This design comes from an exercise in tuning for small area on the open sky130 flow, not from production work.
In this exercise RTL edits were held to simulation tests only and were not proved equivalent to the original.
The series may have gaps, and a smaller design here may also do less where the tests do not look.
The clock input has no modelled driver; a real chip could not lean on it and would need a root buffer or a full tree.

==> flow/design.v <==
`timescale 1ns / 1ps
module Scrambler(
    input wire Clk,
    input wire Reset,
	 input wire En,
    input MAC_Data,
    output wire Scrambled_data
    );
	 reg [6:0] seed;              
	 wire Xored_seed = seed[3] ^ seed [6];
	 assign Scrambled_data = Xored_seed ^ MAC_Data;	
	 always@ (posedge Clk)begin
		if (Reset || ~En) begin
			seed <= 7'b1111111; 			 
		end
		else if (En)begin
			seed <= {seed[5:0] , Xored_seed};
		end
	 end
endmodule
`timescale 1ns / 1ps
module Scrambler_control(
    input wire Clk,
    input wire MAC_Data,
    input wire Reset,
	 input wire En,
    output reg Out
    );
	 wire Scrambled_data;
	 reg start_scramble ;
	 reg [6:0] Preamble_signal_length;
	 reg [11:0] FIFO;
	 Scrambler scrambler (
    .Clk(Clk), 
    .Reset(Reset), 
    .En(start_scramble), 
    .MAC_Data(FIFO[0]), 
    .Scrambled_data(Scrambled_data)
    );
	 always@(posedge Clk) begin
		 if (~En || Reset ) begin
			Out <= 1'b0;	 
			Preamble_signal_length <= 7'b0;
			start_scramble <= 1'b0;
			FIFO <= 12'b0; 
		 end
		 else if ( Preamble_signal_length < 7'd12 )begin
			Out <= 1'b1;
			FIFO[Preamble_signal_length] <= MAC_Data;
			Preamble_signal_length <= Preamble_signal_length + 1'b1;
		 end
		 else if ( Preamble_signal_length < 7'd36 ) begin
			Out <= FIFO[0];
			FIFO <= {MAC_Data,FIFO[11:1]};
			Preamble_signal_length <= Preamble_signal_length + 1'b1; 
		 end
		 else if ( Preamble_signal_length < 7'd84 ) begin
			start_scramble <= 1'b1;	 
			Out <= Scrambled_data;
			FIFO <={MAC_Data,FIFO[11:1]};
			Preamble_signal_length <= Preamble_signal_length + 1'b1; 
		 end 
		 else begin 
			Out <= 1'b0;
			FIFO <= 12'b0;	 
		 end
	 end
endmodule
`timescale 1ns / 1ps
module Encoder(
    input wire Data,
    input wire Clk,
    input wire Reset,
	 input wire EN,
    output wire Out
    );
	 parameter datalen = 48;
	 parameter indexsize = $clog2(2*datalen); 
	 parameter FIFOsize =100;
	 reg [FIFOsize:1] FIFO,NextFIFO;  
	 reg [6:1] shift;
	 reg [indexsize:1] in_index;
    always@ (Data , FIFO , shift , in_index)begin	
			NextFIFO = FIFO >> 1;
			if (in_index >= 1 && in_index <= FIFOsize)
				NextFIFO[in_index] = (Data ^ shift[1] ^ shift[2] ^ shift[4] ^ shift[5 ]);
			if (in_index+1 <= FIFOsize)
				NextFIFO[in_index+1] = (Data ^ shift[1] ^ shift[4] ^ shift[5] ^ shift[6]);
	 end
	 always@ (posedge Clk)begin
		if(Reset == 1'b1 || ~EN)begin
			shift <= 6'b0;  
			FIFO <= {FIFOsize{1'b0}};
			in_index <= {indexsize{1'b0}};
		end
		else begin
			FIFO <= NextFIFO;
			in_index <= in_index + 1'b1;
			shift <= {Data,shift[6:2]};
		end
	 end
	 assign Out = FIFO[1];
endmodule
`timescale 1ns / 1ps
module convencoder_control(
    input Clk,
    input Reset,
    input En,
	 input Data,
    output kout
    );
	 wire encoded_data;
	 reg start_endcode ;
	 reg [5:0] Signal_length;
	 reg [3:0] Preamble_detection;
	 reg [8:0] Data_lenght;
	 wire enable;
	 Encoder conv (
    .Data(Data), 
    .Clk(Clk), 
    .Reset(Reset), 
    .EN(start_endcode), 
    .Out(encoded_data));
	 always@ (posedge Clk)begin
		if (Reset || ~En)begin 
			start_endcode <= 1'b0;
			Preamble_detection <= 4'b0;
			Signal_length <= 6'b0;
		   Data_lenght <= 9'b0;
		end
		else if (Preamble_detection < 4'd12 && Preamble_detection != 12 )begin
			if (Data)begin
				Preamble_detection <= Preamble_detection + 1'b1;
			end
			else begin
				Preamble_detection <= 4'b0;
				end
		end
		else if (Signal_length < 5'd24) begin
			Signal_length <=  Signal_length + 1'b1;
		end	
		else if(Data_lenght < 96 ) begin
			start_endcode <=1;
			Data_lenght <= Data_lenght + 1'b1;
		end
		else
			start_endcode <=0;
	 end
	 assign enable = (Signal_length == 24)? 1'b1: 1'b0;
	 assign kout = (Reset || ~En)? 1'b0 :
						(Preamble_detection < 4'd12)?((Data)?1'b1:1'b0):
						(Signal_length < 5'd24)? Data:
						(Data_lenght < 96)?encoded_data:1'b0;
endmodule
`timescale 1ns / 1ps
module interleaver(
	 input wire Clk,
	 input wire Data,
	 input wire Reset,
	 input wire EN,
	 input wire [11:0] Size,
	 output wire Out
	 );
	 parameter Ncbps = 48;
	 parameter Nbpsc = 1;
	 parameter coding_rate = 1/2;
	 parameter OFDM_symbol = 1/2;
	 reg [96:1] in_data;			 
	 wire [2:0] sym_size;		 
	 wire [8:0] index;			 
	 reg [7:0] counter;			 
	 reg [6:0] index_out;		 
	 wire [1:0] s;					 
	 reg [6:0]temp_k;				 
	 reg [6:0]temp_x;				 
	 reg [6:0]temp_i;				 
	 integer j;
	 assign s = (Nbpsc/2 > 1)?Nbpsc/2:1;     
	 assign sym_size = (counter < 95)? 2'd0:   
							 (counter < 143)? 2'd1:
							 (counter < 191)? 2'd2:2'd3;
	 always@ (posedge Clk) begin
		if (~EN || Reset)begin															 
			in_data <= 96'b0;
			counter <= 8'b0;
			index_out <= 7'b0;
			temp_k <= 7'b0;
		end
		else if(counter < 192) begin			 
			if (counter < 96)												 
				in_data[counter+1] <= Data;													 
			if(counter >= 47)
				index_out <= index_out + 1'b1;  
			else
				temp_k <= temp_k + 1'b1;  													  
			counter <= counter + 1'b1;
		end	
		else
			counter <= 8'd200; 																 
	 end  
	 assign index = lut(index_out-48*sym_size) + 48*sym_size +1; 	 
	 assign Out = (counter < 40) ? 1'b0:												 
					  (counter < 143)? in_data[index] : 1'b0;
	 function [6:0] lut;
		input [6:0] a;
		reg [6:0] f_i;
		reg [6:0] f_x;
		begin
			f_i = (Ncbps>>4)*(a[3:0])+(a>>4);
			f_x = (s == 1)? 1'b0:(f_i+Ncbps-((86*Ncbps)/256));
			lut = (a < 48) ? s*(f_i>>(s-1))+f_x : 7'd0;
		end
	 endfunction
endmodule
`timescale 1ns / 1ps
module control_interleaver(
    input Clk,
    input Reset,
    input En,
	 input Data,
    output reg Out
    );
	 wire interleaved_data ;
	 reg start_Interleaver ;
	 reg [5:0] Signal_length;
	 reg [3:0] Preamble_detection;
	 reg [8:0] Data_lenght;
	 reg [8:0] counter;
	 wire enable;
	 reg [35:0] shiftreg; 
	 wire [11:0] size;
	 assign size = 96;
	 reg [5:0] out_index;
	interleaver interleaver (
    .Clk(Clk), 
    .Data(Data), 
    .Reset(Reset), 
    .EN(start_Interleaver), 
    .Size(size), 
    .Out(interleaved_data)
    );
	 always@ (posedge Clk)begin
		if (Reset || ~En)begin 
			start_Interleaver <= 1'b0;
			Preamble_detection <= 4'b0;
			Signal_length <= 6'b0;
		   Data_lenght <= 9'b0;
			counter <= 9'b0;
			shiftreg <= 36'b0;
			Out <= 1'b0;
			out_index <= 6'b0;
		end
		else if (Preamble_detection < 4'd12 )begin
			if (Data)begin
				Preamble_detection <= Preamble_detection + 1'b1;
				Out <= 1'b0;
				shiftreg[Preamble_detection] <= 1'b1;
			end
			else begin
				Preamble_detection <= 4'b0;
				Out <= 1'b0;
				shiftreg[Preamble_detection] <= 1'b0;
				end
		end
		else if (Signal_length < 5'd24) begin
			Signal_length <=  Signal_length + 1'b1;
			shiftreg[Preamble_detection + Signal_length] <= Data;
			if (Signal_length > 5'd1)begin
				Out <= shiftreg[out_index];
				out_index <= out_index + 1'b1;
			end
		end	
		else if (Data_lenght < 9'd96 && counter < 14)begin
			counter <= counter + 1'b1;
			start_Interleaver <=1;
			Out <= shiftreg[out_index];
			out_index <= out_index + 1'b1;
		end
		else if(Data_lenght < 9'd96 && counter < 192 ) begin
			Out <= interleaved_data ;
			start_Interleaver <=1;
			Data_lenght <= Data_lenght + 1'b1;
		end
		else
			Out <= 1'b0;
	 end
	 assign enable = (Signal_length == 24)? 1'b1: 1'b0;
endmodule
`timescale 1ns / 1ps
module deinterleaver(
	 input wire Clk,
	 input wire Data,
	 input wire Reset,
	 input wire EN,
	 input wire [11:0] Size,
	 output wire Out
	 );
	 parameter Ncbps = 48;
	 parameter Nbpsc = 1;
	 parameter x = 16/Ncbps;
	 reg [96:1] in_data;
	 wire [2:0] sym_size;
	 wire [8:0] index;
	 reg [7:0] counter;
	 reg [6:0] k;
	 reg [6:0] index_out;
	 wire [1:0] s;
	 reg [6:0]temp_k;
	 reg [6:0]temp_x;
	 reg [6:0]temp_i;
	 integer j;
	 assign s = (Nbpsc/2 > 1)?Nbpsc/2:1;     
	 assign sym_size = (counter < 95)? 2'd0:
							 (counter < 143)? 2'd1:
							 (counter < 191)? 2'd2:2'd3;
	 always@ (posedge Clk) begin
		if (~EN || Reset)begin
			in_data <= 96'b0;
			counter <= 8'b0;
			index_out <= 7'b0;
			temp_k <= 7'b0;
		end
		else if(counter < 192) begin
			if (counter < 96)												 
				in_data[counter+1] <= Data;
			if(counter >= 47)
				index_out <= index_out + 1'b1;
			else
				temp_k <= temp_k + 1'b1; 
			counter <= counter + 1'b1;
		end	
		else
			counter <= 8'd200;
	 end  
	 assign index = (counter < 160)? lut(index_out-48*sym_size) + 48*sym_size +1 : 1'b0; 
	 assign Out = (counter < 40) ? 1'b0:
					  (counter < 143)? in_data[index] : 1'b0;
	 function [6:0] lut;
		input [6:0] a;
		begin
			lut = (a < 48) ? 16*a - (Ncbps-1)*((a*86)/256) : 7'd0;
		end
	 endfunction
endmodule
`timescale 1ns / 1ps
module control_deinterleaver(
    input Clk,
    input Reset,
    input En,
	 input Data,
    output reg Out
    );
	 wire deinterleaved_data ;
	 reg start_Denterleaver ;
	 reg [5:0] Signal_length;
	 reg [3:0] Preamble_detection;
	 reg [8:0] Data_lenght;
	 reg [8:0] counter;
	 wire enable;
	 reg [35:0] shiftreg; 
	 wire [11:0] size;
	 assign size = 96;
	 reg [5:0] out_index;
	 deinterleaver deinterleaver (
    .Clk(Clk), 
    .Data(Data), 
    .Reset(Reset), 
    .EN(start_Denterleaver), 
    .Size(size), 
    .Out(deinterleaved_data)
    );
	 always@ (posedge Clk)begin
		if (Reset || ~En)begin 
			start_Denterleaver <= 1'b0;
			Preamble_detection <= 4'b0;
			Signal_length <= 6'b0;
		   Data_lenght <= 9'b0;
			counter <= 9'b0;
			shiftreg <= 36'b0;
			Out <= 1'b0;
			out_index <= 6'b0;
		end
		else if (Preamble_detection < 4'd12 )begin
			if (Data)begin
				Preamble_detection <= Preamble_detection + 1'b1;
				Out <= 1'b0;
				shiftreg[Preamble_detection] <= 1'b1;
			end
			else begin
				Preamble_detection <= 4'b0;
				Out <= 1'b0;
				shiftreg[Preamble_detection] <= 1'b0;
				end
		end
		else if (Signal_length < 5'd24) begin
			Signal_length <=  Signal_length + 1'b1;
			shiftreg[Preamble_detection + Signal_length] <= Data;
			end
		else if (Data_lenght < 9'd96 && counter < 48)begin
			counter <= counter + 1'b1;
			start_Denterleaver <=1;
			if (counter > 12)begin
				Out <= shiftreg[out_index];
				out_index <= out_index + 1'b1;
			end
		end
		else if(Data_lenght < 9'd96 && counter < 192 ) begin
			Out <= deinterleaved_data ;
			start_Denterleaver <=1;
			Data_lenght <= Data_lenght + 1'b1;
		end
		else
			Out <= 1'b0;
	 end
	 assign enable = (Signal_length == 24)? 1'b1: 1'b0;
endmodule
`timescale 1ns / 1ps
module Viterbidecoder(
    input wire Data,
    input wire Clk,
	 input wire EN,
    input wire Reset,
    output wire Out
    );
	 parameter in_size = 96;
	 parameter out_sise = 48;
	 reg flag_outputmod;									 
	 reg [47:0] outreg;     							 
	 reg [10:1] counter; 								 
	 reg [in_size-1:0] FIFO;							 
	 reg [6:1] CS,NS;        
	 reg [2:1] out0,out1,cost0,cost1;   			  
	 reg flag;												  
	 always@ (posedge Clk) begin
		if (Reset == 1'b1 || ~EN)	begin
			CS <= 6'b0;
			outreg <=48'b0;
			flag_outputmod <=0;
			counter <= 10'b0;
			FIFO <= {in_size{1'b0}};
			flag <=0;
		end
		else if ( counter < in_size && flag == 0 ) begin
			FIFO[counter] <= Data;
			if (counter == in_size -1)
				flag <=1;
			else	
				counter <= counter + 1'b1;
		end
		else if ( counter < 2*in_size && flag == 1)begin
					if (counter >= in_size && counter < in_size + 48)	 
						outreg[counter-in_size] <= CS[6];
					CS <= NS;
				   FIFO <= FIFO >> 2;
					counter <= counter + 1;
		end
		else if ( counter < (2*in_size+out_sise) && flag == 1) begin
			 flag_outputmod <=1;
			 outreg <= outreg>>1;
		end
	 end
	always@(*) begin
			out0[1] = 1'b0 ^ CS[1] ^ CS[2] ^ CS[4] ^ CS[5];
			out0[2] = 1'b0 ^ CS[1] ^ CS[4] ^ CS[5] ^ CS[6];
			cost0 = (FIFO[1]^out0[1]) + (FIFO[2]^out0[2]);
			out1[1] = 1'b1 ^ CS[1] ^ CS[2] ^ CS[4] ^ CS[5];
			out1[2] = 1'b1 ^ CS[1] ^ CS[4] ^ CS[5] ^ CS[6];
			cost1 = (FIFO[1]^out1[1]) + (FIFO[2]^out1[2]); 
			if(cost0 <= cost1)
				NS = {1'b0,CS[6:2]};
			else
				NS = {1'b1,CS[6:2]};
	end
	 assign Out = outreg[0];
endmodule
`timescale 1ns / 1ps
module viterbicontrol(
    input Clk,
    input Reset,
    input En,
	 input Data,
    output reg Out
    );
	 wire viterbied_data ;
	 reg start_Viterbi ;
	 reg [5:0] Signal_length;
	 reg [3:0] Preamble_detection;
	 reg [8:0] Data_lenght;
	 reg [8:0] counter;
	 wire enable;
	 reg [35:0] shiftreg; 
	 Viterbidecoder Viterbi (
    .Data(Data), 
    .Clk(Clk), 
    .EN(start_Viterbi), 
    .Reset(Reset), 
    .Out(viterbied_data)
    );
	 always@ (posedge Clk)begin
		if (Reset || ~En)begin 
			start_Viterbi <= 1'b0;
			Preamble_detection <= 4'b0;
			Signal_length <= 6'b0;
		   Data_lenght <= 9'b0;
			counter <= 9'b0;
			shiftreg <= 36'b0;
			Out <= 1'b0;
		end
		else if (Preamble_detection < 4'd12 )begin
			if (Data)begin
				Preamble_detection <= Preamble_detection + 1'b1;
				Out <= 1'b0;
				shiftreg[Preamble_detection] <= 1'b1;
			end
			else begin
				Preamble_detection <= 4'b0;
				Out <= 1'b0;
				shiftreg[Preamble_detection] <= 1'b0;
				end
		end
		else if (Signal_length < 5'd24) begin
			Signal_length <=  Signal_length + 1'b1;
			Out <= 1'b0;
			shiftreg[Preamble_detection + Signal_length] <= Data;
		end	
		else if (Data_lenght < 9'd96 && counter < 156)begin
			Out <= 1'b0;
			start_Viterbi <=1;
			Data_lenght <= Data_lenght + 1'b1;
			counter <= counter + 1'b1;
		end
		else if(counter < 156)
			counter <= counter + 1'b1;
		else if (Signal_length == 5'd24 && counter < 192) begin
			Out <= shiftreg[0];
			shiftreg <= shiftreg >> 1 ;
			counter <= counter + 1'b1;
			Data_lenght <= 9'b0;		
		end
		else if(Data_lenght < 9'd96 && counter == 192 ) begin
			Out <= viterbied_data ;
			start_Viterbi <=1;
			Data_lenght <= Data_lenght + 1'b1;
		end
		else
			Out <= 1'b0;
	 end
	 assign enable = (Signal_length == 24)? 1'b1: 1'b0;
endmodule
`timescale 1ns / 1ps
module Descrambler(
    input wire Clk,
    input wire Reset,
    input wire Scrambled_Data,
    input wire En,
    output wire Descrambled_Data
    );
	 reg [2:0] counter_intial_seed;
	 reg [6:0] seed;
	 assign Descrambled_Data = (counter_intial_seed > 7'd6)?Scrambled_Data^seed[6]^seed[3]:1'b0;
	 always@(posedge Clk)begin
		if( ~En || Reset )begin
			seed <= 7'b0;
			counter_intial_seed <= 3'b0;
		end
		else if ( En )begin 
			if (counter_intial_seed < 3'd7)begin
				seed <= {seed[5:0],Scrambled_Data};
				counter_intial_seed <= counter_intial_seed+1;
			end 
			else 
				seed <= { seed[5:0] , seed[6]^seed[3] };
		end
	 end
endmodule
`timescale 1ns / 1ps
module Descrambler_control(
    input Clk,
    input Reset,
    input En,
	 input Data,
    output reg Out
    );
	 wire Descrambled_data;
	 reg start_Descramble ;
	 reg [5:0] Signal_length;
	 reg [3:0] Preamble_detection;
	 reg [6:0] Data_lenght;
	Descrambler descrambler (
		 .Clk(Clk), 
		 .Reset(Reset), 
		 .Scrambled_Data(Data), 
		 .En(start_Descramble), 
		 .Descrambled_Data(Descrambled_data)
		 ); 
	 always@ (posedge Clk)begin
		if (Reset || ~En)begin 
			start_Descramble <= 1'b0;
			Preamble_detection <= 4'b0;
			Signal_length <= 6'b0;
		   Data_lenght <= 7'b0;
			Out <= 1'b0;
		end
		else if (Preamble_detection < 4'd12 )begin
			if (Data)begin
				Preamble_detection <= Preamble_detection + 1'b1;
				Out <= 1'b0;
			end
			else
				Preamble_detection <= 4'b0;
		end
		else if (Signal_length < 5'd24) begin
			Signal_length <=  Signal_length + 1'b1;
			Out <= Data;
		end	
		else if(Data_lenght < 6'd48 ) begin
			Out <= Descrambled_data;
			start_Descramble <=1;
			Data_lenght <= Data_lenght + 1'b1;
		end
		else
			Out <= 1'b0;
	 end
endmodule
`timescale 1ns / 1ps
module Topmodule(
    input wire Clk,
    input wire Data,
    input wire Reset,
    input wire En,
    output reg Out
    );
	 wire Out_scrambler;
	 wire Out_descrambler;
	 wire Out_convendcoder;
	 wire Out_viterbi;
	 wire Out_interleaver;
	 wire Out_deinterleaver;
	 reg [9:0] counter;
	 Scrambler_control Scrambler (
    .Clk(Clk), 
    .MAC_Data(Data), 
    .Reset(Reset), 
    .En(En), 
    .Out(Out_scrambler)
    );
	 convencoder_control convendcoder (
    .Clk(Clk), 
    .Reset(Reset), 
    .En(En), 
    .Data(Out_scrambler), 
    .kout(Out_convendcoder)
    );
	 control_interleaver interleaved (
    .Clk(Clk), 
    .Reset(Reset), 
    .En(En), 
    .Data(Out_convendcoder), 
    .Out(Out_interleaver)
    );
	 control_deinterleaver deinterleaved (
    .Clk(Clk), 
    .Reset(Reset), 
    .En(En), 
    .Data(Out_interleaver), 
    .Out(Out_deinterleaver) 
    );
	 viterbicontrol vit (
    .Data(Out_deinterleaver), 
    .Clk(Clk), 
    .En(En), 
    .Reset(Reset), 
    .Out(Out_viterbi)
    );
	 Descrambler_control Descrambler (
    .Clk(Clk),  
    .Reset(Reset), 
    .En(En), 
    .Data(Out_viterbi), 
    .Out(Out_descrambler)
    );
	always@ (posedge Clk)begin
		if(~En || Reset) begin
			Out <= 1'b0;
			counter <= 10'b0;
		end
		else 
			Out <= Out_descrambler;
	end
endmodule
==> flow/run.sh <==
#!/bin/bash
# synth_recipe.tcl (not shown) runs the flow's synth.tcl, then flattens the netlist and writes it again
# the make line also repeats each setting of config.mk as NAME=value (left out here)
make -C /OpenROAD-flow-scripts/flow DESIGN_CONFIG=/design/flow/config.mk WORK_HOME=/design/flow/orfs CLKGATE_MAP_FILE= SYNTH_SCRIPT=/design/flow/synth_recipe.tcl finish
==> flow/config.mk <==
export PLATFORM = sky130hd
export DESIGN_NAME = Topmodule
export DESIGN_NICKNAME = Topmodule
export VERILOG_FILES = /design/flow/design.v
export SDC_FILE = /design/flow/constraint.sdc
export NUM_CORES = 4
export LEC_CHECK = 0
export CAP_MARGIN = 20
export CORE_MARGIN = 2
export CORE_UTILIZATION = 40
export SLEW_MARGIN = 20
==> flow/constraint.sdc <==
create_clock -name core_clock -period 12.0 [get_ports {Clk}]
set_input_delay 2.4000 -clock core_clock [delete_from_list [all_inputs] [get_ports {Clk}]]
set_output_delay 2.4000 -clock core_clock [all_outputs]
set_load 0.01 [all_outputs]
run_1/gate_families.png
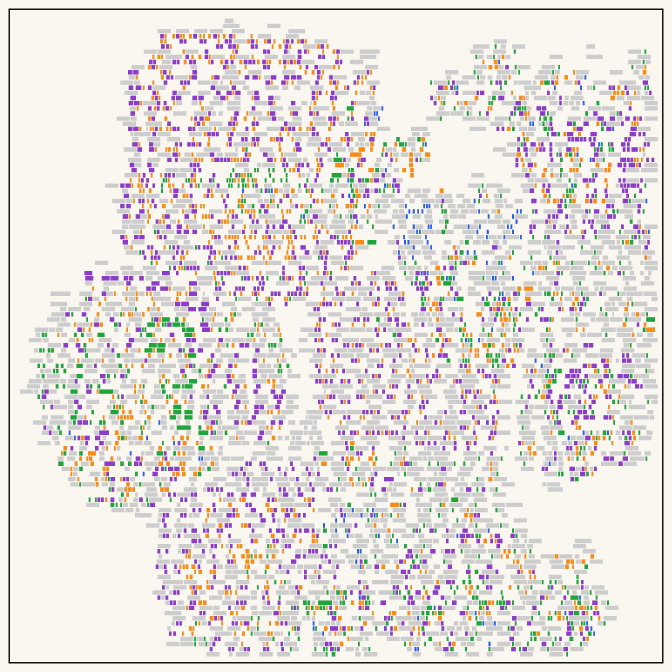
Key: orange = NAND gates [cells 1203, where widely spread]; green = NOR gates [cells 779, where widely spread]; purple = inverting AOI/OAI gates [cells 1447, where widely spread]; blue = inverters [cells 143]

run_1/drive_strength.png
Scale bar: 100 microns.
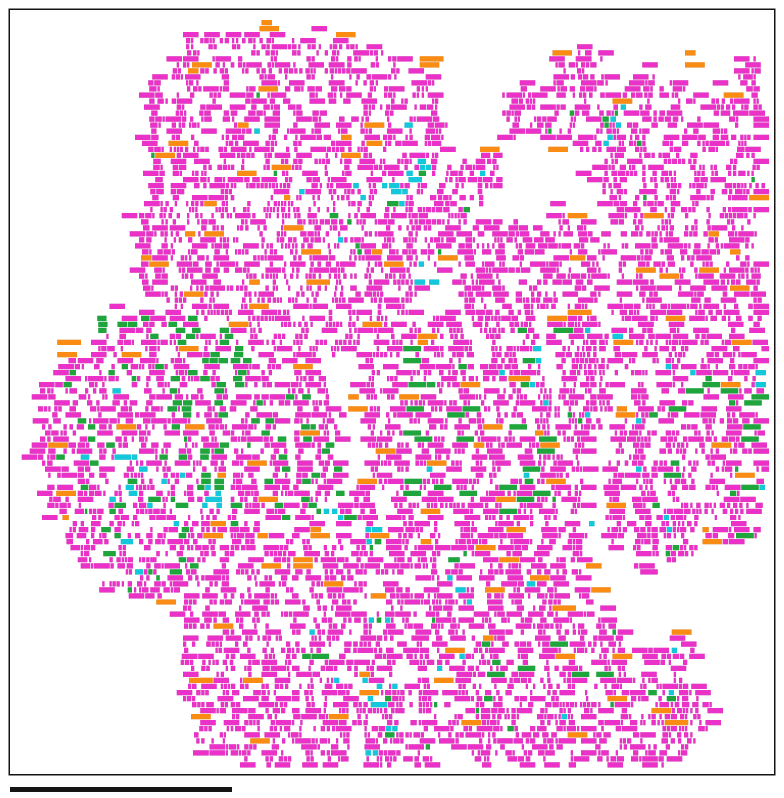
Key: green = drive 2 [cells 208, share 3.7%, most used mux2_2]; magenta = drive 1 or less [cells 5242, share 92%, most used dfxtp_1]; orange = drive 6 and up [cells 135, share 2.4%, most used clkbuf_16]; cyan = drive 3 to 4 [cells 92, share 1.6%, most used buf_4]

==> results.toml, run 1 <==
[run_status]
status = "no timing/DRC/antenna violations"

[critical_path]
path_depth = 44
cp_common_cell = "ha_1"
cp_data_required_time_ns = 12.57
cp_top_family = "adder cells"
critPathKind = "register to register"
cp-startpoint = "deinterleaved.deinterleaver.counter[0]"
critPathSlowestCell = "dfxtp_1"
r2r_start = "deinterleaved.deinterleaver.counter[0]"
arrival_ns = 11.55
crit_path_max_incr_delay_ns = 0.59
critPathCapture = "deinterleaved.Out"
cp_num_buf_inv = 7
r2r_cells = 44
cp-start-kind = "register"
r2r-end = "deinterleaved.Out"

[synth]
synthCells = 5866
ys.flop_type = "dfxtp_1"
synth_xor_area_share_pct = 4.135
yosys.area_share.simple_pct = 22.44
ys_types = 103
ys_ff_latch = 783
syn_avg_cell_area_sq_um = 7.898
synth_top_family_by_area = "simple AND/OR/NAND/NOR gates"
synth-seq-area-share_pct = 33.84
syn-cell-area_sq_mm = 0.04633
async_flop_share_pct = 0
synth_compound_area_share_pct = 21.17
synth_edf_count = 0
muxShareOfSynthArea_pct = 8.229
synth-adder-area-share_pct = 5.358
synth_fp_nets = 6054

[grt]
grt.total_usage_pct = 21.13
grt_pass1_wl_mm = 209.8
grt_pass1_vias = 38650
grt_max_degree = 98

[routing]
wl_met1_mm = 61.60
drc = 0
via_per_inst = 5.878
ant_nets = 0
drt-total-wl_mm = 129.7
drt_first_pass_iters = 6
topRoutingLayerUsed = "met4"
dr_wl_met2_mm = 57.83
drt_iter0_markers = 3715
wire_per_inst_microns = 18.04
route.met3.wl_mm = 7.308
num_vias = 42260

[cells_and_area]
layout_commonest_cell = "dfxtp_1"
buffers = 70
multi_input_area_share_pct = 56.66
final_layout_size_suffix_gt1_share_pct = 7.662
final_util_pct = 44.05
clock_buffers = 133
regArea_sq_mm = 0.01568
inv_count = 143
antennaDiodeCount = 1
multiInputGateArea_sq_mm = 0.02861
final_nets = 5789
final-nonclk-buf-share_pct = 1.164
comb.multi_input.count = 4509
reg_top3 = "convendcoder.conv.FIFO (100), deinterleaved.deinterleaver.in_data (96), interleaved.interleaver.in_data (96)"
largest_class = "multi-input gates"
area_growth_pct = 9.010
layout_common_cells = "783 x dfxtp_1, 778 x nand2_1, 528 x nor2_1"
largest-register = "convendcoder.conv.FIFO"
largest_register_ffs = 100
clock_area_share_pct = 6.320
fillers = 11340

[timing]
finalHoldViolCount = 0
fmax_mhz = 91.03
slew_violations = 0
slew_headroom_pct = 18.76
tns_ns = 0
min_period_ns = 10.99
rsz0062_at_grt = "no"
setup_viol = 0
worst_pin_slew_ns = 1.203
post-route-period-util_pct = 91.54
fin_skew_ns = 0.02098

[worst_hold_path]
hp-start = "Scrambler.scrambler.seed[1]"
min_path_cells = 1
worstHoldEndpoint = "Scrambler.scrambler.seed[2]"
hold_path_class = "register to register"

[die]
io_pins = 5
taps = 1512
fp.dieH_microns = 344.3
die_x_microns = 344.3

[placed_design]
dp_hpwl_mm = 82.96
place.gp.congestion = 0.8839

[cts]
holdBufCountCts = 0
cts_root_buf = "clkbuf_16"
cts_tree = "done"
clock_sinks = 783
clk_latency_ns = 0.67
cts_buffers = 94
run_1/final_placement.png
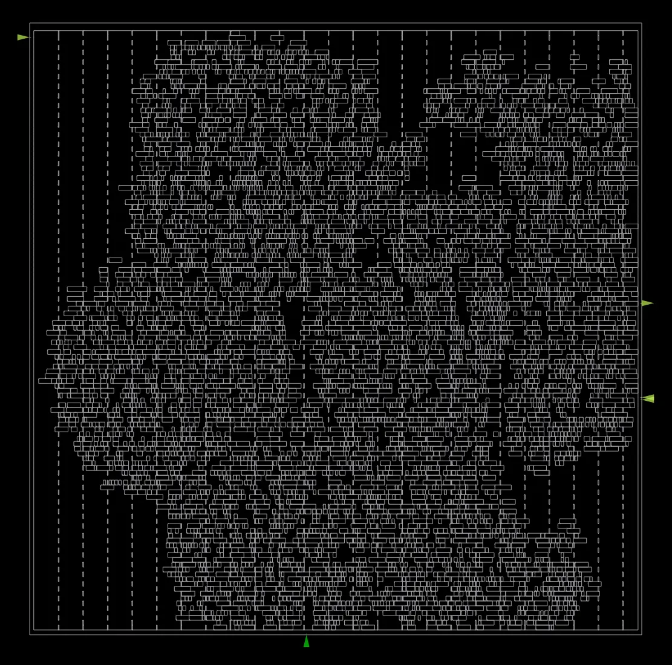
row count: 124
Seq Cell Count: 783
Final Non-Filler Cells: 7190
sequential share of cell area: 31.04%
Core Box Area: 0.1147 sq mm

run 1: cell families after synthesis:
logic type / after synthesis
AOI/OAI and AO/OA: 1580
xor gates and xnor gates: 208
adders and majority gates: 184
DFF: 783
buffers and inverters: 574
and+or+nand+nor: 2211
muxes: 326
run 1: routing by layer:
metal / vias up / GRT usage, %
li1: 20610 / -
met1: 20250 / 30.28
met2: 1192 / 33.17
met3: 214 / 2.844
met4: 0 / 5.670
met5: - / 0
run 1: cell usage after synthesis, drive strengths merged, types with 46 or more instances:
master | count | area [sq um]
and2 | 60 | 375.4
nor2 | 540 | 2049
a31oi | 122 | 763.2
o211ai | 46 | 380.4
nand4 | 104 | 656.9
mux2i | 229 | 2292
nor4 | 56 | 490.5
o21ai | 414 | 2076
xnor2 | 112 | 995.9
a21oi | 520 | 2614
a221oi | 57 | 505.5
nand2 | 780 | 2930
buf | 59 | 302.8
inv | 140 | 525.5
mux2 | 59 | 664.4
a211oi | 84 | 630.6
nand2b | 52 | 325.3
nand3 | 248 | 1241
xor2 | 91 | 804.5
or3 | 88 | 555.5
o31ai | 63 | 513.0
ha | 160 | 2002
nor3 | 137 | 720.7
dfxtp | 783 | 15680
clkbuf | 372 | 1396
run 1: repair_timing:
item / 4_1_cts / 5_1_grt
hold endpoints to repair: 0 / 0
resized for setup: 0 / 1
endpoints found under the setup margin: 0 / 1
buffers inserted: 0 / 0
run 1: stage by stage:
step                cell area (sq um)  instances  setup WS (ns)  hold WS, ns
global route                    50500       7189         0.1809       0.4227
finish                          50500       7190          1.015       0.4062
global placement                47180       7010          1.143       0.3901
detailed placement              47200       7011         0.9308       0.3962
CTS                             50390       7183         0.8882       0.4068
floorplan                       46330       5866          2.220       0.3863
run 1: worst reg2reg max path: cells and delay by family, from the launching register on:
kind                       cells  cell delay [ns]
AOI/OAI and AO/OA              5             1.23
xor gates and xnor gates       4             1.28
adders and majority gates     13             4.78
buffers and inverters          7             0.42
DFF                            1             0.59
and+or+nand+nor               15             2.57
--- run 2 (diff from run 1) ---
==> flow/design.v (replaced) <==
module Topmodule(
    input wire Clk,
    input wire Data,
    input wire Reset,
    input wire En,
    output reg Out
    );
    wire rst = Reset | ~En;
    reg [8:0] cnt;
    wire sat = cnt[8] & cnt[7];             
    always @(posedge Clk)
        if (rst) cnt <= 9'd0;
        else if (!sat) cnt <= cnt + 1'b1;
    reg [68:0] r;
    wire ins = (cnt < 9'd69);
    wire clr = (cnt >= 9'd276) && (cnt <= 9'd300);
    always @(posedge Clk)
        r <= {r[67:0], ins ? Data : (r[68] & ~clr)};
    reg [4:0] q;                            
    always @(posedge Clk)
        q <= {q[3:0], Out};
    wire cs6 = Out, cs5 = q[0], cs4 = q[1], cs2 = q[3], cs1 = q[4];
    wire o1 = cs1 ^ cs2 ^ cs4 ^ cs5;
    wire o2 = cs1 ^ cs4 ^ cs5 ^ cs6;
    wire [4:0] u = cnt[4:0];
    wire sigw = (cnt >= 9'd272) && (cnt <= 9'd294);
    wire datw = (cnt >= 9'd320) && (cnt <= 9'd343);
    wire l26 = r[65], l25 = r[66], l24 = r[67], l23 = r[68];
    wire l22 = r[0],  l21 = r[1],  l20 = r[2],  l19 = r[3];
    wire e3 = r[19], e2 = r[20], e1 = r[21], e0 = r[22];
    wire em1 = r[23], em2 = r[24], em3 = r[25], em4 = r[26];
    wire A25 = l25 ^ l23 ^ l22 ^ l20 ^ l19;
    wire B25 = l25 ^ l24 ^ l23 ^ l22 ^ l19;
    wire A26 = l26 ^ l24 ^ l23 ^ l21 ^ l20;
    wire B26 = l26 ^ l25 ^ l24 ^ l23 ^ l20;
    wire A3  = e3 ^ e1 ^ e0 ^ em2 ^ em3;
    wire B2  = e2 ^ e1 ^ e0 ^ em1 ^ em4;
    localparam [23:0] K1 = 24'b110000010011111100000011;
    localparam [23:0] K2 = 24'b101111000111011001110010;
    reg p1, p2;                             
    always @(*) begin
        case (u)
            5'd0, 5'd3, 5'd6, 5'd9, 5'd12, 5'd15, 5'd18, 5'd21: begin p1 = 1'b1; p2 = 1'b0; end
            5'd1, 5'd4, 5'd7, 5'd10, 5'd13, 5'd16, 5'd19, 5'd22: begin p1 = 1'b0; p2 = 1'b1; end
            default: begin p1 = 1'b0; p2 = 1'b0; end
        endcase
    end
    wire F1 = ((u == 5'd1) ? A26 : p1 ? A25 : B2) ^ K1[u];
    wire F2 = ((u == 5'd0 || u == 5'd1) ? B26 : p2 ? B25 : A3) ^ K2[u];
    wire b  = (F1 ^ o1) & (F2 ^ o2);
    always @(posedge Clk)
        Out <= ~rst & ((sigw & r[64]) | (datw & b));
endmodule
run_2/cts_layout.png
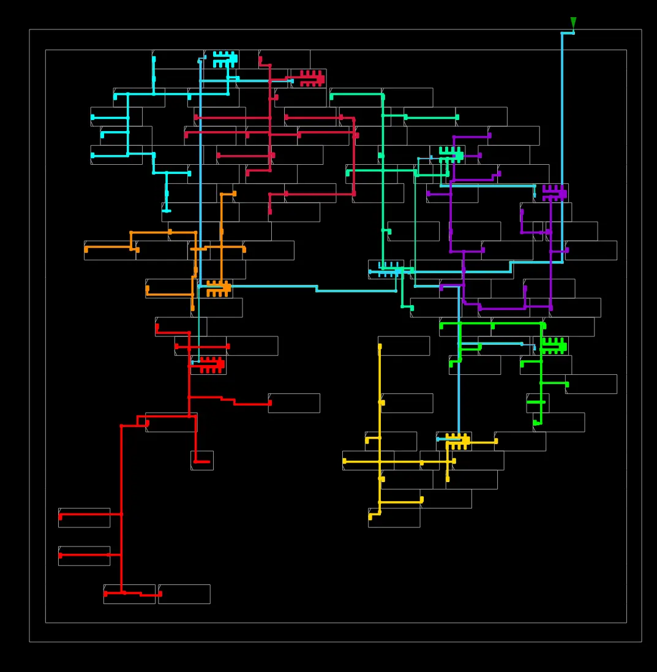
CTS Buf Count: 9
Seq Cell Count: 86
Clock Sinks: 86
clock root buffer: clkbuf_8
CTS HTree Levels: 3

run_2/gate_families.png
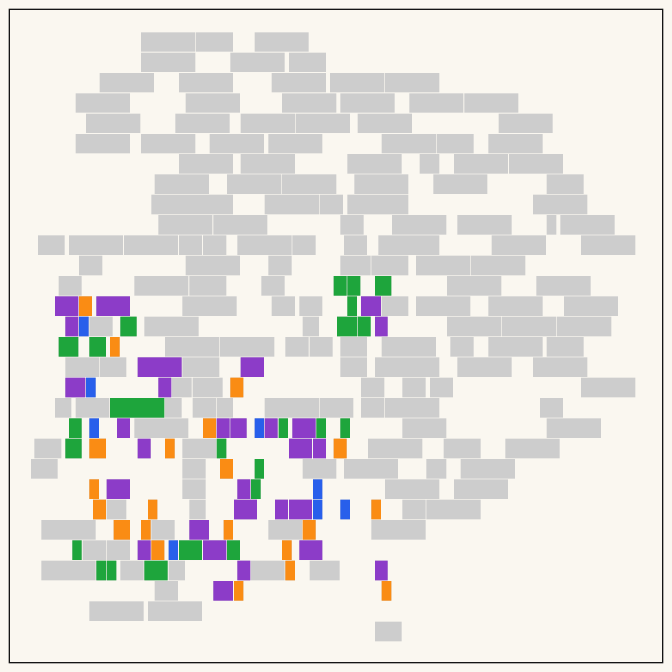
Key: orange = NAND gates [cells 21]; green = NOR gates [cells 24]; purple = inverting AOI/OAI gates [cells 29]; blue = inverters [cells 8]

==> run 2 against run 1 <==
Still clean. Non-clock buffer count down 66. Hold slack got worse by 0.086 ns. Clock skew is 0.011 ns lower. Register-to-register slack better by 8.8 ns. Synthesized area down 94%. Maximum frequency increased to 2.7 times the previous value. Critical endpoint is now p1. Highest routed layer unchanged.
==> results.toml, run 2 <==
[placed_design]
dp_slack_ns = 7.547
port_buffers = 4
dpl_cell_area_sq_mm = 0.002870
place.gp.congestion = 0.7520
dp_hpwl_mm = 2.651

[worst_hold_path]
hold_path_class = "register to register"
min_path_cells = 0
worstHoldEndpoint = "r[28]"
hp-start = "r[27]"

[timing]
slew_headroom_pct = 52.76
fmax_mhz = 244.1
slew_violations = 0
post-route-period-util_pct = 34.13
min_period_ns = 4.096
timing.final.ws_setup_ns = 7.904
fin_skew_ns = 0.01030
tns_ns = 0
hold-worst-slack_ns = 0.3206
setup_viol = 0
rsz0062_at_grt = "no"
finalHoldViolCount = 0
worst_pin_slew_ns = 0.6907

[die]
core_sq_mm = 0.006756
dieArea_sq_mm = 0.007610
start_util_pct = 41.02
io_pins = 5
die_x_microns = 87.24
fp.dieH_microns = 87.24

[critical_path]
arrival_ns = 4.32
cp-start-kind = "primary input"
r2r_cells = 9
r2r_slack_ns = 9.78
critPathMaxFanout = 11
r2r-end = "p1"
critPathKind = "primary input to register"
r2r_start = "cnt[1]"
crit_path_max_incr_delay_ns = 0.41
path_cells = "clkdlybuf4s50_1 > nand2b_1 > a21oi_1 > inv_1 > ha_1 > nor4_1 > a211o_1 > o22ai_2"
critPathSlowestCell = "clkdlybuf4s50_1"
cp_data_required_time_ns = 12.22
endpoint_kind = "register"

[synth]
syn-cell-area_sq_mm = 0.002771
async_flop_share_pct = 0
ys_top_cells_by_area = "dfxtp_1 62%, xnor2_1 4.7%, ha_1 3.2%"
ys_types = 48
synth-seq-area-share_pct = 62.12
ys_ff_latch = 86
synth_fp_nets = 239
synth_edf_count = 0
synth_top_cell_by_area = "dfxtp_1"
syn_avg_cell_area_sq_um = 12.16
netlist.area_leader.share_pct = 62.12
yosysWarningCount = 1
synthCells = 228
synth.most_common_cell = "dfxtp_1"
yosys-top-cells-count = "86 x dfxtp_1, 15 x xnor2_1, 11 x nand2_1, 10 x nor2_1, 9 x xor2_1"
ys.flop_type = "dfxtp_1"

[grt]
grt_max_degree = 16
grt_pass1_wl_mm = 6.996
grt.total_usage_pct = 12.28
grt_pass1_vias = 1468
grt.overflow.total = 0
antenna_found_initial = 0

[routing]
num_vias = 1528
drc = 0
ant_nets = 0
drt_iter0_markers = 51
drt-total-wl_mm = 3.946
via_per_inst = 4.760
drt_first_pass_iters = 4
wire_per_inst_microns = 12.29

[cts]
clk_pin_slew_ns = 0.09
clk_latency_ns = 0.35
clockBufferDepth = 2
post_cts_buffers = 0
ctsResizeCount = 0
holdBufCountCts = 0
cts_tree = "done"

[cells_and_area]
reg_top3 = "r (69), cnt (9), q (5)"
largest_register_ffs = 69
final_layout_size_suffix_gt1_share_pct = 10.79
layout_commonest_cell = "dfxtp_1"
layout_common_cells = "86 x dfxtp_1, 15 x xnor2_1, 11 x nand2_1"
final_nets = 247
largest-register = "r"
antennaDiodeCount = 0
final_util_pct = 45.43
area_growth_pct = 10.74
final_area_sq_mm = 0.003069

[run]
maxCapViolations = 0

[run_status]
status = "no timing/DRC/antenna violations"
run_2/final_placement.png
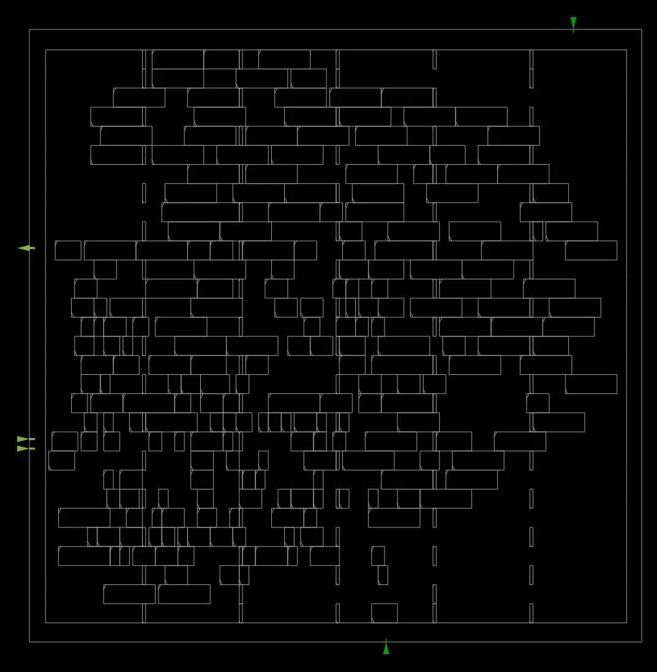
Tap Count: 80
row count: 30

run_2/zoom.png
Scale bar: 10 microns. Window x 2 to 42, y 45 to 85 microns. Cells in grey, sequential cells in the stronger grey; small squares are vias.
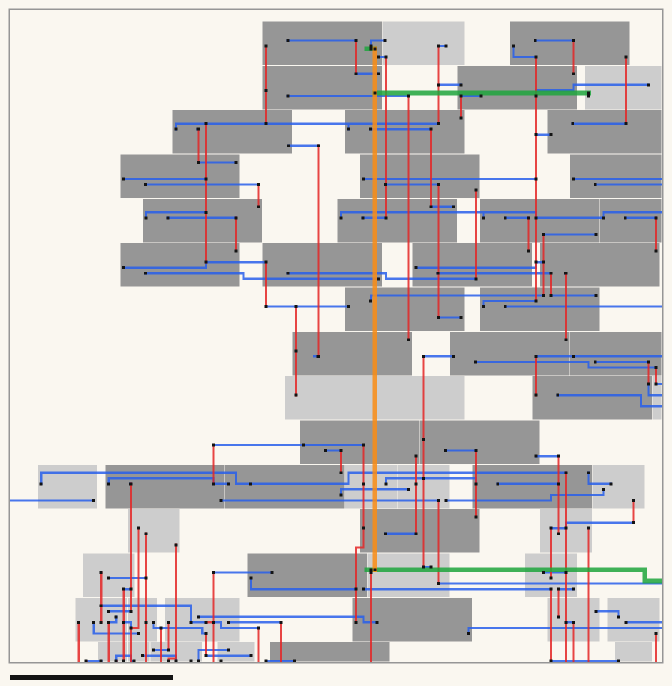
Key: orange = met4; blue = met1; red = met2; green = met3
Sequential cells in the window: 32. Netlist names of flops here include `r` (24), `q` (5). 49 logic cells have their middle in the window. Most frequent: dfxtp_1 (32), xnor2_1 (4), xor2_1 (4).

run 2: kinds of logic after synthesis:
| group | Yosys count | synth area share, % |
|---|---|---|
| muxes | 6 | 2.257 |
| DFF | 86 | 62.12 |
| adders and majority gates | 7 | 3.160 |
| AOI/OAI and AO/OA | 31 | 8.127 |
| buffers and inverters | 15 | 2.573 |
| and+or+nand+nor | 55 | 11.11 |
| xor gates and xnor gates | 28 | 10.65 |
run 2: critical path, delay by kind of cell:
kind,cells,cell delay [ns]
AND/OR/NAND/NOR,2,0.69
AO/OA/AOI/OAI,3,0.52
adder cells (fa/ha/maj),1,0.22
buffers and inverters,2,0.48
run 2: metrics by stage:
step           std cells
6_report             321
5_1_grt              321
3_5_place_dp         305
4_1_cts              321
3_3_place_gp         305
2_1_floorplan        228
run 2: worst max path at each step:
stage               depth (start not counted)  end   from  slack [ns]
floorplan                                   7   p1  Reset        8.12
global placement                            8   p1  Reset        7.59
detailed placement                          8   p1  Reset        7.55
CTS                                         8   p1  Reset        7.93
global route                                8   p1  Reset        7.74
finish                                      8   p1  Reset        7.90
run 2: area by class of cell:
class | instances | area, sq um
multi-input cells | 127 | 978.4
repair buffers | 4 | 40.04
clock buffers | 10 | 127.6
inverters | 8 | 30.03
fillers | 620 | 3687
clock inverters | 6 | 71.32
flip-flops and latches | 86 | 1722
well taps | 80 | 100.1
run 2: routing by layer:
metal	global-route usage (%)	routed length (microns)	up-vias
met2	16.72	1634	22
met1	17.16	2083	704
li1	-	-	794
met4	6.294	86	0
met5	0	0	-
met3	4.265	143	8
--- run 3 (diff from run 2) ---
==> flow/design.v (replaced) <==
module Topmodule(
    input wire Clk,
    input wire Data,
    input wire Reset,
    input wire En,
    output reg Out
    );
    wire rst = Reset | ~En;
    reg [8:0] cnt;
    wire sat = cnt[8] & cnt[7];
    always @(posedge Clk)
        if (rst) cnt <= 9'd0;
        else if (!sat) cnt <= cnt + 1'b1;
    reg [6:0] L;
    always @(posedge Clk)
        L <= {L[5:0], Data};
    reg [53:0] r;
    wire ins0  = (cnt <= 9'd47);
    wire in0   = Data & (cnt >= 9'd25);
    wire ins6  = (cnt <= 9'd22);
    wire ins30 = (cnt >= 9'd47) && (cnt <= 9'd70);
    wire b;
    always @(posedge Clk)
        r <= {r[52:30], ins30 ? b : r[29], r[28:6], ins6 ? Data : r[5], r[4:0], ins0 ? in0 : r[53]};
    wire l26 = Data, l25 = L[0], l24 = L[1], l23 = L[2];
    wire l22 = L[3], l21 = L[4], l20 = L[5], l19 = L[6];
    wire e3  = r[22], e2  = r[23], e1  = r[24], e0  = r[25];
    wire em1 = r[26], em2 = r[27], em3 = r[28], em4 = r[29];
    wire A25 = l25 ^ l23 ^ l22 ^ l20 ^ l19;
    wire B25 = l25 ^ l24 ^ l23 ^ l22 ^ l19;
    wire A26 = l26 ^ l24 ^ l23 ^ l21 ^ l20;
    wire B26 = l26 ^ l25 ^ l24 ^ l23 ^ l20;
    wire A3  = e3 ^ e1 ^ e0 ^ em2 ^ em3;
    wire B2  = e2 ^ e1 ^ e0 ^ em1 ^ em4;
    wire cs6 = r[30] & (cnt >= 9'd48);
    wire cs5 = r[31] & (cnt >= 9'd49);
    wire cs4 = r[32] & (cnt >= 9'd50);
    wire cs2 = r[34] & (cnt >= 9'd52);
    wire cs1 = r[35] & (cnt >= 9'd53);
    wire o1 = cs1 ^ cs2 ^ cs4 ^ cs5;
    wire o2 = cs1 ^ cs4 ^ cs5 ^ cs6;
    wire [8:0] jj = cnt - 9'd47;           
    wire [4:0] u = jj[4:0];
    localparam [23:0] K1 = 24'b110000010011111100000011;
    localparam [23:0] K2 = 24'b101111000111011001110010;
    reg p1, p2;                             
    always @(*) begin
        case (u)
            5'd0, 5'd3, 5'd6, 5'd9, 5'd12, 5'd15, 5'd18, 5'd21: begin p1 = 1'b1; p2 = 1'b0; end
            5'd1, 5'd4, 5'd7, 5'd10, 5'd13, 5'd16, 5'd19, 5'd22: begin p1 = 1'b0; p2 = 1'b1; end
            default: begin p1 = 1'b0; p2 = 1'b0; end
        endcase
    end
    wire F1 = ((u == 5'd1) ? A26 : p1 ? A25 : B2) ^ K1[u];
    wire F2 = ((u == 5'd0 || u == 5'd1) ? B26 : p2 ? B25 : A3) ^ K2[u];
    assign b = (F1 ^ o1) & (F2 ^ o2);
    always @(*)
        Out = ((cnt >= 9'd273) && (cnt <= 9'd295) && r[8]) |
              ((cnt >= 9'd321) && (cnt <= 9'd344) && r[33]);
endmodule
run_3/cts_layout.png
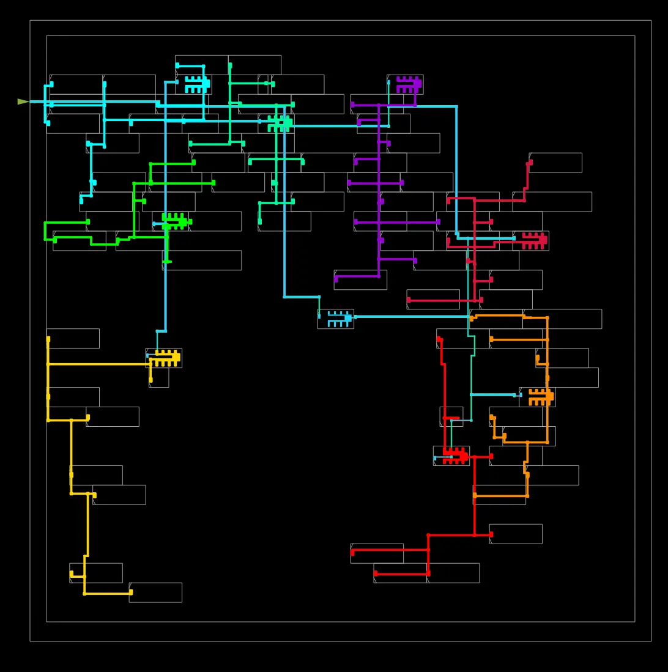
Seq Cell Count: 70
Clock Sinks: 70

run_3/zoom.png
Scale bar: 10 microns. Window x 2 to 42, y 45 to 85 microns. Cells in grey, sequential cells in the stronger grey; small squares are vias.
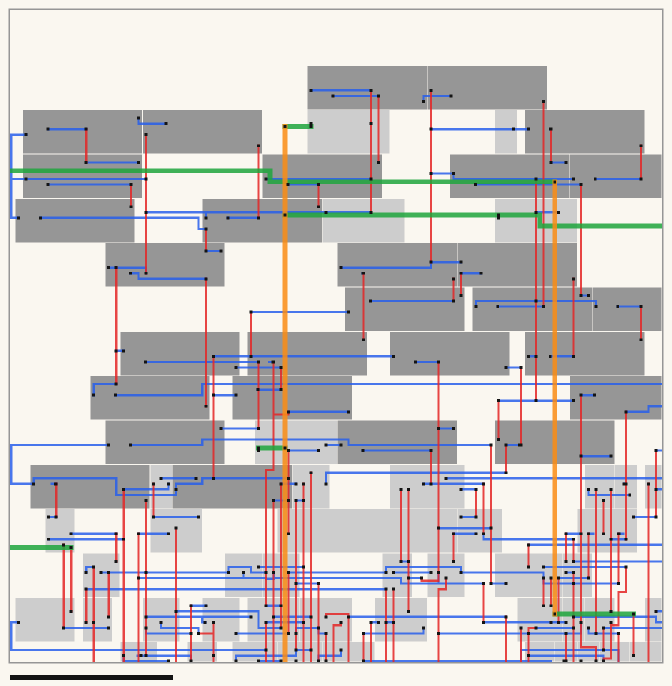
Key: blue = met1; red = met2; orange = met4; green = met3
62 logic cells have their middle in the window. Sequential cells in the window: 29. Most frequent: dfxtp_1 (29), clkbuf_8 (4). Netlist names of flops here include `r` (27), `cnt` (2).

run_3/drive_strength.png
Scale bar: 20 microns.
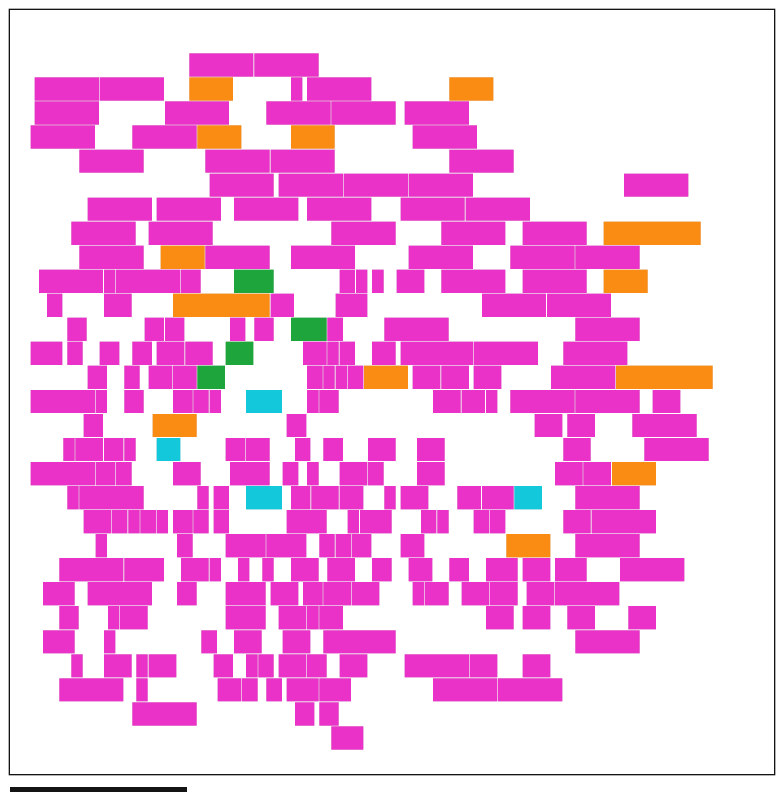
Key: cyan = drive 3 to 4 [cells 4, share 1.5%]; magenta = drive 1 or less [cells 243, share 92%, most used dfxtp_1]; green = drive 2 [cells 4, share 1.5%]; orange = drive 6 and up [cells 13, share 4.9%, most used clkbuf_8]

run_3/port_nets.png
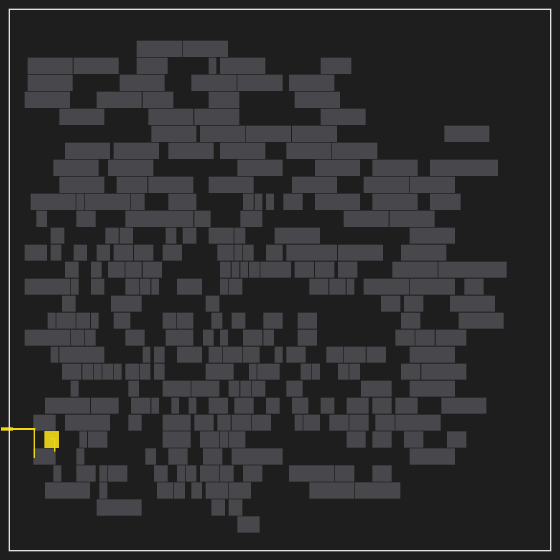
Key: yellow = `En` [bits 1, direction input, end cells 1, buffers 1, wire 10.7 microns]

==> run 3 against run 2 <==
Still clean. Flip-flop and latch count down 16. Hold slack better by 0.0064 ns. Final cell count up 7.2%. Non-clock buffer count unchanged. Setup slack worse by 1.2 ns. Cell area down 1.3%. Sequential share of layout area down 9.8 points. Maximum frequency down 23%. Count of clock-buffer cells in the layout up 1. Critical endpoint is now Out.
==> results.toml, run 3 <==
[run]
maxCapViolations = 0

[cells_and_area]
regArea_sq_mm = 0.001401
stdcell_count = 344
antennaDiodeCount = 0
area_growth_pct = 11.32
final_area_sq_mm = 0.003028
final_layout_size_suffix_gt1_share_pct = 7.955
layout_commonest_cell = "dfxtp_1"
final_util_pct = 45.32
largest_register_ffs = 54
final_nets = 270
reg_top3 = "r (54), cnt (9), L (7)"

[critical_path]
cp-startpoint = "cnt[0]"
critPathMaxFanout = 16
critPathSlowestCell = "dfxtp_1"
endpoint_kind = "output pin"
cp_data_required_time_ns = 9.60
critPathKind = "register to output pin"
crit_path_max_incr_delay_ns = 0.67

[placed_design]
dpl_cell_area_sq_mm = 0.002780

[synth]
synth_top_cell_by_area = "dfxtp_1"
async_flop_share_pct = 0
syn-cell-area_sq_mm = 0.002720
ys.flop_type = "dfxtp_1"
synth_fp_nets = 272
yosys-top-cells-count = "70 x dfxtp_1, 23 x xnor2_1, 14 x nand2_1, 13 x nor2_1, 12 x xor2_1"
synth-seq-area-share_pct = 51.52
ys_ff_latch = 70

[die]
die_x_microns = 86.47
dieArea_sq_mm = 0.007476
fp.dieH_microns = 86.47
fp-row-count = 30
core_sq_mm = 0.006681

[timing]
timing.final.ws_setup_ns = 6.709
worst_pin_slew_ns = 0.8796
finalHoldViolCount = 0
slew_violations = 0
slew_headroom_pct = 41.28
hold-worst-slack_ns = 0.3271

[routing]
drc = 0
num_vias = 1763
drt-total-wl_mm = 4.699
wire_per_inst_microns = 13.66
via_per_inst = 5.125
drt_first_pass_iters = 5

[cts]
holdBufCountCts = 0
ctsResizeCount = 0

[grt]
grt.total_usage_pct = 14.27
use_met3_pct = 4.286
grt_pass1_vias = 1679
grt_max_degree = 26
met2_usage_pct = 20.07

[worst_hold_path]
hold_path_class = "register to register"

[run_status]
status = "no timing/DRC/antenna violations"
==> run 3: worst min path at each step <==
stage,cells past startpoint,to,slack [ns],startpoint
after floorplan,0,r[10],0.31,r[9]
after global placement,0,r[1],0.31,r[0]
after detailed placement,0,r[41],0.31,r[40]
after CTS,0,r[15],0.33,r[14]
after global routing,0,r[12],0.33,r[11]
final,0,r[15],0.33,r[14]
==> run 3: area by class of cell <==
| type | instances | area share, % |
|---|---|---|
| flip-flops and latches | 70 | 46.28 |
| multi-input cells | 169 | 40.29 |
| clock buffers | 11 | 4.669 |
| clock inverters | 5 | 3.512 |
| well taps | 80 | 3.306 |
| repair buffers | 4 | 1.322 |
| inverters | 5 | 0.6198 |
==> run 3: layer usage <==
| layer | wire (microns) | share of wire [%] | vias to the layer above |
|---|---|---|---|
| met1 | 2397 | 51 | 818 |
| li1 | - | - | 913 |
| met5 | 0 | 0 | - |
| met4 | 78 | 1.7 | 0 |
| met2 | 2070 | 44 | 24 |
| met3 | 152 | 3.2 | 8 |
==> run 3: logic make-up (layout without fill, tap and decap cells) <==
logic type | after synthesis | count (layout) | share of synthesized area (%)
XOR/XNOR | 37 | 37 | 12.93
flip-flops | 70 | 70 | 51.52
AO/OA/AOI/OAI | 50 | 50 | 12.47
multiplexers | 4 | 4 | 1.518
buffers and inverters | 22 | 25 | 3.634
AND/OR/NAND/NOR | 71 | 71 | 14.72
adder cells (fa/ha/maj) | 7 | 7 | 3.220
==> run 3: critical path: cells and delay by family (launching register included) <==
kind | cells | cell delay, ns
flip-flops | 1 | 0.67
AO/OA/AOI/OAI | 2 | 0.28
AND/OR/NAND/NOR | 3 | 0.68
buffers and inverters | 1 | 0.57
adder cells (fa/ha/maj) | 1 | 0.35
--- run 4 (diff from run 3) ---
--- a/flow/design.v
+++ b/flow/design.v
@@ -7,8 +7,9 @@
     );
     wire rst = Reset | ~En;
+    localparam [8:0] X = 9'd9;
     reg [8:0] cnt;
     wire sat = cnt[8] & cnt[7];
     always @(posedge Clk)
-        if (rst) cnt <= 9'd0;
+        if (rst) cnt <= X;
         else if (!sat) cnt <= cnt + 1'b1;
     reg [6:0] L;
@@ -16,8 +17,8 @@
         L <= {L[5:0], Data};
     reg [53:0] r;
-    wire ins0  = (cnt <= 9'd47);
-    wire in0   = Data & (cnt >= 9'd25);
-    wire ins6  = (cnt <= 9'd22);
-    wire ins30 = (cnt >= 9'd47) && (cnt <= 9'd70);
+    wire ins0  = (cnt <= X+9'd47);
+    wire in0   = Data & (cnt >= X+9'd25);
+    wire ins6  = (cnt <= X+9'd22);
+    wire ins30 = (cnt >= X+9'd47) && (cnt <= X+9'd70);
     wire b;
     always @(posedge Clk)
@@ -33,12 +34,12 @@
     wire A3  = e3 ^ e1 ^ e0 ^ em2 ^ em3;
     wire B2  = e2 ^ e1 ^ e0 ^ em1 ^ em4;
-    wire cs6 = r[30] & (cnt >= 9'd48);
-    wire cs5 = r[31] & (cnt >= 9'd49);
-    wire cs4 = r[32] & (cnt >= 9'd50);
-    wire cs2 = r[34] & (cnt >= 9'd52);
-    wire cs1 = r[35] & (cnt >= 9'd53);
+    wire cs6 = r[30] & (cnt >= X+9'd48);
+    wire cs5 = r[31] & (cnt >= X+9'd49);
+    wire cs4 = r[32] & (cnt >= X+9'd50);
+    wire cs2 = r[34] & (cnt >= X+9'd52);
+    wire cs1 = r[35] & (cnt >= X+9'd53);
     wire o1 = cs1 ^ cs2 ^ cs4 ^ cs5;
     wire o2 = cs1 ^ cs4 ^ cs5 ^ cs6;
-    wire [8:0] jj = cnt - 9'd47;           
+    wire [8:0] jj = cnt - X - 9'd47;           
     wire [4:0] u = jj[4:0];
     localparam [23:0] K1 = 24'b110000010011111100000011;
@@ -56,5 +57,5 @@
     assign b = (F1 ^ o1) & (F2 ^ o2);
     always @(*)
-        Out = ((cnt >= 9'd273) && (cnt <= 9'd295) && r[8]) |
-              ((cnt >= 9'd321) && (cnt <= 9'd344) && r[33]);
+        Out = ((cnt >= X+9'd273) && (cnt <= X+9'd295) && r[8]) |
+              ((cnt >= X+9'd321) && (cnt <= X+9'd344) && r[33]);
 endmodule
==> flow/flow/run.sh (new file) <==
#!/bin/bash
# Standard ORFS layout with three changes:
#  - the combinational part of the standard synthesis is re-mapped for area
#    (registers, their names and cell types untouched) before floorplanning;
#  - clock tree synthesis uses small clock buffers and no dummy loads;
#  - port buffers are the smallest buffer.
# Each tool's output goes to a log file of its own in the work folder.
set -euo pipefail
W=$(pwd)
R=$W/orfs/results/$FLOW_PLATFORM/Topmodule/base
export CTS_ARGS="-sink_clustering_enable -repair_clock_nets -dont_use_dummy_load -sink_clustering_size 30 -sink_clustering_max_diameter 200 -buf_list \"sky130_fd_sc_hd__clkbuf_2 sky130_fd_sc_hd__clkbuf_4\""
export BUFFER_PORTS_ARGS="-buffer_cell sky130_fd_sc_hd__buf_1"
bash standard.sh synth > $W/flow_synth.log 2>&1
cp $R/1_2_yosys.v $W/standard_1_2_yosys.v
REMAP_NETLIST=$R/1_2_yosys.v REMAP_ABC=$W/flow/remap.abc \
  yosys -c $W/flow/remap.tcl > $W/flow_remap.log 2>&1
touch $R/1_2_yosys.v
bash standard.sh finish > $W/flow_finish.log 2>&1
==> flow/flow/remap.abc (new file) <==
strash
&get -n
&deepsyn -T 30
&put
&get -n
&st
&dch
&nf -R 1000
&put
==> flow/flow/remap.tcl (new file) <==
# Re-map the combinational logic of the standard synthesis for area.
# The registers (their instances, names and cell types) are kept as they are.
yosys -import
set lib $::env(FLOW_HOME)/platforms/sky130hd/lib/sky130_fd_sc_hd__tt_025C_1v80.lib
set net $::env(REMAP_NETLIST)
read_liberty -ignore_miss_func $lib
read_verilog $net
hierarchy -top $::env(FLOW_TOP)
blackbox sky130_fd_sc_hd__dfxtp_1
flatten
opt_clean -purge
tee -o remap_before.stat stat -liberty $lib
abc -liberty $lib -dont_use *lpflow* -dont_use *probe* -script $::env(REMAP_ABC)
opt_clean -purge
hilomap -singleton -hicell sky130_fd_sc_hd__conb_1 HI -locell sky130_fd_sc_hd__conb_1 LO
insbuf -buf sky130_fd_sc_hd__buf_4 A X
opt_clean -purge
tee -o remap_after.stat stat -liberty $lib
write_verilog -noattr -nohex -nodec $net
==> flow/standard.sh (new file) <==
#!/bin/bash
# synth_recipe.tcl (not shown) runs the flow's synth.tcl, then flattens the netlist and writes it again
# the make line also repeats each setting of config.mk as NAME=value (left out here)
make -C /OpenROAD-flow-scripts/flow DESIGN_CONFIG=/design/flow/config.mk WORK_HOME=/design/flow/orfs CLKGATE_MAP_FILE= SYNTH_SCRIPT=/design/flow/synth_recipe.tcl "${@:-finish}"
removed: flow/run.sh
==> run 4 against run 3 <==
Still clean on timing, DRC and antenna. Count of clock-buffer cells in the layout shrank 2. Final cell count shrank 23%. Setup slack gained 0.98 ns. Hold slack lost 0.015 ns. Register-to-register slack gained 1.3 ns. Cell area shrank 26%. Synthesized cell count shrank 30%. Critical path type unchanged. Critical endpoint unchanged. Highest routed layer unchanged.
==> results.toml, run 4 <==
[routing]
ant_nets = 0
via_per_inst = 4.654
drt-total-wl_mm = 3.089
drt_first_pass_iters = 4
drc = 0
wire_per_inst_microns = 11.61

[grt]
grt_max_degree = 15
antenna_found_initial = 0
grt.total_usage_pct = 12.51
grt_pass1_vias = 1207

[synth]
syn_avg_cell_area_sq_um = 11.39
yosysWarningCount = 1
synth_fp_nets = 187
syn-cell-area_sq_mm = 0.002084
synthCells = 183

[timing]
fmax_mhz = 231.7
post-route-period-util_pct = 35.96
finalHoldViolCount = 0
slew_headroom_pct = 61.69

[die]
dieArea_sq_mm = 0.005805
start_util_pct = 41.07
io_pins = 5
fp-row-count = 26
die_x_microns = 76.19

[run_status]
status = "no timing/DRC/antenna violations"

[cells_and_area]
final_layout_size_suffix_gt1_share_pct = 4.592
largest_register_ffs = 54
antennaDiodeCount = 0
final_nets = 202
largest-register = "r"
stdcell_count = 266
reg_top3 = "r (54), cnt (9), L (7)"
area_growth_pct = 8.163

[critical_path]
endpoint_kind = "output pin"
critPathMaxFanout = 12
critPathKind = "register to output pin"
path_depth = 5
critPathSlowestCell = "dfxtp_1"
path_cells = "or2_0 > o21ai_0 > a222oi_1 > nor4b_1 > buf_1"
cp_num_buf_inv = 1
r2r_cells = 11
arrival_ns = 1.92

[worst_hold_path]
hold_path_class = "register to register"
min_path_cells = 0

[cts]
clk_latency_ns = 0.40
post_cts_buffers = 0
clockBufferDepth = 2
cts_tree = "done"
h-tree-depth = 3

[placed_design]
dp_hpwl_mm = 2.034
dp_cells = 257
place.gp.congestion = 0.8128
port_buffers = 4

[run]
maxCapViolations = 0
run 4: final timing paths:
check             startpoint  endpoint  slack, ns
setup / recovery      cnt[2]       Out       7.68
hold / removal         r[44]     r[45]       0.31
setup reg to reg      cnt[0]     r[30]       9.77
hold reg to reg        r[44]     r[45]       0.31
run 4: stage by stage:
stage               setup slack [ns]  utilization (%)
floorplan                      8.207                -
detailed placement             8.109            43.10
global route                   7.532            44.43
CTS                            7.669            44.43
global placement               8.143            43.10
finish                         7.685            44.43
run 4: final cells by class:
type / count / area [sq um]
sequential: 70 / 1401
timing repair buffer: 4 / 15.01
clock buffer: 9 / 67.56
inverter: 2 / 7.507
fill: 506 / 2820
multi-input combinational: 111 / 675.6
tap: 70 / 87.58
run 4: layer usage:
layer  wire length, microns  global-route usage, %
met3                    152                  6.161
met2                   1271                  17.05
met4                     89                  7.091
met1                   1575                  16.01
met5                      0                      0
run 4: worst reg2reg max path, cell delays in order (launching register included):
cell	delay [ns]
dfxtp_1	0.62
nand2_1	0.13
nor2_1	0.10
nor2_1	0.08
o211a_1	0.14
o21ai_0	0.15
o21ai_0	0.18
a21oi_1	0.22
xor2_1	0.21
mux2i_1	0.10
o211ai_1	0.10
a31oi_1	0.10
run_4/gate_families.png
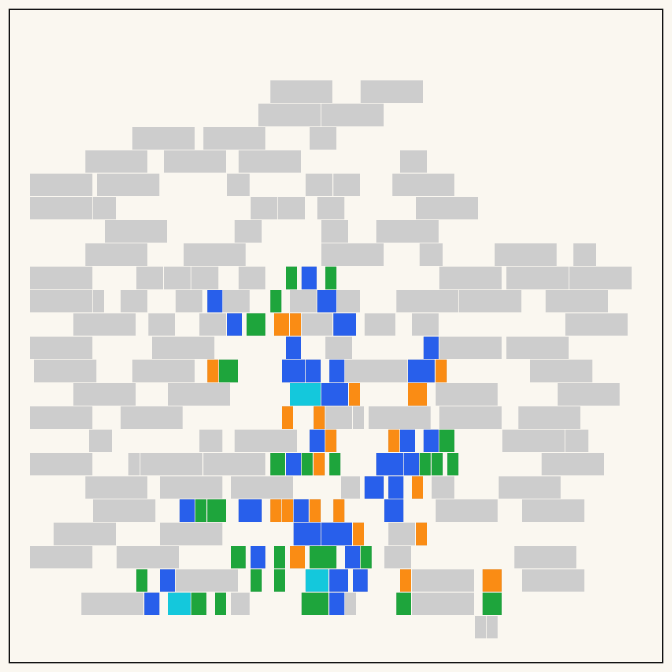
Key: cyan = AND-OR and OR-AND gates [cells 3]; green = NOR gates [cells 26]; orange = NAND gates [cells 21]; blue = inverting AOI/OAI gates [cells 33]

run_4/final_placement.png
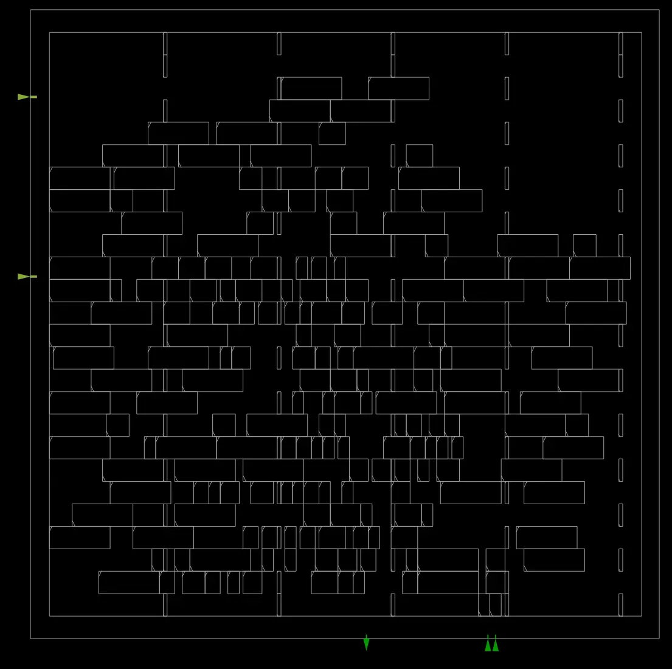
Core Box Area: 0.005075 sq mm
Tap Count: 70
# fillers: 506

run_4/drive_strength.png
Scale bar: 20 microns.
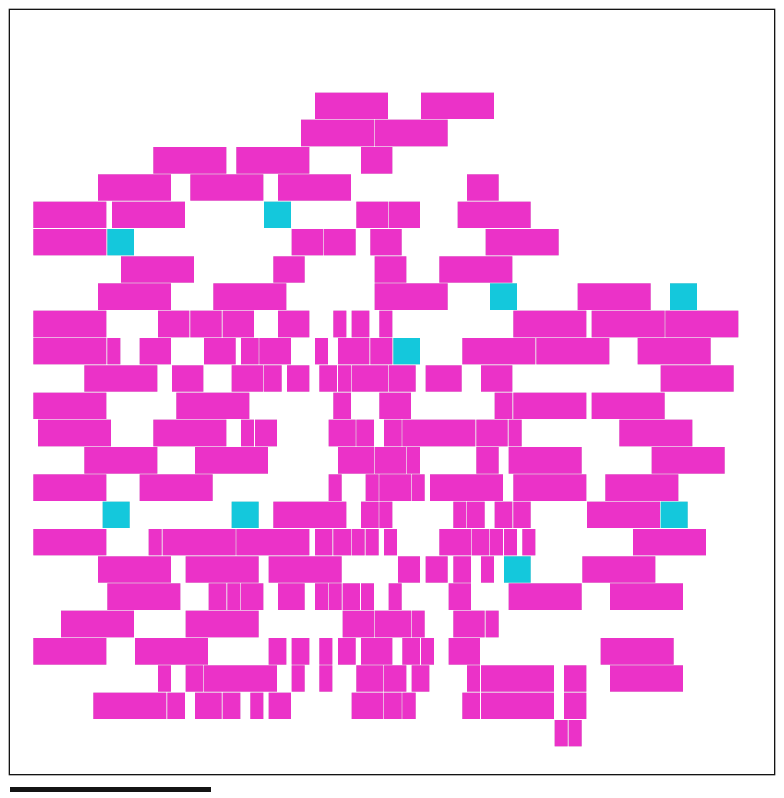
Key: cyan = drive 3 to 4 [cells 9, share 4.6%, most used clkbuf_4]; magenta = drive 1 or less [cells 187, share 95%, most used dfxtp_1]

run_4/port_nets.png
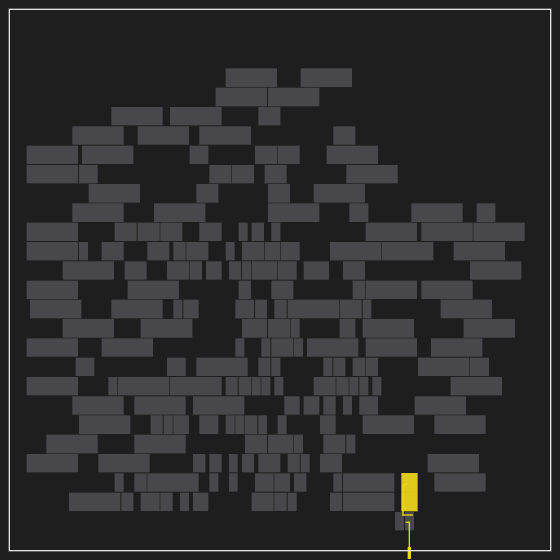
Key: yellow = `En` [bits 1, direction input, end cells 2, buffers 1, wire 10.3 microns]

--- run 5 (diff from run 4) ---
--- a/flow/flow/run.sh
+++ b/flow/flow/run.sh
@@ -9,5 +9,5 @@
 W=$(pwd)
 R=$W/orfs/results/$FLOW_PLATFORM/Topmodule/base
-export CTS_ARGS="-sink_clustering_enable -repair_clock_nets -dont_use_dummy_load -sink_clustering_size 30 -sink_clustering_max_diameter 200 -buf_list \"sky130_fd_sc_hd__clkbuf_2 sky130_fd_sc_hd__clkbuf_4\""
+export CTS_ARGS="-sink_clustering_enable -repair_clock_nets -dont_use_dummy_load -sink_clustering_size 30 -sink_clustering_max_diameter 200 -buf_list sky130_fd_sc_hd__clkbuf_4"
 export BUFFER_PORTS_ARGS="-buffer_cell sky130_fd_sc_hd__buf_1"
 bash standard.sh synth > $W/flow_synth.log 2>&1
==> run 5 against run 4 <==
Non-clock buffer count stayed put. Final cell count stayed put. Clock skew stayed put. Sequential share of layout area stayed put. Largest cell class unchanged.
==> results.toml, run 5 <==
[timing]
slew_violations = 0
finalHoldViolCount = 0
worst_pin_slew_ns = 0.5666
rsz0062_at_grt = "no"
timing.final.ws_setup_ns = 7.685
fmax_mhz = 231.7
post-route-period-util_pct = 35.96
hold-worst-slack_ns = 0.3118
tns_ns = 0
setup_viol = 0

[cells_and_area]
reg_top3 = "r (54), cnt (9), L (7)"
final_layout_size_suffix_gt1_share_pct = 4.592
largest_register_ffs = 54
layout_commonest_cell = "dfxtp_1"
final_area_sq_mm = 0.002255
layout_common_cells = "70 x dfxtp_1, 17 x nand2_1, 15 x nor2_1"
antennaDiodeCount = 0
area_growth_pct = 8.163

[worst_hold_path]
hp-start = "r[44]"
hold_path_class = "register to register"
worstHoldEndpoint = "r[45]"

[synth]
synthCells = 183
yosysWarningCount = 1
syn-cell-area_sq_mm = 0.002084
synth_fp_nets = 187

[critical_path]
endpoint_kind = "output pin"
r2r_slack_ns = 9.77
cp_data_required_time_ns = 9.60
arrival_ns = 1.92
critPathKind = "register to output pin"
cp-start-kind = "register"
r2r_cells = 11
critPathMaxFanout = 12

[run]
maxCapViolations = 0

[cts]
post_cts_buffers = 0
clk_latency_ns = 0.40
cts_tree = "done"
clk_pin_slew_ns = 0.08
h-tree-depth = 3
holdBufCountCts = 0
clock_sinks = 70

[placed_design]
dpl_cell_area_sq_mm = 0.002187
dp_slack_ns = 8.109
port_buffers = 4

[die]
die_x_microns = 76.19
start_util_pct = 41.07
dieArea_sq_mm = 0.005805
core_sq_mm = 0.005075
fp.dieH_microns = 76.19
fp-row-count = 26

[routing]
num_vias = 1238
ant_nets = 0
drt-total-wl_mm = 3.089

[grt]
grt.overflow.total = 0
grt_pass1_vias = 1207
grt_max_degree = 15
antenna_found_initial = 0

[run_status]
status = "no timing/DRC/antenna violations"
==> run 5: worst max-delay path, cell delays in order, from the launching register on <==
cell      delay (ns)
dfxtp_1         0.42
or2_0           0.33
o21ai_0         0.18
a222oi_1        0.10
nor4b_1         0.32
buf_1           0.19
==> run 5: layout make-up <==
type,instances,area (sq um)
sequential,70,1401
timing repair buffer,4,15.01
multi-input combinational,111,675.6
fill,506,2820
inverter,2,7.507
tap,70,87.58
clock buffer,9,67.56
==> run 5: per-layer routing <==
layer  vias to the layer above  global-route usage (%)  wire length, microns
li1                        647                       -                     -
met1                       557                   16.01                  1575
met2                        25                   17.05                  1271
met3                         9                   6.161                   152
met4                         0                   7.091                    89
met5                         -                       0                     0
==> run 5: worst max path at each step <==
stage                     slack (ns)   to  depth (start not counted)
after floorplan                 8.21  Out                          4
after global routing            7.53  Out                          5
after CTS                       7.67  Out                          5
after global placement          8.14  Out                          5
after detailed placement        8.11  Out                          5
final                           7.68  Out                          5
run_5/zoom.png
Scale bar: 10 microns. Window x 0 to 40, y 36 to 76 microns. Cells in grey, sequential cells in the stronger grey; small squares are vias.
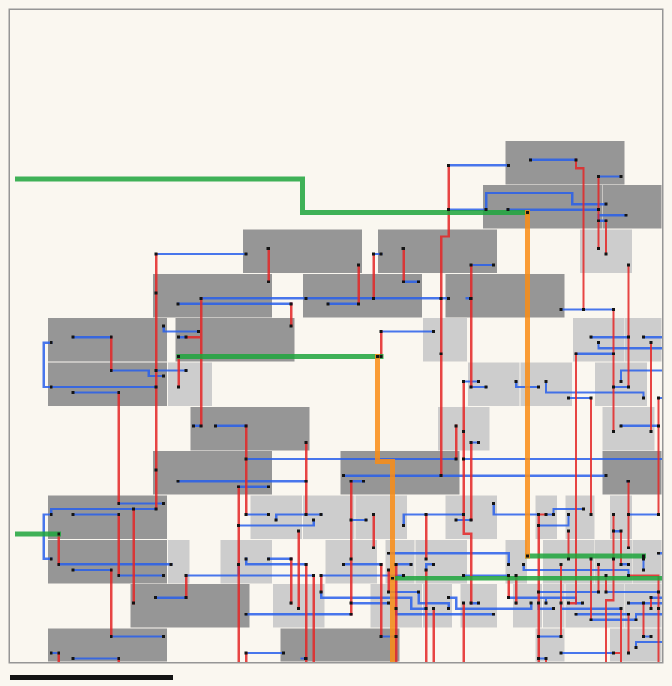
Key: blue = met1; green = met3; red = met2; orange = met4
54 logic cells have their middle in the window. Netlist names of flops here include `r` (13), `L` (5). Sequential cells in the window: 18. Most frequent: dfxtp_1 (18), xnor2_1 (11), xor2_1 (8).

run_5/cts_layout.png
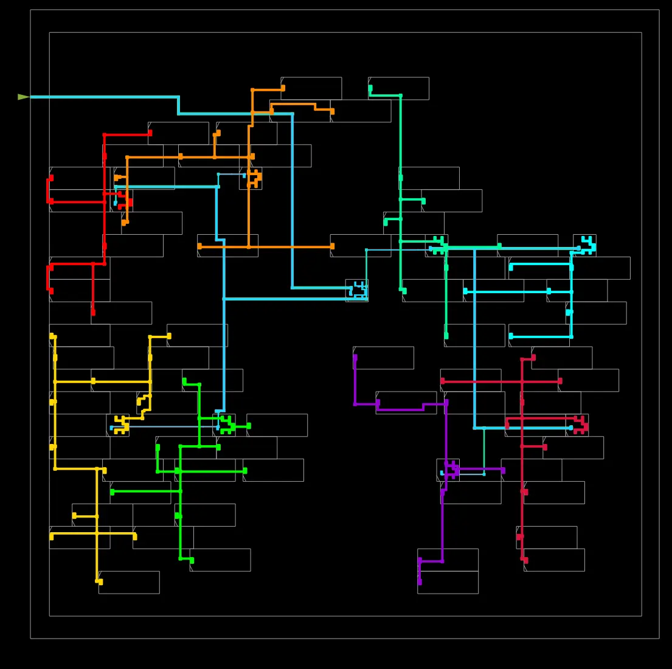
clock root buffer: clkbuf_4

--- run 6 (diff from run 5) ---
--- a/flow/design.v
+++ b/flow/design.v
@@ -7,5 +7,5 @@
     );
     wire rst = Reset | ~En;
-    localparam [8:0] X = 9'd9;
+    localparam [8:0] X = 9'd23;
     reg [8:0] cnt;
     wire sat = cnt[8] & cnt[7];
@@ -13,7 +13,7 @@
         if (rst) cnt <= X;
         else if (!sat) cnt <= cnt + 1'b1;
-    reg [6:0] L;
+    reg [5:0] L;
     always @(posedge Clk)
-        L <= {L[5:0], Data};
+        L <= {L[4:0], Data};
     reg [53:0] r;
     wire ins0  = (cnt <= X+9'd47);
@@ -25,11 +25,14 @@
         r <= {r[52:30], ins30 ? b : r[29], r[28:6], ins6 ? Data : r[5], r[4:0], ins0 ? in0 : r[53]};
     wire l26 = Data, l25 = L[0], l24 = L[1], l23 = L[2];
-    wire l22 = L[3], l21 = L[4], l20 = L[5], l19 = L[6];
+    wire l22 = L[3], l21 = L[4], l20 = L[5];
     wire e3  = r[22], e2  = r[23], e1  = r[24], e0  = r[25];
     wire em1 = r[26], em2 = r[27], em3 = r[28], em4 = r[29];
-    wire A25 = l25 ^ l23 ^ l22 ^ l20 ^ l19;
-    wire B25 = l25 ^ l24 ^ l23 ^ l22 ^ l19;
     wire A26 = l26 ^ l24 ^ l23 ^ l21 ^ l20;
     wire B26 = l26 ^ l25 ^ l24 ^ l23 ^ l20;
+    reg A25, B25;
+    always @(posedge Clk) begin
+        A25 <= A26;
+        B25 <= B26;
+    end
     wire A3  = e3 ^ e1 ^ e0 ^ em2 ^ em3;
     wire B2  = e2 ^ e1 ^ e0 ^ em1 ^ em4;
run_6/zoom.png
Scale bar: 10 microns. Window x 0 to 40, y 35 to 75 microns. Cells in grey, sequential cells in the stronger grey; small squares are vias.
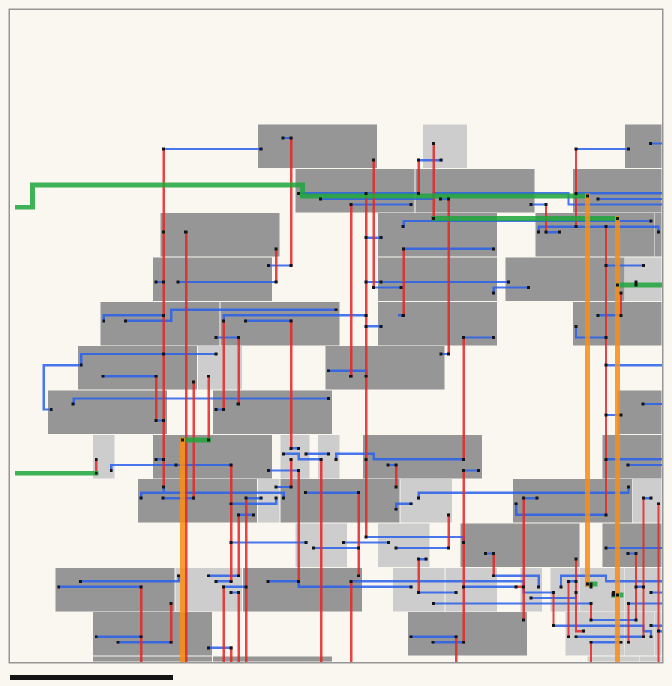
Key: orange = met4; blue = met1; red = met2; green = met3
Sequential cells in the window: 28. Most frequent: dfxtp_1 (28), xnor2_1 (4), clkbuf_4 (4). Netlist names of flops here include `r` (21), `L` (6). 48 logic cells have their middle in the window.

run_6/port_nets.png
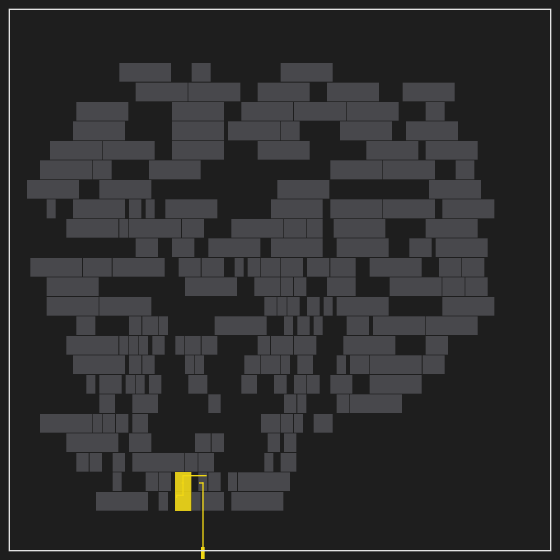
Key: yellow = `En` [bits 1, direction input, end cells 2, buffers 1, wire 16.8 microns]

run_6/cts_layout.png
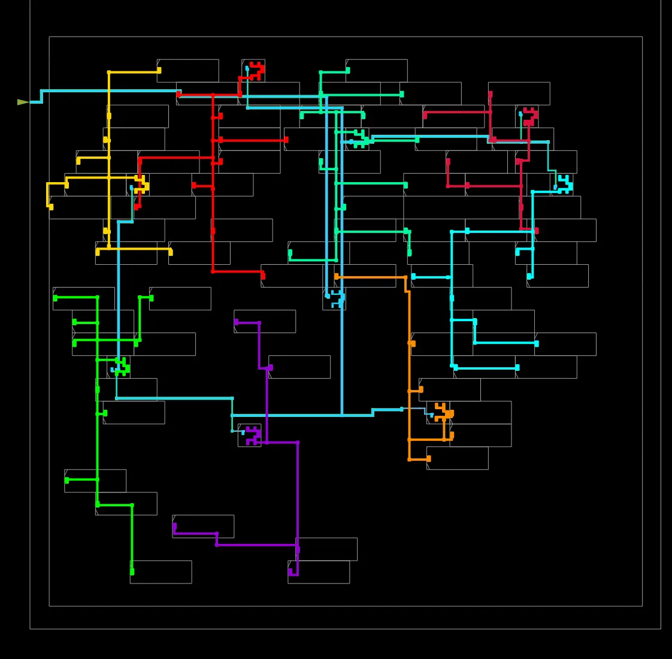
Seq Cell Count: 71
Clock Sinks: 71

run_6/drive_strength.png
Scale bar: 20 microns.
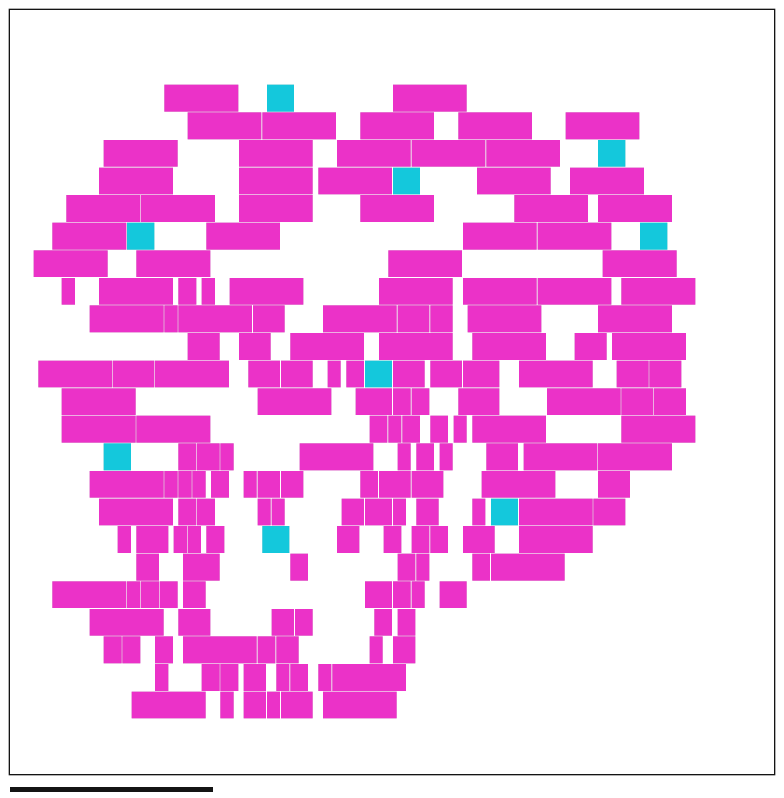
Key: magenta = drive 1 or less [cells 177, share 95%, most used dfxtp_1]; cyan = drive 3 to 4 [cells 9, share 4.8%, most used clkbuf_4]

==> run 6 against run 5 <==
Largest cell class unchanged. Cell area fell by 2.3%. Still clean. Critical endpoint unchanged. Synthesized area fell by 2.3%. Non-clock buffer count did not move. Critical path depth rose by 2.
==> results.toml, run 6 <==
[run_status]
status = "no timing/DRC/antenna violations"

[cts]
cts_root_buf = "clkbuf_4"
cts_buffers = 9
ctsResizeCount = 0
holdBufCountCts = 0
clockBufferDepth = 2
post_cts_buffers = 0
clk_pin_slew_ns = 0.12
cts_tree = "done"
clk_latency_ns = 0.41
h-tree-depth = 3

[routing]
drt-total-wl_mm = 3.087
wire_per_inst_microns = 12.20
ant_nets = 0
via_per_inst = 4.660
drc = 0
num_vias = 1179
drt_first_pass_iters = 4
drt_iter0_markers = 24

[cells_and_area]
largest-register = "r"
reg_top3 = "r (54), cnt (9), L (6)"
antennaDiodeCount = 0
layout_commonest_cell = "dfxtp_1"
layout_common_cells = "71 x dfxtp_1, 18 x nand2_1, 14 x a21oi_1"
final_layout_size_suffix_gt1_share_pct = 4.839
area_growth_pct = 8.174
final_area_sq_mm = 0.002202
fillers = 476
largest_register_ffs = 54
final_nets = 192
final_util_pct = 45.71

[timing]
min_period_ns = 4.668
fmax_mhz = 214.2
setup_viol = 0
slew_headroom_pct = 66.54
fin_skew_ns = 0.03705
tns_ns = 0
worst_pin_slew_ns = 0.5012
finalHoldViolCount = 0
hold-worst-slack_ns = 0.3115
rsz0062_at_grt = "no"
slew_violations = 0
post-route-period-util_pct = 38.90

[grt]
grt_max_degree = 17
grt_pass1_wl_mm = 5.313
grt.total_usage_pct = 13.56
grt_pass1_vias = 1146
antenna_found_initial = 0
grt.overflow.total = 0

[placed_design]
place.gp.congestion = 0.8251
dp_hpwl_mm = 2.027
port_buffers = 4
dpl_cell_area_sq_mm = 0.002135

[synth]
synthCells = 173
syn_avg_cell_area_sq_um = 11.77
syn-cell-area_sq_mm = 0.002036
synth_fp_nets = 177
yosysWarningCount = 1

[die]
core_sq_mm = 0.004817
die_x_microns = 75.34
start_util_pct = 42.26
dieArea_sq_mm = 0.005676
fp-row-count = 25
io_pins = 5
fp.dieH_microns = 75.34

[critical_path]
cp_data_required_time_ns = 9.60
arrival_ns = 2.27
r2r_cells = 10
critPathMaxFanout = 9
cp-start-kind = "register"
crit_path_max_incr_delay_ns = 0.51
r2r_slack_ns = 9.48
critPathKind = "register to output pin"
path_cells = "clkinv_1 > a21oi_1 > and3_1 > nand2_1 > nor2_1 > nor4b_1 > buf_1"
critPathSlowestCell = "dfxtp_1"
endpoint_kind = "output pin"

[worst_hold_path]
min_path_cells = 0
hold_path_class = "register to register"

[run]
maxCapViolations = 0
[run 6: final cells by class]
cell class	instances	area, sq um	share of cell area, %
tap	67	83.83	3.807
sequential	71	1421	64.55
inverter	2	7.507	0.3409
multi-input combinational	100	606.8	27.56
timing repair buffer	4	15.01	0.6818
clock buffer	9	67.56	3.068
[run 6: worst paths after layout]
path                end    from
setup / recovery    Out  cnt[0]
hold / removal    r[42]   r[41]
hold reg to reg   r[42]   r[41]
setup reg to reg  r[30]  cnt[4]
[run 6: per-stage QoR]
stage / cells / setup WS (ns)
2_1_floorplan: 173 / 8.027
3_3_place_gp: 244 / 7.800
3_5_place_dp: 244 / 7.674
4_1_cts: 253 / 7.353
5_1_grt: 253 / 7.102
6_report: 253 / 7.332
[run 6: worst max-delay path: cells and delay by family (launching register included)]
family | cells | cell delay, ns
AO/OA/AOI/OAI | 1 | 0.28
buffers and inverters | 2 | 0.31
AND/OR/NAND/NOR | 4 | 0.79
flip-flops | 1 | 0.51
[run 6: routing by layer]
metal  track usage (%)  vias up  part of all wire (%)  wire length [microns]
met5                 0        -                     0                      0
met3             6.349        8                   4.2                    130
li1                  -      610                     -                      -
met1             16.86      542                    49                   1502
met4             8.772        0                   2.5                     78
met2             18.84       19                    45                   1375
--- run 7 (diff from run 6) ---
==> flow/design.v (replaced) <==
module Topmodule(
    input wire Clk,
    input wire Data,
    input wire Reset,
    input wire En,
    output reg Out
    );
    wire rst = Reset | ~En;
    reg [6:0] hi;
    reg [1:0] lo;
    wire sat = (hi >= 7'd122);
    always @(posedge Clk)
        if (rst) begin
            hi <= 7'd6;
            lo <= 2'd1;
        end else if (!sat) begin
            if (lo == 2'd2) begin
                lo <= 2'd0;
                hi <= hi + 1'b1;
            end else
                lo <= lo + 1'b1;
        end
    reg [5:0] L;
    always @(posedge Clk)
        L <= {L[4:0], Data};
    reg [53:0] r;
    wire ins0  = ((hi < 7'd22) || (hi == 7'd22 && lo <= 2'd0));
    wire in0   = Data & ((hi > 7'd14) || (hi == 7'd14 && lo >= 2'd2));
    wire ins6  = ((hi < 7'd13) || (hi == 7'd13 && lo <= 2'd2));
    wire ins30 = (((hi > 7'd22) || (hi == 7'd22 && lo >= 2'd0)) && ((hi < 7'd29) || (hi == 7'd29 && lo <= 2'd2)));
    wire b;
    always @(posedge Clk)
        r <= {r[52:30], ins30 ? b : r[29], r[28:6], ins6 ? Data : r[5], r[4:0], ins0 ? in0 : r[53]};
    wire l26 = Data, l25 = L[0], l24 = L[1], l23 = L[2];
    wire l21 = L[4], l20 = L[5];
    wire e3  = r[22], e2  = r[23], e1  = r[24], e0  = r[25];
    wire em1 = r[26], em2 = r[27], em3 = r[28], em4 = r[29];
    wire A26 = l26 ^ l24 ^ l23 ^ l21 ^ l20;
    wire B26 = l26 ^ l25 ^ l24 ^ l23 ^ l20;
    reg A25, B25;
    always @(posedge Clk) begin
        A25 <= A26;
        B25 <= B26;
    end
    wire A3  = e3 ^ e1 ^ e0 ^ em2 ^ em3;
    wire B2  = e2 ^ e1 ^ e0 ^ em1 ^ em4;
    wire cs6 = r[30] & ((hi > 7'd22) || (hi == 7'd22 && lo >= 2'd1));
    wire cs5 = r[31] & ((hi > 7'd22) || (hi == 7'd22 && lo >= 2'd2));
    wire cs4 = r[32] & ((hi > 7'd23) || (hi == 7'd23 && lo >= 2'd0));
    wire cs2 = r[34] & ((hi > 7'd23) || (hi == 7'd23 && lo >= 2'd2));
    wire cs1 = r[35] & ((hi > 7'd24) || (hi == 7'd24 && lo >= 2'd0));
    wire o1 = cs1 ^ cs2 ^ cs4 ^ cs5;
    wire o2 = cs1 ^ cs4 ^ cs5 ^ cs6;
    reg K1;
    always @(*) begin
        K1 = 1'b0;
        case ({hi, lo})
            {7'd22, 2'd0}: K1 = 1'b1;
            {7'd22, 2'd1}: K1 = 1'b1;
            {7'd24, 2'd2}: K1 = 1'b1;
            {7'd25, 2'd0}: K1 = 1'b1;
            {7'd25, 2'd1}: K1 = 1'b1;
            {7'd25, 2'd2}: K1 = 1'b1;
            {7'd26, 2'd0}: K1 = 1'b1;
            {7'd26, 2'd1}: K1 = 1'b1;
            {7'd27, 2'd1}: K1 = 1'b1;
            {7'd29, 2'd1}: K1 = 1'b1;
            {7'd29, 2'd2}: K1 = 1'b1;
            default: ;
        endcase
    end
    reg K2;
    always @(*) begin
        K2 = 1'b0;
        case ({hi, lo})
            {7'd22, 2'd1}: K2 = 1'b1;
            {7'd23, 2'd1}: K2 = 1'b1;
            {7'd23, 2'd2}: K2 = 1'b1;
            {7'd24, 2'd0}: K2 = 1'b1;
            {7'd25, 2'd0}: K2 = 1'b1;
            {7'd25, 2'd1}: K2 = 1'b1;
            {7'd26, 2'd0}: K2 = 1'b1;
            {7'd26, 2'd1}: K2 = 1'b1;
            {7'd26, 2'd2}: K2 = 1'b1;
            {7'd28, 2'd0}: K2 = 1'b1;
            {7'd28, 2'd1}: K2 = 1'b1;
            {7'd28, 2'd2}: K2 = 1'b1;
            {7'd29, 2'd0}: K2 = 1'b1;
            {7'd29, 2'd2}: K2 = 1'b1;
            default: ;
        endcase
    end
    reg u0;
    always @(*) begin
        u0 = 1'b0;
        case ({hi, lo})
            {7'd22, 2'd0}: u0 = 1'b1;
            default: ;
        endcase
    end
    reg u1;
    always @(*) begin
        u1 = 1'b0;
        case ({hi, lo})
            {7'd22, 2'd1}: u1 = 1'b1;
            default: ;
        endcase
    end
    wire p1 = (lo == 2'd0);    
    wire p2 = (lo == 2'd1);    
    wire F1 = (u1 ? A26 : p1 ? A25 : B2) ^ K1;
    wire F2 = ((u0 | u1) ? B26 : p2 ? B25 : A3) ^ K2;
    assign b = (F1 ^ o1) & (F2 ^ o2);
    always @(*)
        Out = ((((hi > 7'd97) || (hi == 7'd97 && lo >= 2'd1)) && ((hi < 7'd104) || (hi == 7'd104 && lo <= 2'd2))) && r[8]) |
              ((((hi > 7'd113) || (hi == 7'd113 && lo >= 2'd1)) && ((hi < 7'd121) || (hi == 7'd121 && lo <= 2'd0))) && r[33]);
endmodule
run_7/port_nets.png
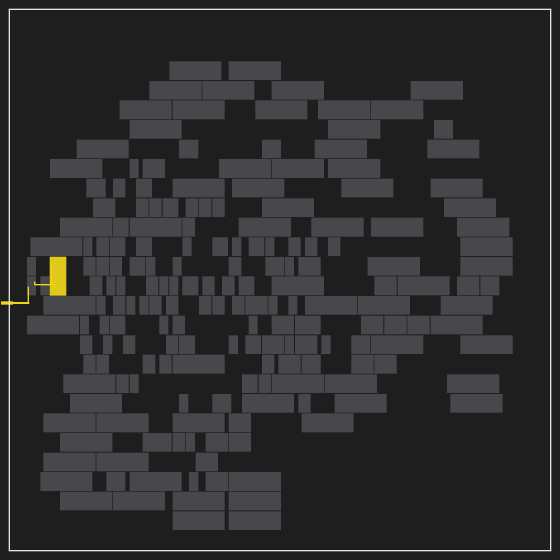
Key: yellow = `En` [bits 1, direction input, end cells 2, buffers 1, wire 10.4 microns]

run_7/zoom.png
Scale bar: 10 microns. Window x 0 to 40, y 35 to 75 microns. Cells in grey, sequential cells in the stronger grey; small squares are vias.
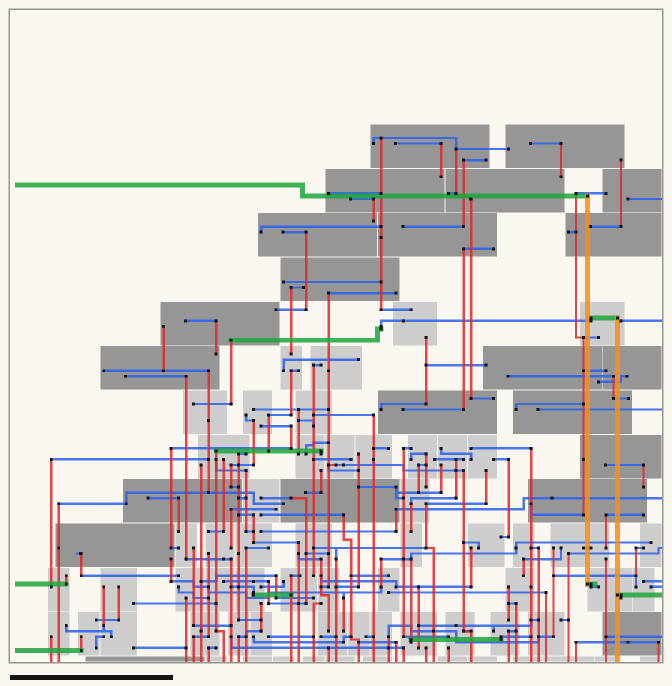
Key: green = met3; red = met2; blue = met1; orange = met4
Most frequent: dfxtp_1 (18). 68 logic cells have their middle in the window. Netlist names of flops here include `r` (14), `hi` (4). Sequential cells in the window: 18.

==> run 7 against run 6 <==
Critical path depth is 2 lower. Clock skew down 0.0079 ns. First-iteration DRC count up 25%. Highest routed layer unchanged. Synthesized area down 0.74%. Cell area is 0.68% lower. Largest cell class unchanged.
==> results.toml, run 7 <==
[run_status]
status = "no timing/DRC/antenna violations"

[cells_and_area]
layout_common_cells = "71 x dfxtp_1, 17 x o21ai_0, 15 x a21oi_1"
largest_register_ffs = 54
area_growth_pct = 8.235
final_nets = 195
final_layout_size_suffix_gt1_share_pct = 4.762
final_area_sq_mm = 0.002187
fillers = 460
layout_commonest_cell = "dfxtp_1"
antennaDiodeCount = 0
largest-register = "r"
reg_top3 = "r (54), hi (7), L (6)"

[placed_design]
place.gp.congestion = 0.8041
dp_hpwl_mm = 1.994
port_buffers = 4
dp_cells = 247
dp_slack_ns = 7.800
dpl_cell_area_sq_mm = 0.002120

[critical_path]
critPathKind = "register to output pin"
critPathMaxFanout = 13
cp-start-kind = "register"
arrival_ns = 2.06
endpoint_kind = "output pin"
cp_data_required_time_ns = 9.60

[cts]
clk_pin_slew_ns = 0.09
post_cts_buffers = 0
h-tree-depth = 3
clock_sinks = 71
ctsResizeCount = 0
clockBufferDepth = 2
clk_latency_ns = 0.39
cts_root_buf = "clkbuf_4"
cts_tree = "done"
cts_buffers = 9
holdBufCountCts = 0

[timing]
worst_pin_slew_ns = 0.4186
post-route-period-util_pct = 37.17
fmax_mhz = 224.2
fin_skew_ns = 0.02912
hold-worst-slack_ns = 0.3194
tns_ns = 0
slew_violations = 0
timing.final.ws_setup_ns = 7.540
min_period_ns = 4.460
slew_headroom_pct = 71.37
rsz0062_at_grt = "no"
finalHoldViolCount = 0
setup_viol = 0

[routing]
drt_first_pass_iters = 4
drt-total-wl_mm = 2.915
num_vias = 1197
ant_nets = 0
drc = 0
drt_iter0_markers = 30
via_per_inst = 4.676
wire_per_inst_microns = 11.39

[grt]
grt.overflow.total = 0
grt_pass1_wl_mm = 5.140
grt_pass1_vias = 1163
grt.total_usage_pct = 13.28
antenna_found_initial = 0
grt_max_degree = 14

[die]
io_pins = 5
die_x_microns = 75.08
core_sq_mm = 0.004786
fp.dieH_microns = 75.08
start_util_pct = 42.22
dieArea_sq_mm = 0.005636

[synth]
syn_avg_cell_area_sq_um = 11.48
yosysWarningCount = 1
synth_fp_nets = 180
synthCells = 176
syn-cell-area_sq_mm = 0.002021

[run]
maxCapViolations = 0

[worst_hold_path]
hold_path_class = "register to register"
run_7/cts_layout.png
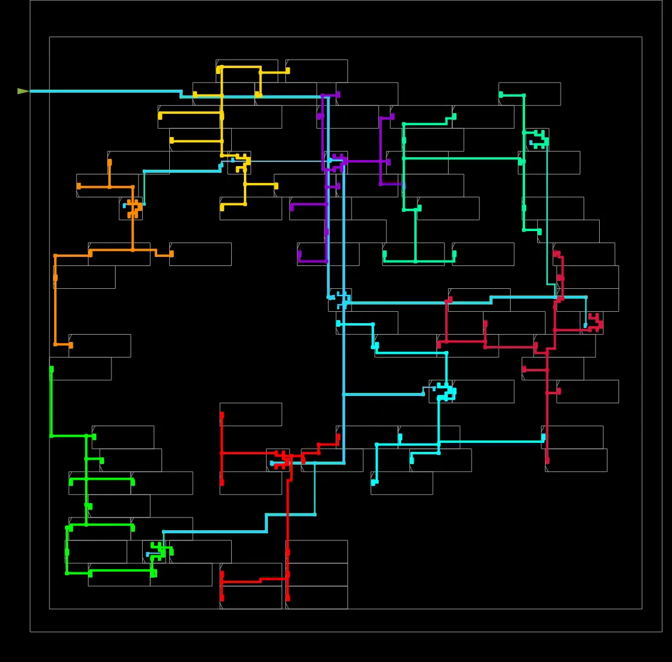

run_7/final_placement.png
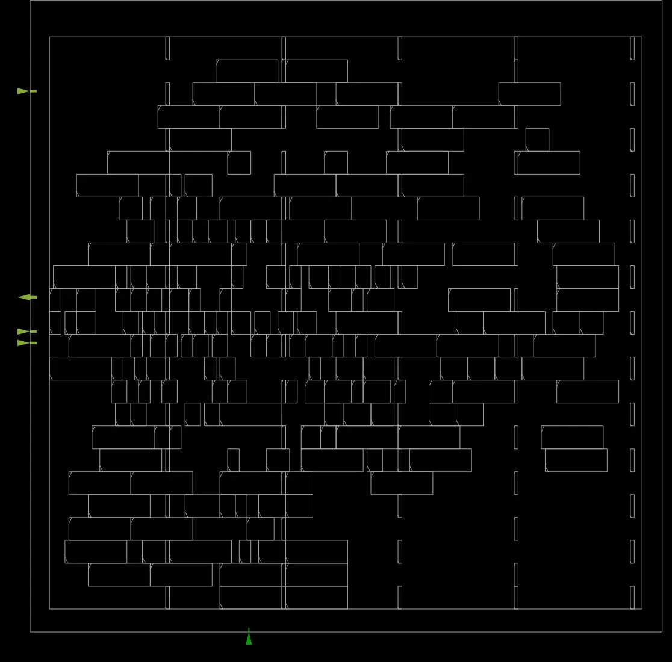
Tap Count: 67
Core Util, Final: 45.70%
Final Non-Filler Cells: 256
row count: 25

-- run 7: cell type report --
class                           count  area (sq um)  share of cell area, %
Inverter                            3         11.26                 0.5149
Tap cell                           67         83.83                  3.833
Sequential cell                    71          1421                  64.99
Multi-Input combinational cell    102         588.1                  26.89
Clock buffer                        9         67.56                  3.089
Timing Repair Buffer                4         15.01                 0.6865
-- run 7: worst paths after layout --
check / end / cells past startpoint / slack, ns / startpoint
worst max-delay path: Out / 5 / 7.54 / lo[1]
worst min-delay path: r[11] / 0 / 0.32 / r[10]
worst max register to register: r[30] / 10 / 9.93 / lo[0]
worst min register to register: r[11] / 0 / 0.32 / r[10]
-- run 7: worst max-delay path: stages, from the launching register on --
cell and delay, ns:
dfxtp_1 0.55, nor2b_1 0.29, or3_1 0.15, a21oi_1 0.06, a2111oi_0 0.43, buf_1 0.19
-- run 7: metal layers --
metal | vias up | track usage [%] | part of all wire, %
li1 | 621 | - | -
met1 | 548 | 14.95 | 49
met2 | 22 | 18.71 | 44
met3 | 6 | 9.371 | 4.7
met4 | 0 | 6.944 | 2.0
met5 | - | 0 | 0
--- run 8 (diff from run 7) ---
--- a/flow/flow/run.sh
+++ b/flow/flow/run.sh
@@ -3,5 +3,6 @@
 #  - the combinational part of the standard synthesis is re-mapped for area
 #    (registers, their names and cell types untouched) before floorplanning;
-#  - clock tree synthesis uses small clock buffers and no dummy loads;
+#  - the clock tree is four leaf buffers, one per quarter of the
+#    flip-flops, driven by the clock port (flow/clock.tcl, run after CTS);
 #  - port buffers are the smallest buffer.
 # Each tool's output goes to a log file of its own in the work folder.
@@ -11,4 +12,6 @@
 export CTS_ARGS="-sink_clustering_enable -repair_clock_nets -dont_use_dummy_load -sink_clustering_size 30 -sink_clustering_max_diameter 200 -buf_list sky130_fd_sc_hd__clkbuf_4"
 export BUFFER_PORTS_ARGS="-buffer_cell sky130_fd_sc_hd__buf_1"
+export POST_CTS_TCL=$W/flow/clock.tcl
+export CLOCK_LEAF_BUF=sky130_fd_sc_hd__buf_6
 bash standard.sh synth > $W/flow_synth.log 2>&1
 cp $R/1_2_yosys.v $W/standard_1_2_yosys.v
==> flow/flow/clock.tcl (new file) <==
# Run after clock tree synthesis (POST_CTS_TCL). The design has few
# flip-flops, so the tree CTS built (a root and eight leaf buffers) is
# replaced by four leaf buffers, each driving the flip-flops of one quarter
# of the placement; the clock port drives the four buffers.
set block [ord::get_db_block]
set dbu [$block getDbUnitsPerMicron]
set tree {}
foreach inst [$block getInsts] {
  if {[string match "clkbuf_*_Clk" [$inst getName]]} { lappend tree [$inst getName] }
}
puts "clock.tcl: removing [llength $tree] clock tree buffers"
remove_buffers [get_cells $tree]
set flops {}
foreach pin [get_pins -of_objects [get_nets Clk]] {
  set it [sta::sta_to_db_pin $pin]
  if {$it eq "NULL"} { continue }
  set loc [[$it getInst] getLocation]
  lappend flops [list $pin [lindex $loc 0] [lindex $loc 1]]
}
set n [llength $flops]
puts "clock.tcl: $n clock sinks"
set sx [lsort -integer -index 1 $flops]
set h [expr {$n / 2}]
set groups {}
foreach half [list [lrange $sx 0 [expr {$h - 1}]] [lrange $sx $h end]] {
  set sy [lsort -integer -index 2 $half]
  set m [expr {[llength $sy] / 2}]
  lappend groups [lrange $sy 0 [expr {$m - 1}]] [lrange $sy $m end]
}
set i 0
foreach g $groups {
  set pins {}
  set cx 0
  set cy 0
  foreach f $g {
    lappend pins [lindex $f 0]
    set cx [expr {$cx + [lindex $f 1]}]
    set cy [expr {$cy + [lindex $f 2]}]
  }
  set k [llength $g]
  set x [expr {double($cx) / $k / $dbu}]
  set y [expr {double($cy) / $k / $dbu}]
  puts "clock.tcl: leaf $i drives $k flip-flops from $x $y"
  insert_buffer -buffer_cell $::env(CLOCK_LEAF_BUF) -net [get_nets Clk] -load_pins $pins \
    -location [list $x $y] -buffer_name clkleaf_$i -net_name clknet_leaf_$i
  incr i
}
foreach net [$block getNets] {
  if {[string match "clknet_*" [$net getName]] || [$net getName] eq "Clk"} { $net setSigType CLOCK }
}
detailed_placement
check_placement -verbose
estimate_parasitics -placement
report_clock_skew
run_8/final_placement.png
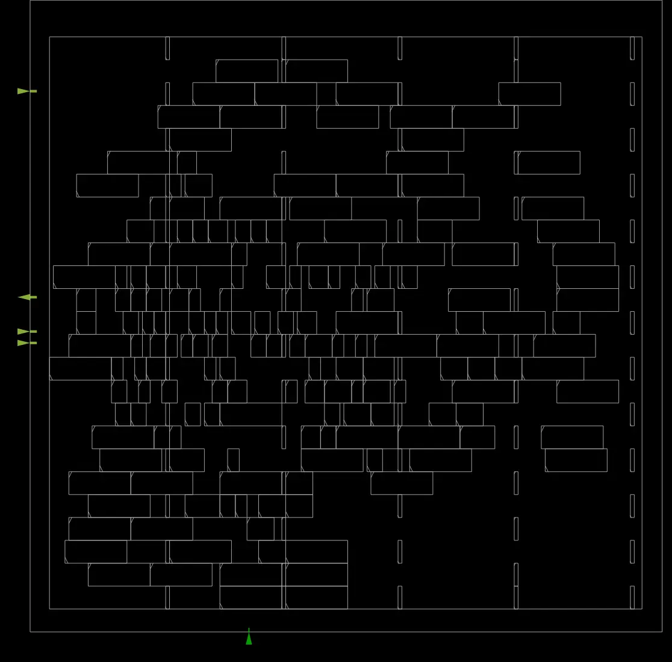
Final Non-Filler Cells: 247
sequential share of cell area: 66.12%

run_8/port_nets.png
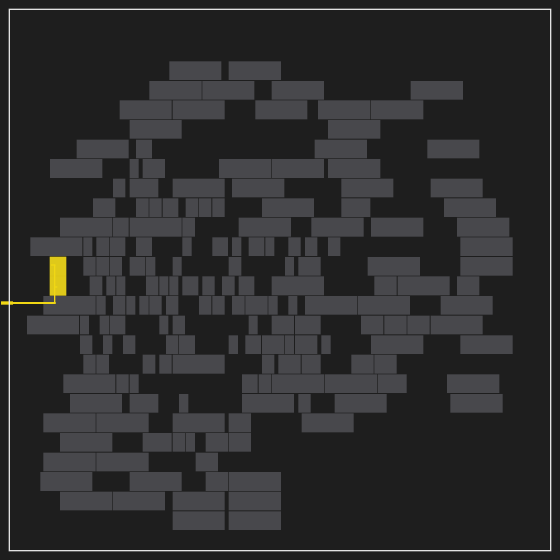
Key: yellow = `En` [bits 1, direction input, end cells 2, buffers 0, wire 11.5 microns]

run_8/zoom.png
Scale bar: 10 microns. Window x 0 to 40, y 35 to 75 microns. Cells in grey, sequential cells in the stronger grey; small squares are vias.
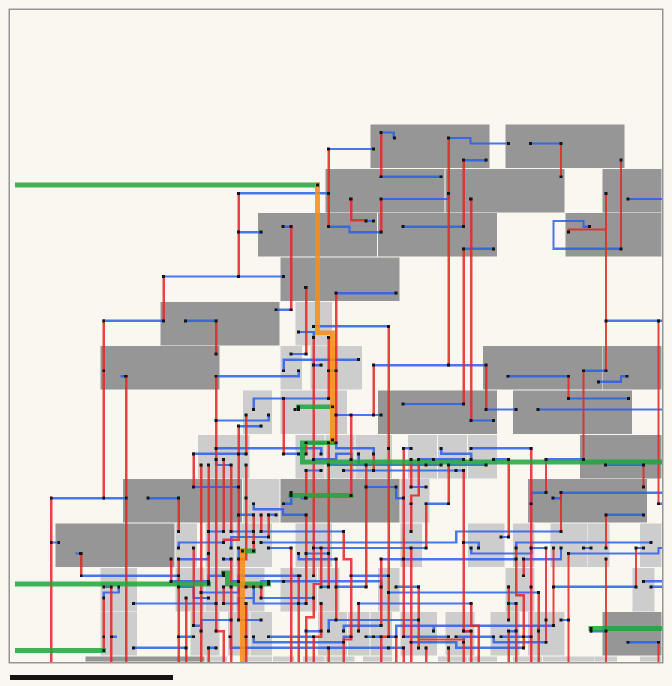
Key: green = met3; red = met2; orange = met4; blue = met1
62 logic cells have their middle in the window. Sequential cells in the window: 18. Most frequent: dfxtp_1 (18). Netlist names of flops here include `r` (14), `hi` (4).

run_8/gate_families.png
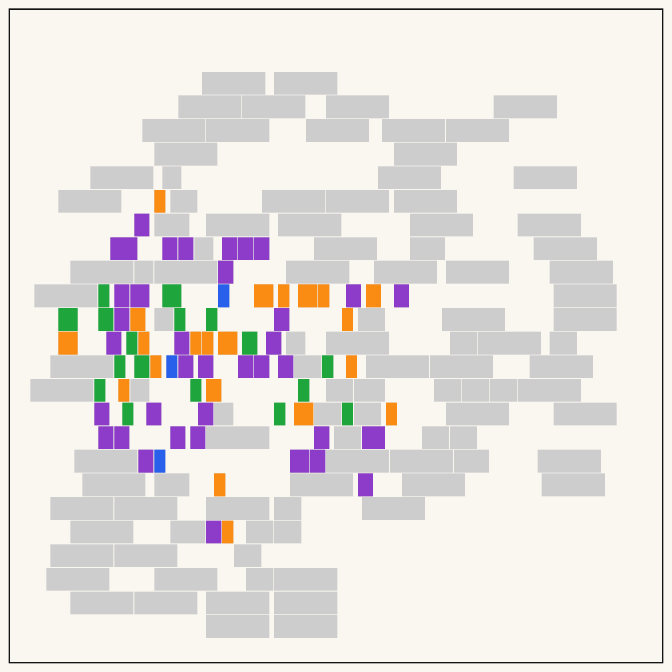
Key: purple = inverting AOI/OAI gates [cells 36]; orange = NAND gates [cells 21]; green = NOR gates [cells 17]; blue = inverters [cells 3]

==> run 8 against run 7 <==
Still clean on timing, DRC and antenna. Maximum frequency grew 0.98%. Utilization shrank 0.78 points. Die area unchanged. Final cell count fell by 3.5%. Register-to-register slack worse by 0.03 ns. Wire length rose by 0.41%. Flip-flop and latch count did not move. Largest cell class unchanged.
==> results.toml, run 8 <==
[critical_path]
cp-startpoint = "lo[1]"
critPathCapture = "Out"
crit_path_max_incr_delay_ns = 0.82
arrival_ns = 2.02
critPathSlowestCell = "a2111oi_0"
r2r_cells = 11
endpoint_kind = "output pin"
r2r_start = "hi[0]"
r2r_slack_ns = 9.90
r2r-end = "r[30]"
cp-start-kind = "register"
critPathMaxFanout = 13
critPathKind = "register to output pin"
path_cells = "nor2b_1 > or3_1 > a21oi_1 > a2111oi_0"
cp_data_required_time_ns = 9.60

[timing]
hold-worst-slack_ns = 0.3329
setup_viol = 0
post-route-period-util_pct = 36.80
worst_pin_slew_ns = 0.9432
fmax_mhz = 226.4
min_period_ns = 4.417
finalHoldViolCount = 0
rsz0062_at_grt = "no"
slew_violations = 0
fin_skew_ns = 0.01029
tns_ns = 0
slew_headroom_pct = 35.49

[routing]
wire_per_inst_microns = 11.85
ant_nets = 0
via_per_inst = 4.887
drt-total-wl_mm = 2.927
drt_iter0_markers = 120
num_vias = 1207
drc = 0
drt_first_pass_iters = 4

[cells_and_area]
fillers = 458
layout_commonest_cell = "dfxtp_1"
final_layout_size_suffix_gt1_share_pct = 2.222
largest-register = "r"
layout_common_cells = "71 x dfxtp_1, 17 x o21ai_0, 15 x a21oi_1"
largest_register_ffs = 54
regArea_sq_mm = 0.001421
antennaDiodeCount = 0
final_nets = 186
area_growth_pct = 6.378
reg_top3 = "r (54), hi (7), L (6)"
multiInputGateArea_sq_um = 588.1

[grt]
grt.total_usage_pct = 15.47
grt_pass1_wl_mm = 5.037
grt_max_degree = 19
antenna_found_initial = 0
grt_pass1_vias = 1113
grt.overflow.total = 0

[worst_hold_path]
hold_path_class = "register to register"

[placed_design]
port_buffers = 4
dp_cells = 247
dp_hpwl_mm = 1.994
place.gp.congestion = 0.8041

[synth]
synth_fp_nets = 180
synthCells = 176
syn_avg_cell_area_sq_um = 11.48
yosysWarningCount = 1
syn-cell-area_sq_mm = 0.002021

[die]
fp-row-count = 25
dieArea_sq_mm = 0.005636
core_sq_mm = 0.004786
start_util_pct = 42.22
fp.dieH_microns = 75.08
die_x_microns = 75.08
io_pins = 5

[run_status]
status = "no timing/DRC/antenna violations"

[cts]
clock_sinks = 71
clk_latency_ns = 0.14
clk_pin_slew_ns = 0.11

[run]
maxCapViolations = 0
## run 8: worst max-delay path: cells and delay by family, from the launching register on
kind | cells | cell delay [ns]
AOI/OAI and AO/OA | 2 | 0.88
and+or+nand+nor | 2 | 0.44
DFF | 1 | 0.56
## run 8: layout make-up, clock buffers not listed
| type | count | share of cell area [%] |
|---|---|---|
| inverters | 3 | 0.5239 |
| flip-flops and latches | 71 | 66.12 |
| multi-input cells | 102 | 27.36 |
| well taps | 67 | 3.900 |
## run 8: stage by stage
stage | setup WS [ns] | cell area (sq um) | utilization, %
final | 7.583 | 2150 | 44.92
after global routing | 7.417 | 2150 | 44.92
after detailed placement | 7.800 | 2120 | 44.29
after global placement | 7.845 | 2120 | 44.29
after floorplan | 8.043 | 2021 | -
## run 8: how the worst min path moves through the flow
stage	start	to	slack, ns	depth (start not counted)
floorplan	L[3]	L[4]	0.31	0
global placement	r[4]	r[5]	0.31	0
detailed placement	r[1]	r[2]	0.31	0
global route	r[38]	r[39]	0.34	0
finish	r[47]	r[48]	0.33	0
## run 8: routing by layer
metal | routed length (microns) | part of all wire, % | global-route usage (%) | vias up
met3 | 174 | 5.9 | 4.685 | 5
met1 | 1372 | 47 | 21.96 | 574
met2 | 1356 | 46 | 22.81 | 27
li1 | - | - | - | 601
met4 | 24 | 0.82 | 4.563 | 0
met5 | 0 | 0 | 0 | -

==> notes/layouts.md <==
Pictures saved along the way, in no particular order.

Logic cells by family.
shot_01.png
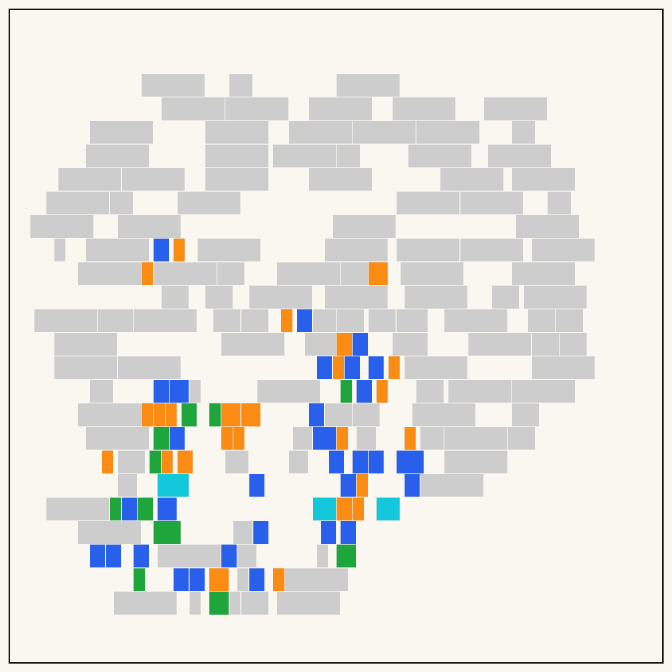
shot_02.png
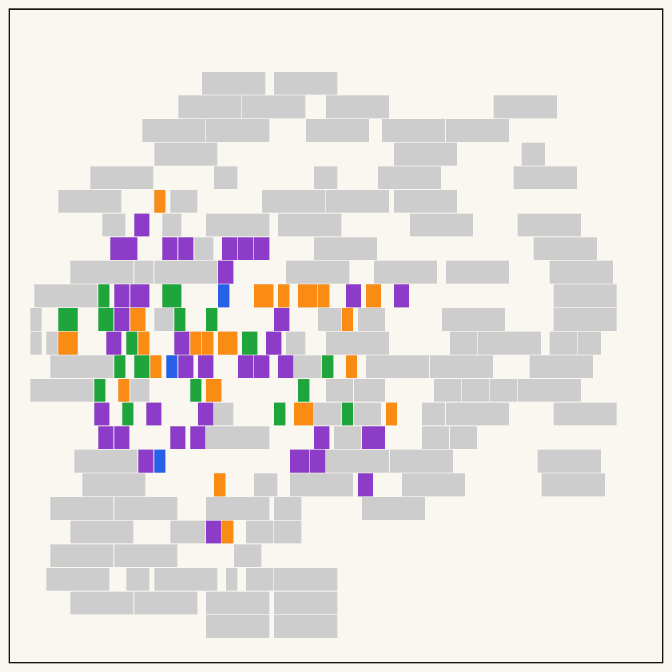
shot_03.png
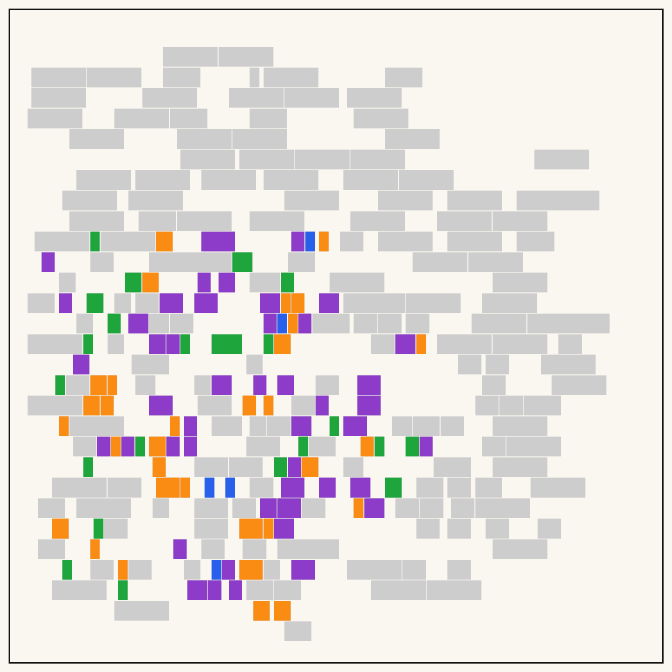
Of these, most cells: shot_03.png
run 3: shot_03.png
run 7: shot_02.png
run 6: shot_01.png

Key to shot_01.png:
Key: blue = inverting AOI/OAI gates [cells 31]; cyan = AND-OR and OR-AND gates [cells 3]; orange = NAND gates [cells 25]; green = NOR gates [cells 11, where bottom left]

## re-timing with driven ports
No port has a modelled driver above. Below, the same layouts with a new extraction and two added sets of constraints.
Step 1 assumes that a clkbuf_16 drives the clock port and a buf_2 every other input.
Step 2, shift: input delay + t, output delay - t, t = (earliest + latest rising clock arrival at the registers) / 2. This alone moves slack from input paths to output paths.
a / b / c = ideal / step 1 / step 2; a / b = the first two.
run | t (ns) | slack for setup (ns) | hold WS [ns] | worst setup path after step 2 | worst slew at a driven data input, ns
run 1 | 0.735 | 1.015 / 1.015 / 1.015 | 0.406 / 0.406 / 0.406 | register to register | 0.06
run 2 | 0.369 | 7.904 / 7.910 / 7.541 | 0.321 / 0.321 / 0.321 | input to register | 0.03
run 3 | 0.364 | 6.709 / 6.681 / 7.045 | 0.327 / 0.327 / 0.327 | register to output | 0.03
run 4 | 0.402 | 7.685 / 7.661 / 8.063 | 0.312 / 0.312 / 0.312 | register to output | 0.03
run 5 | 0.402 | 7.685 / 7.661 / 8.063 | 0.312 / 0.312 / 0.312 | register to output | 0.03
run 6 | 0.413 | 7.332 / 7.309 / 7.701 | 0.312 / 0.312 / 0.312 | input to register | 0.03
run 7 | 0.403 | 7.540 / 7.517 / 7.809 | 0.319 / 0.319 / 0.319 | input to register | 0.03
run 8 | 0.185 | 7.583 / 7.528 / 7.713 | 0.333 / 0.333 / 0.333 | register to output | 0.07
After both steps setup and hold are still met in every run listed. The setup slack of run 2, which loses most, moves by +0.006 ns with the drivers and by -0.363 ns with both steps.
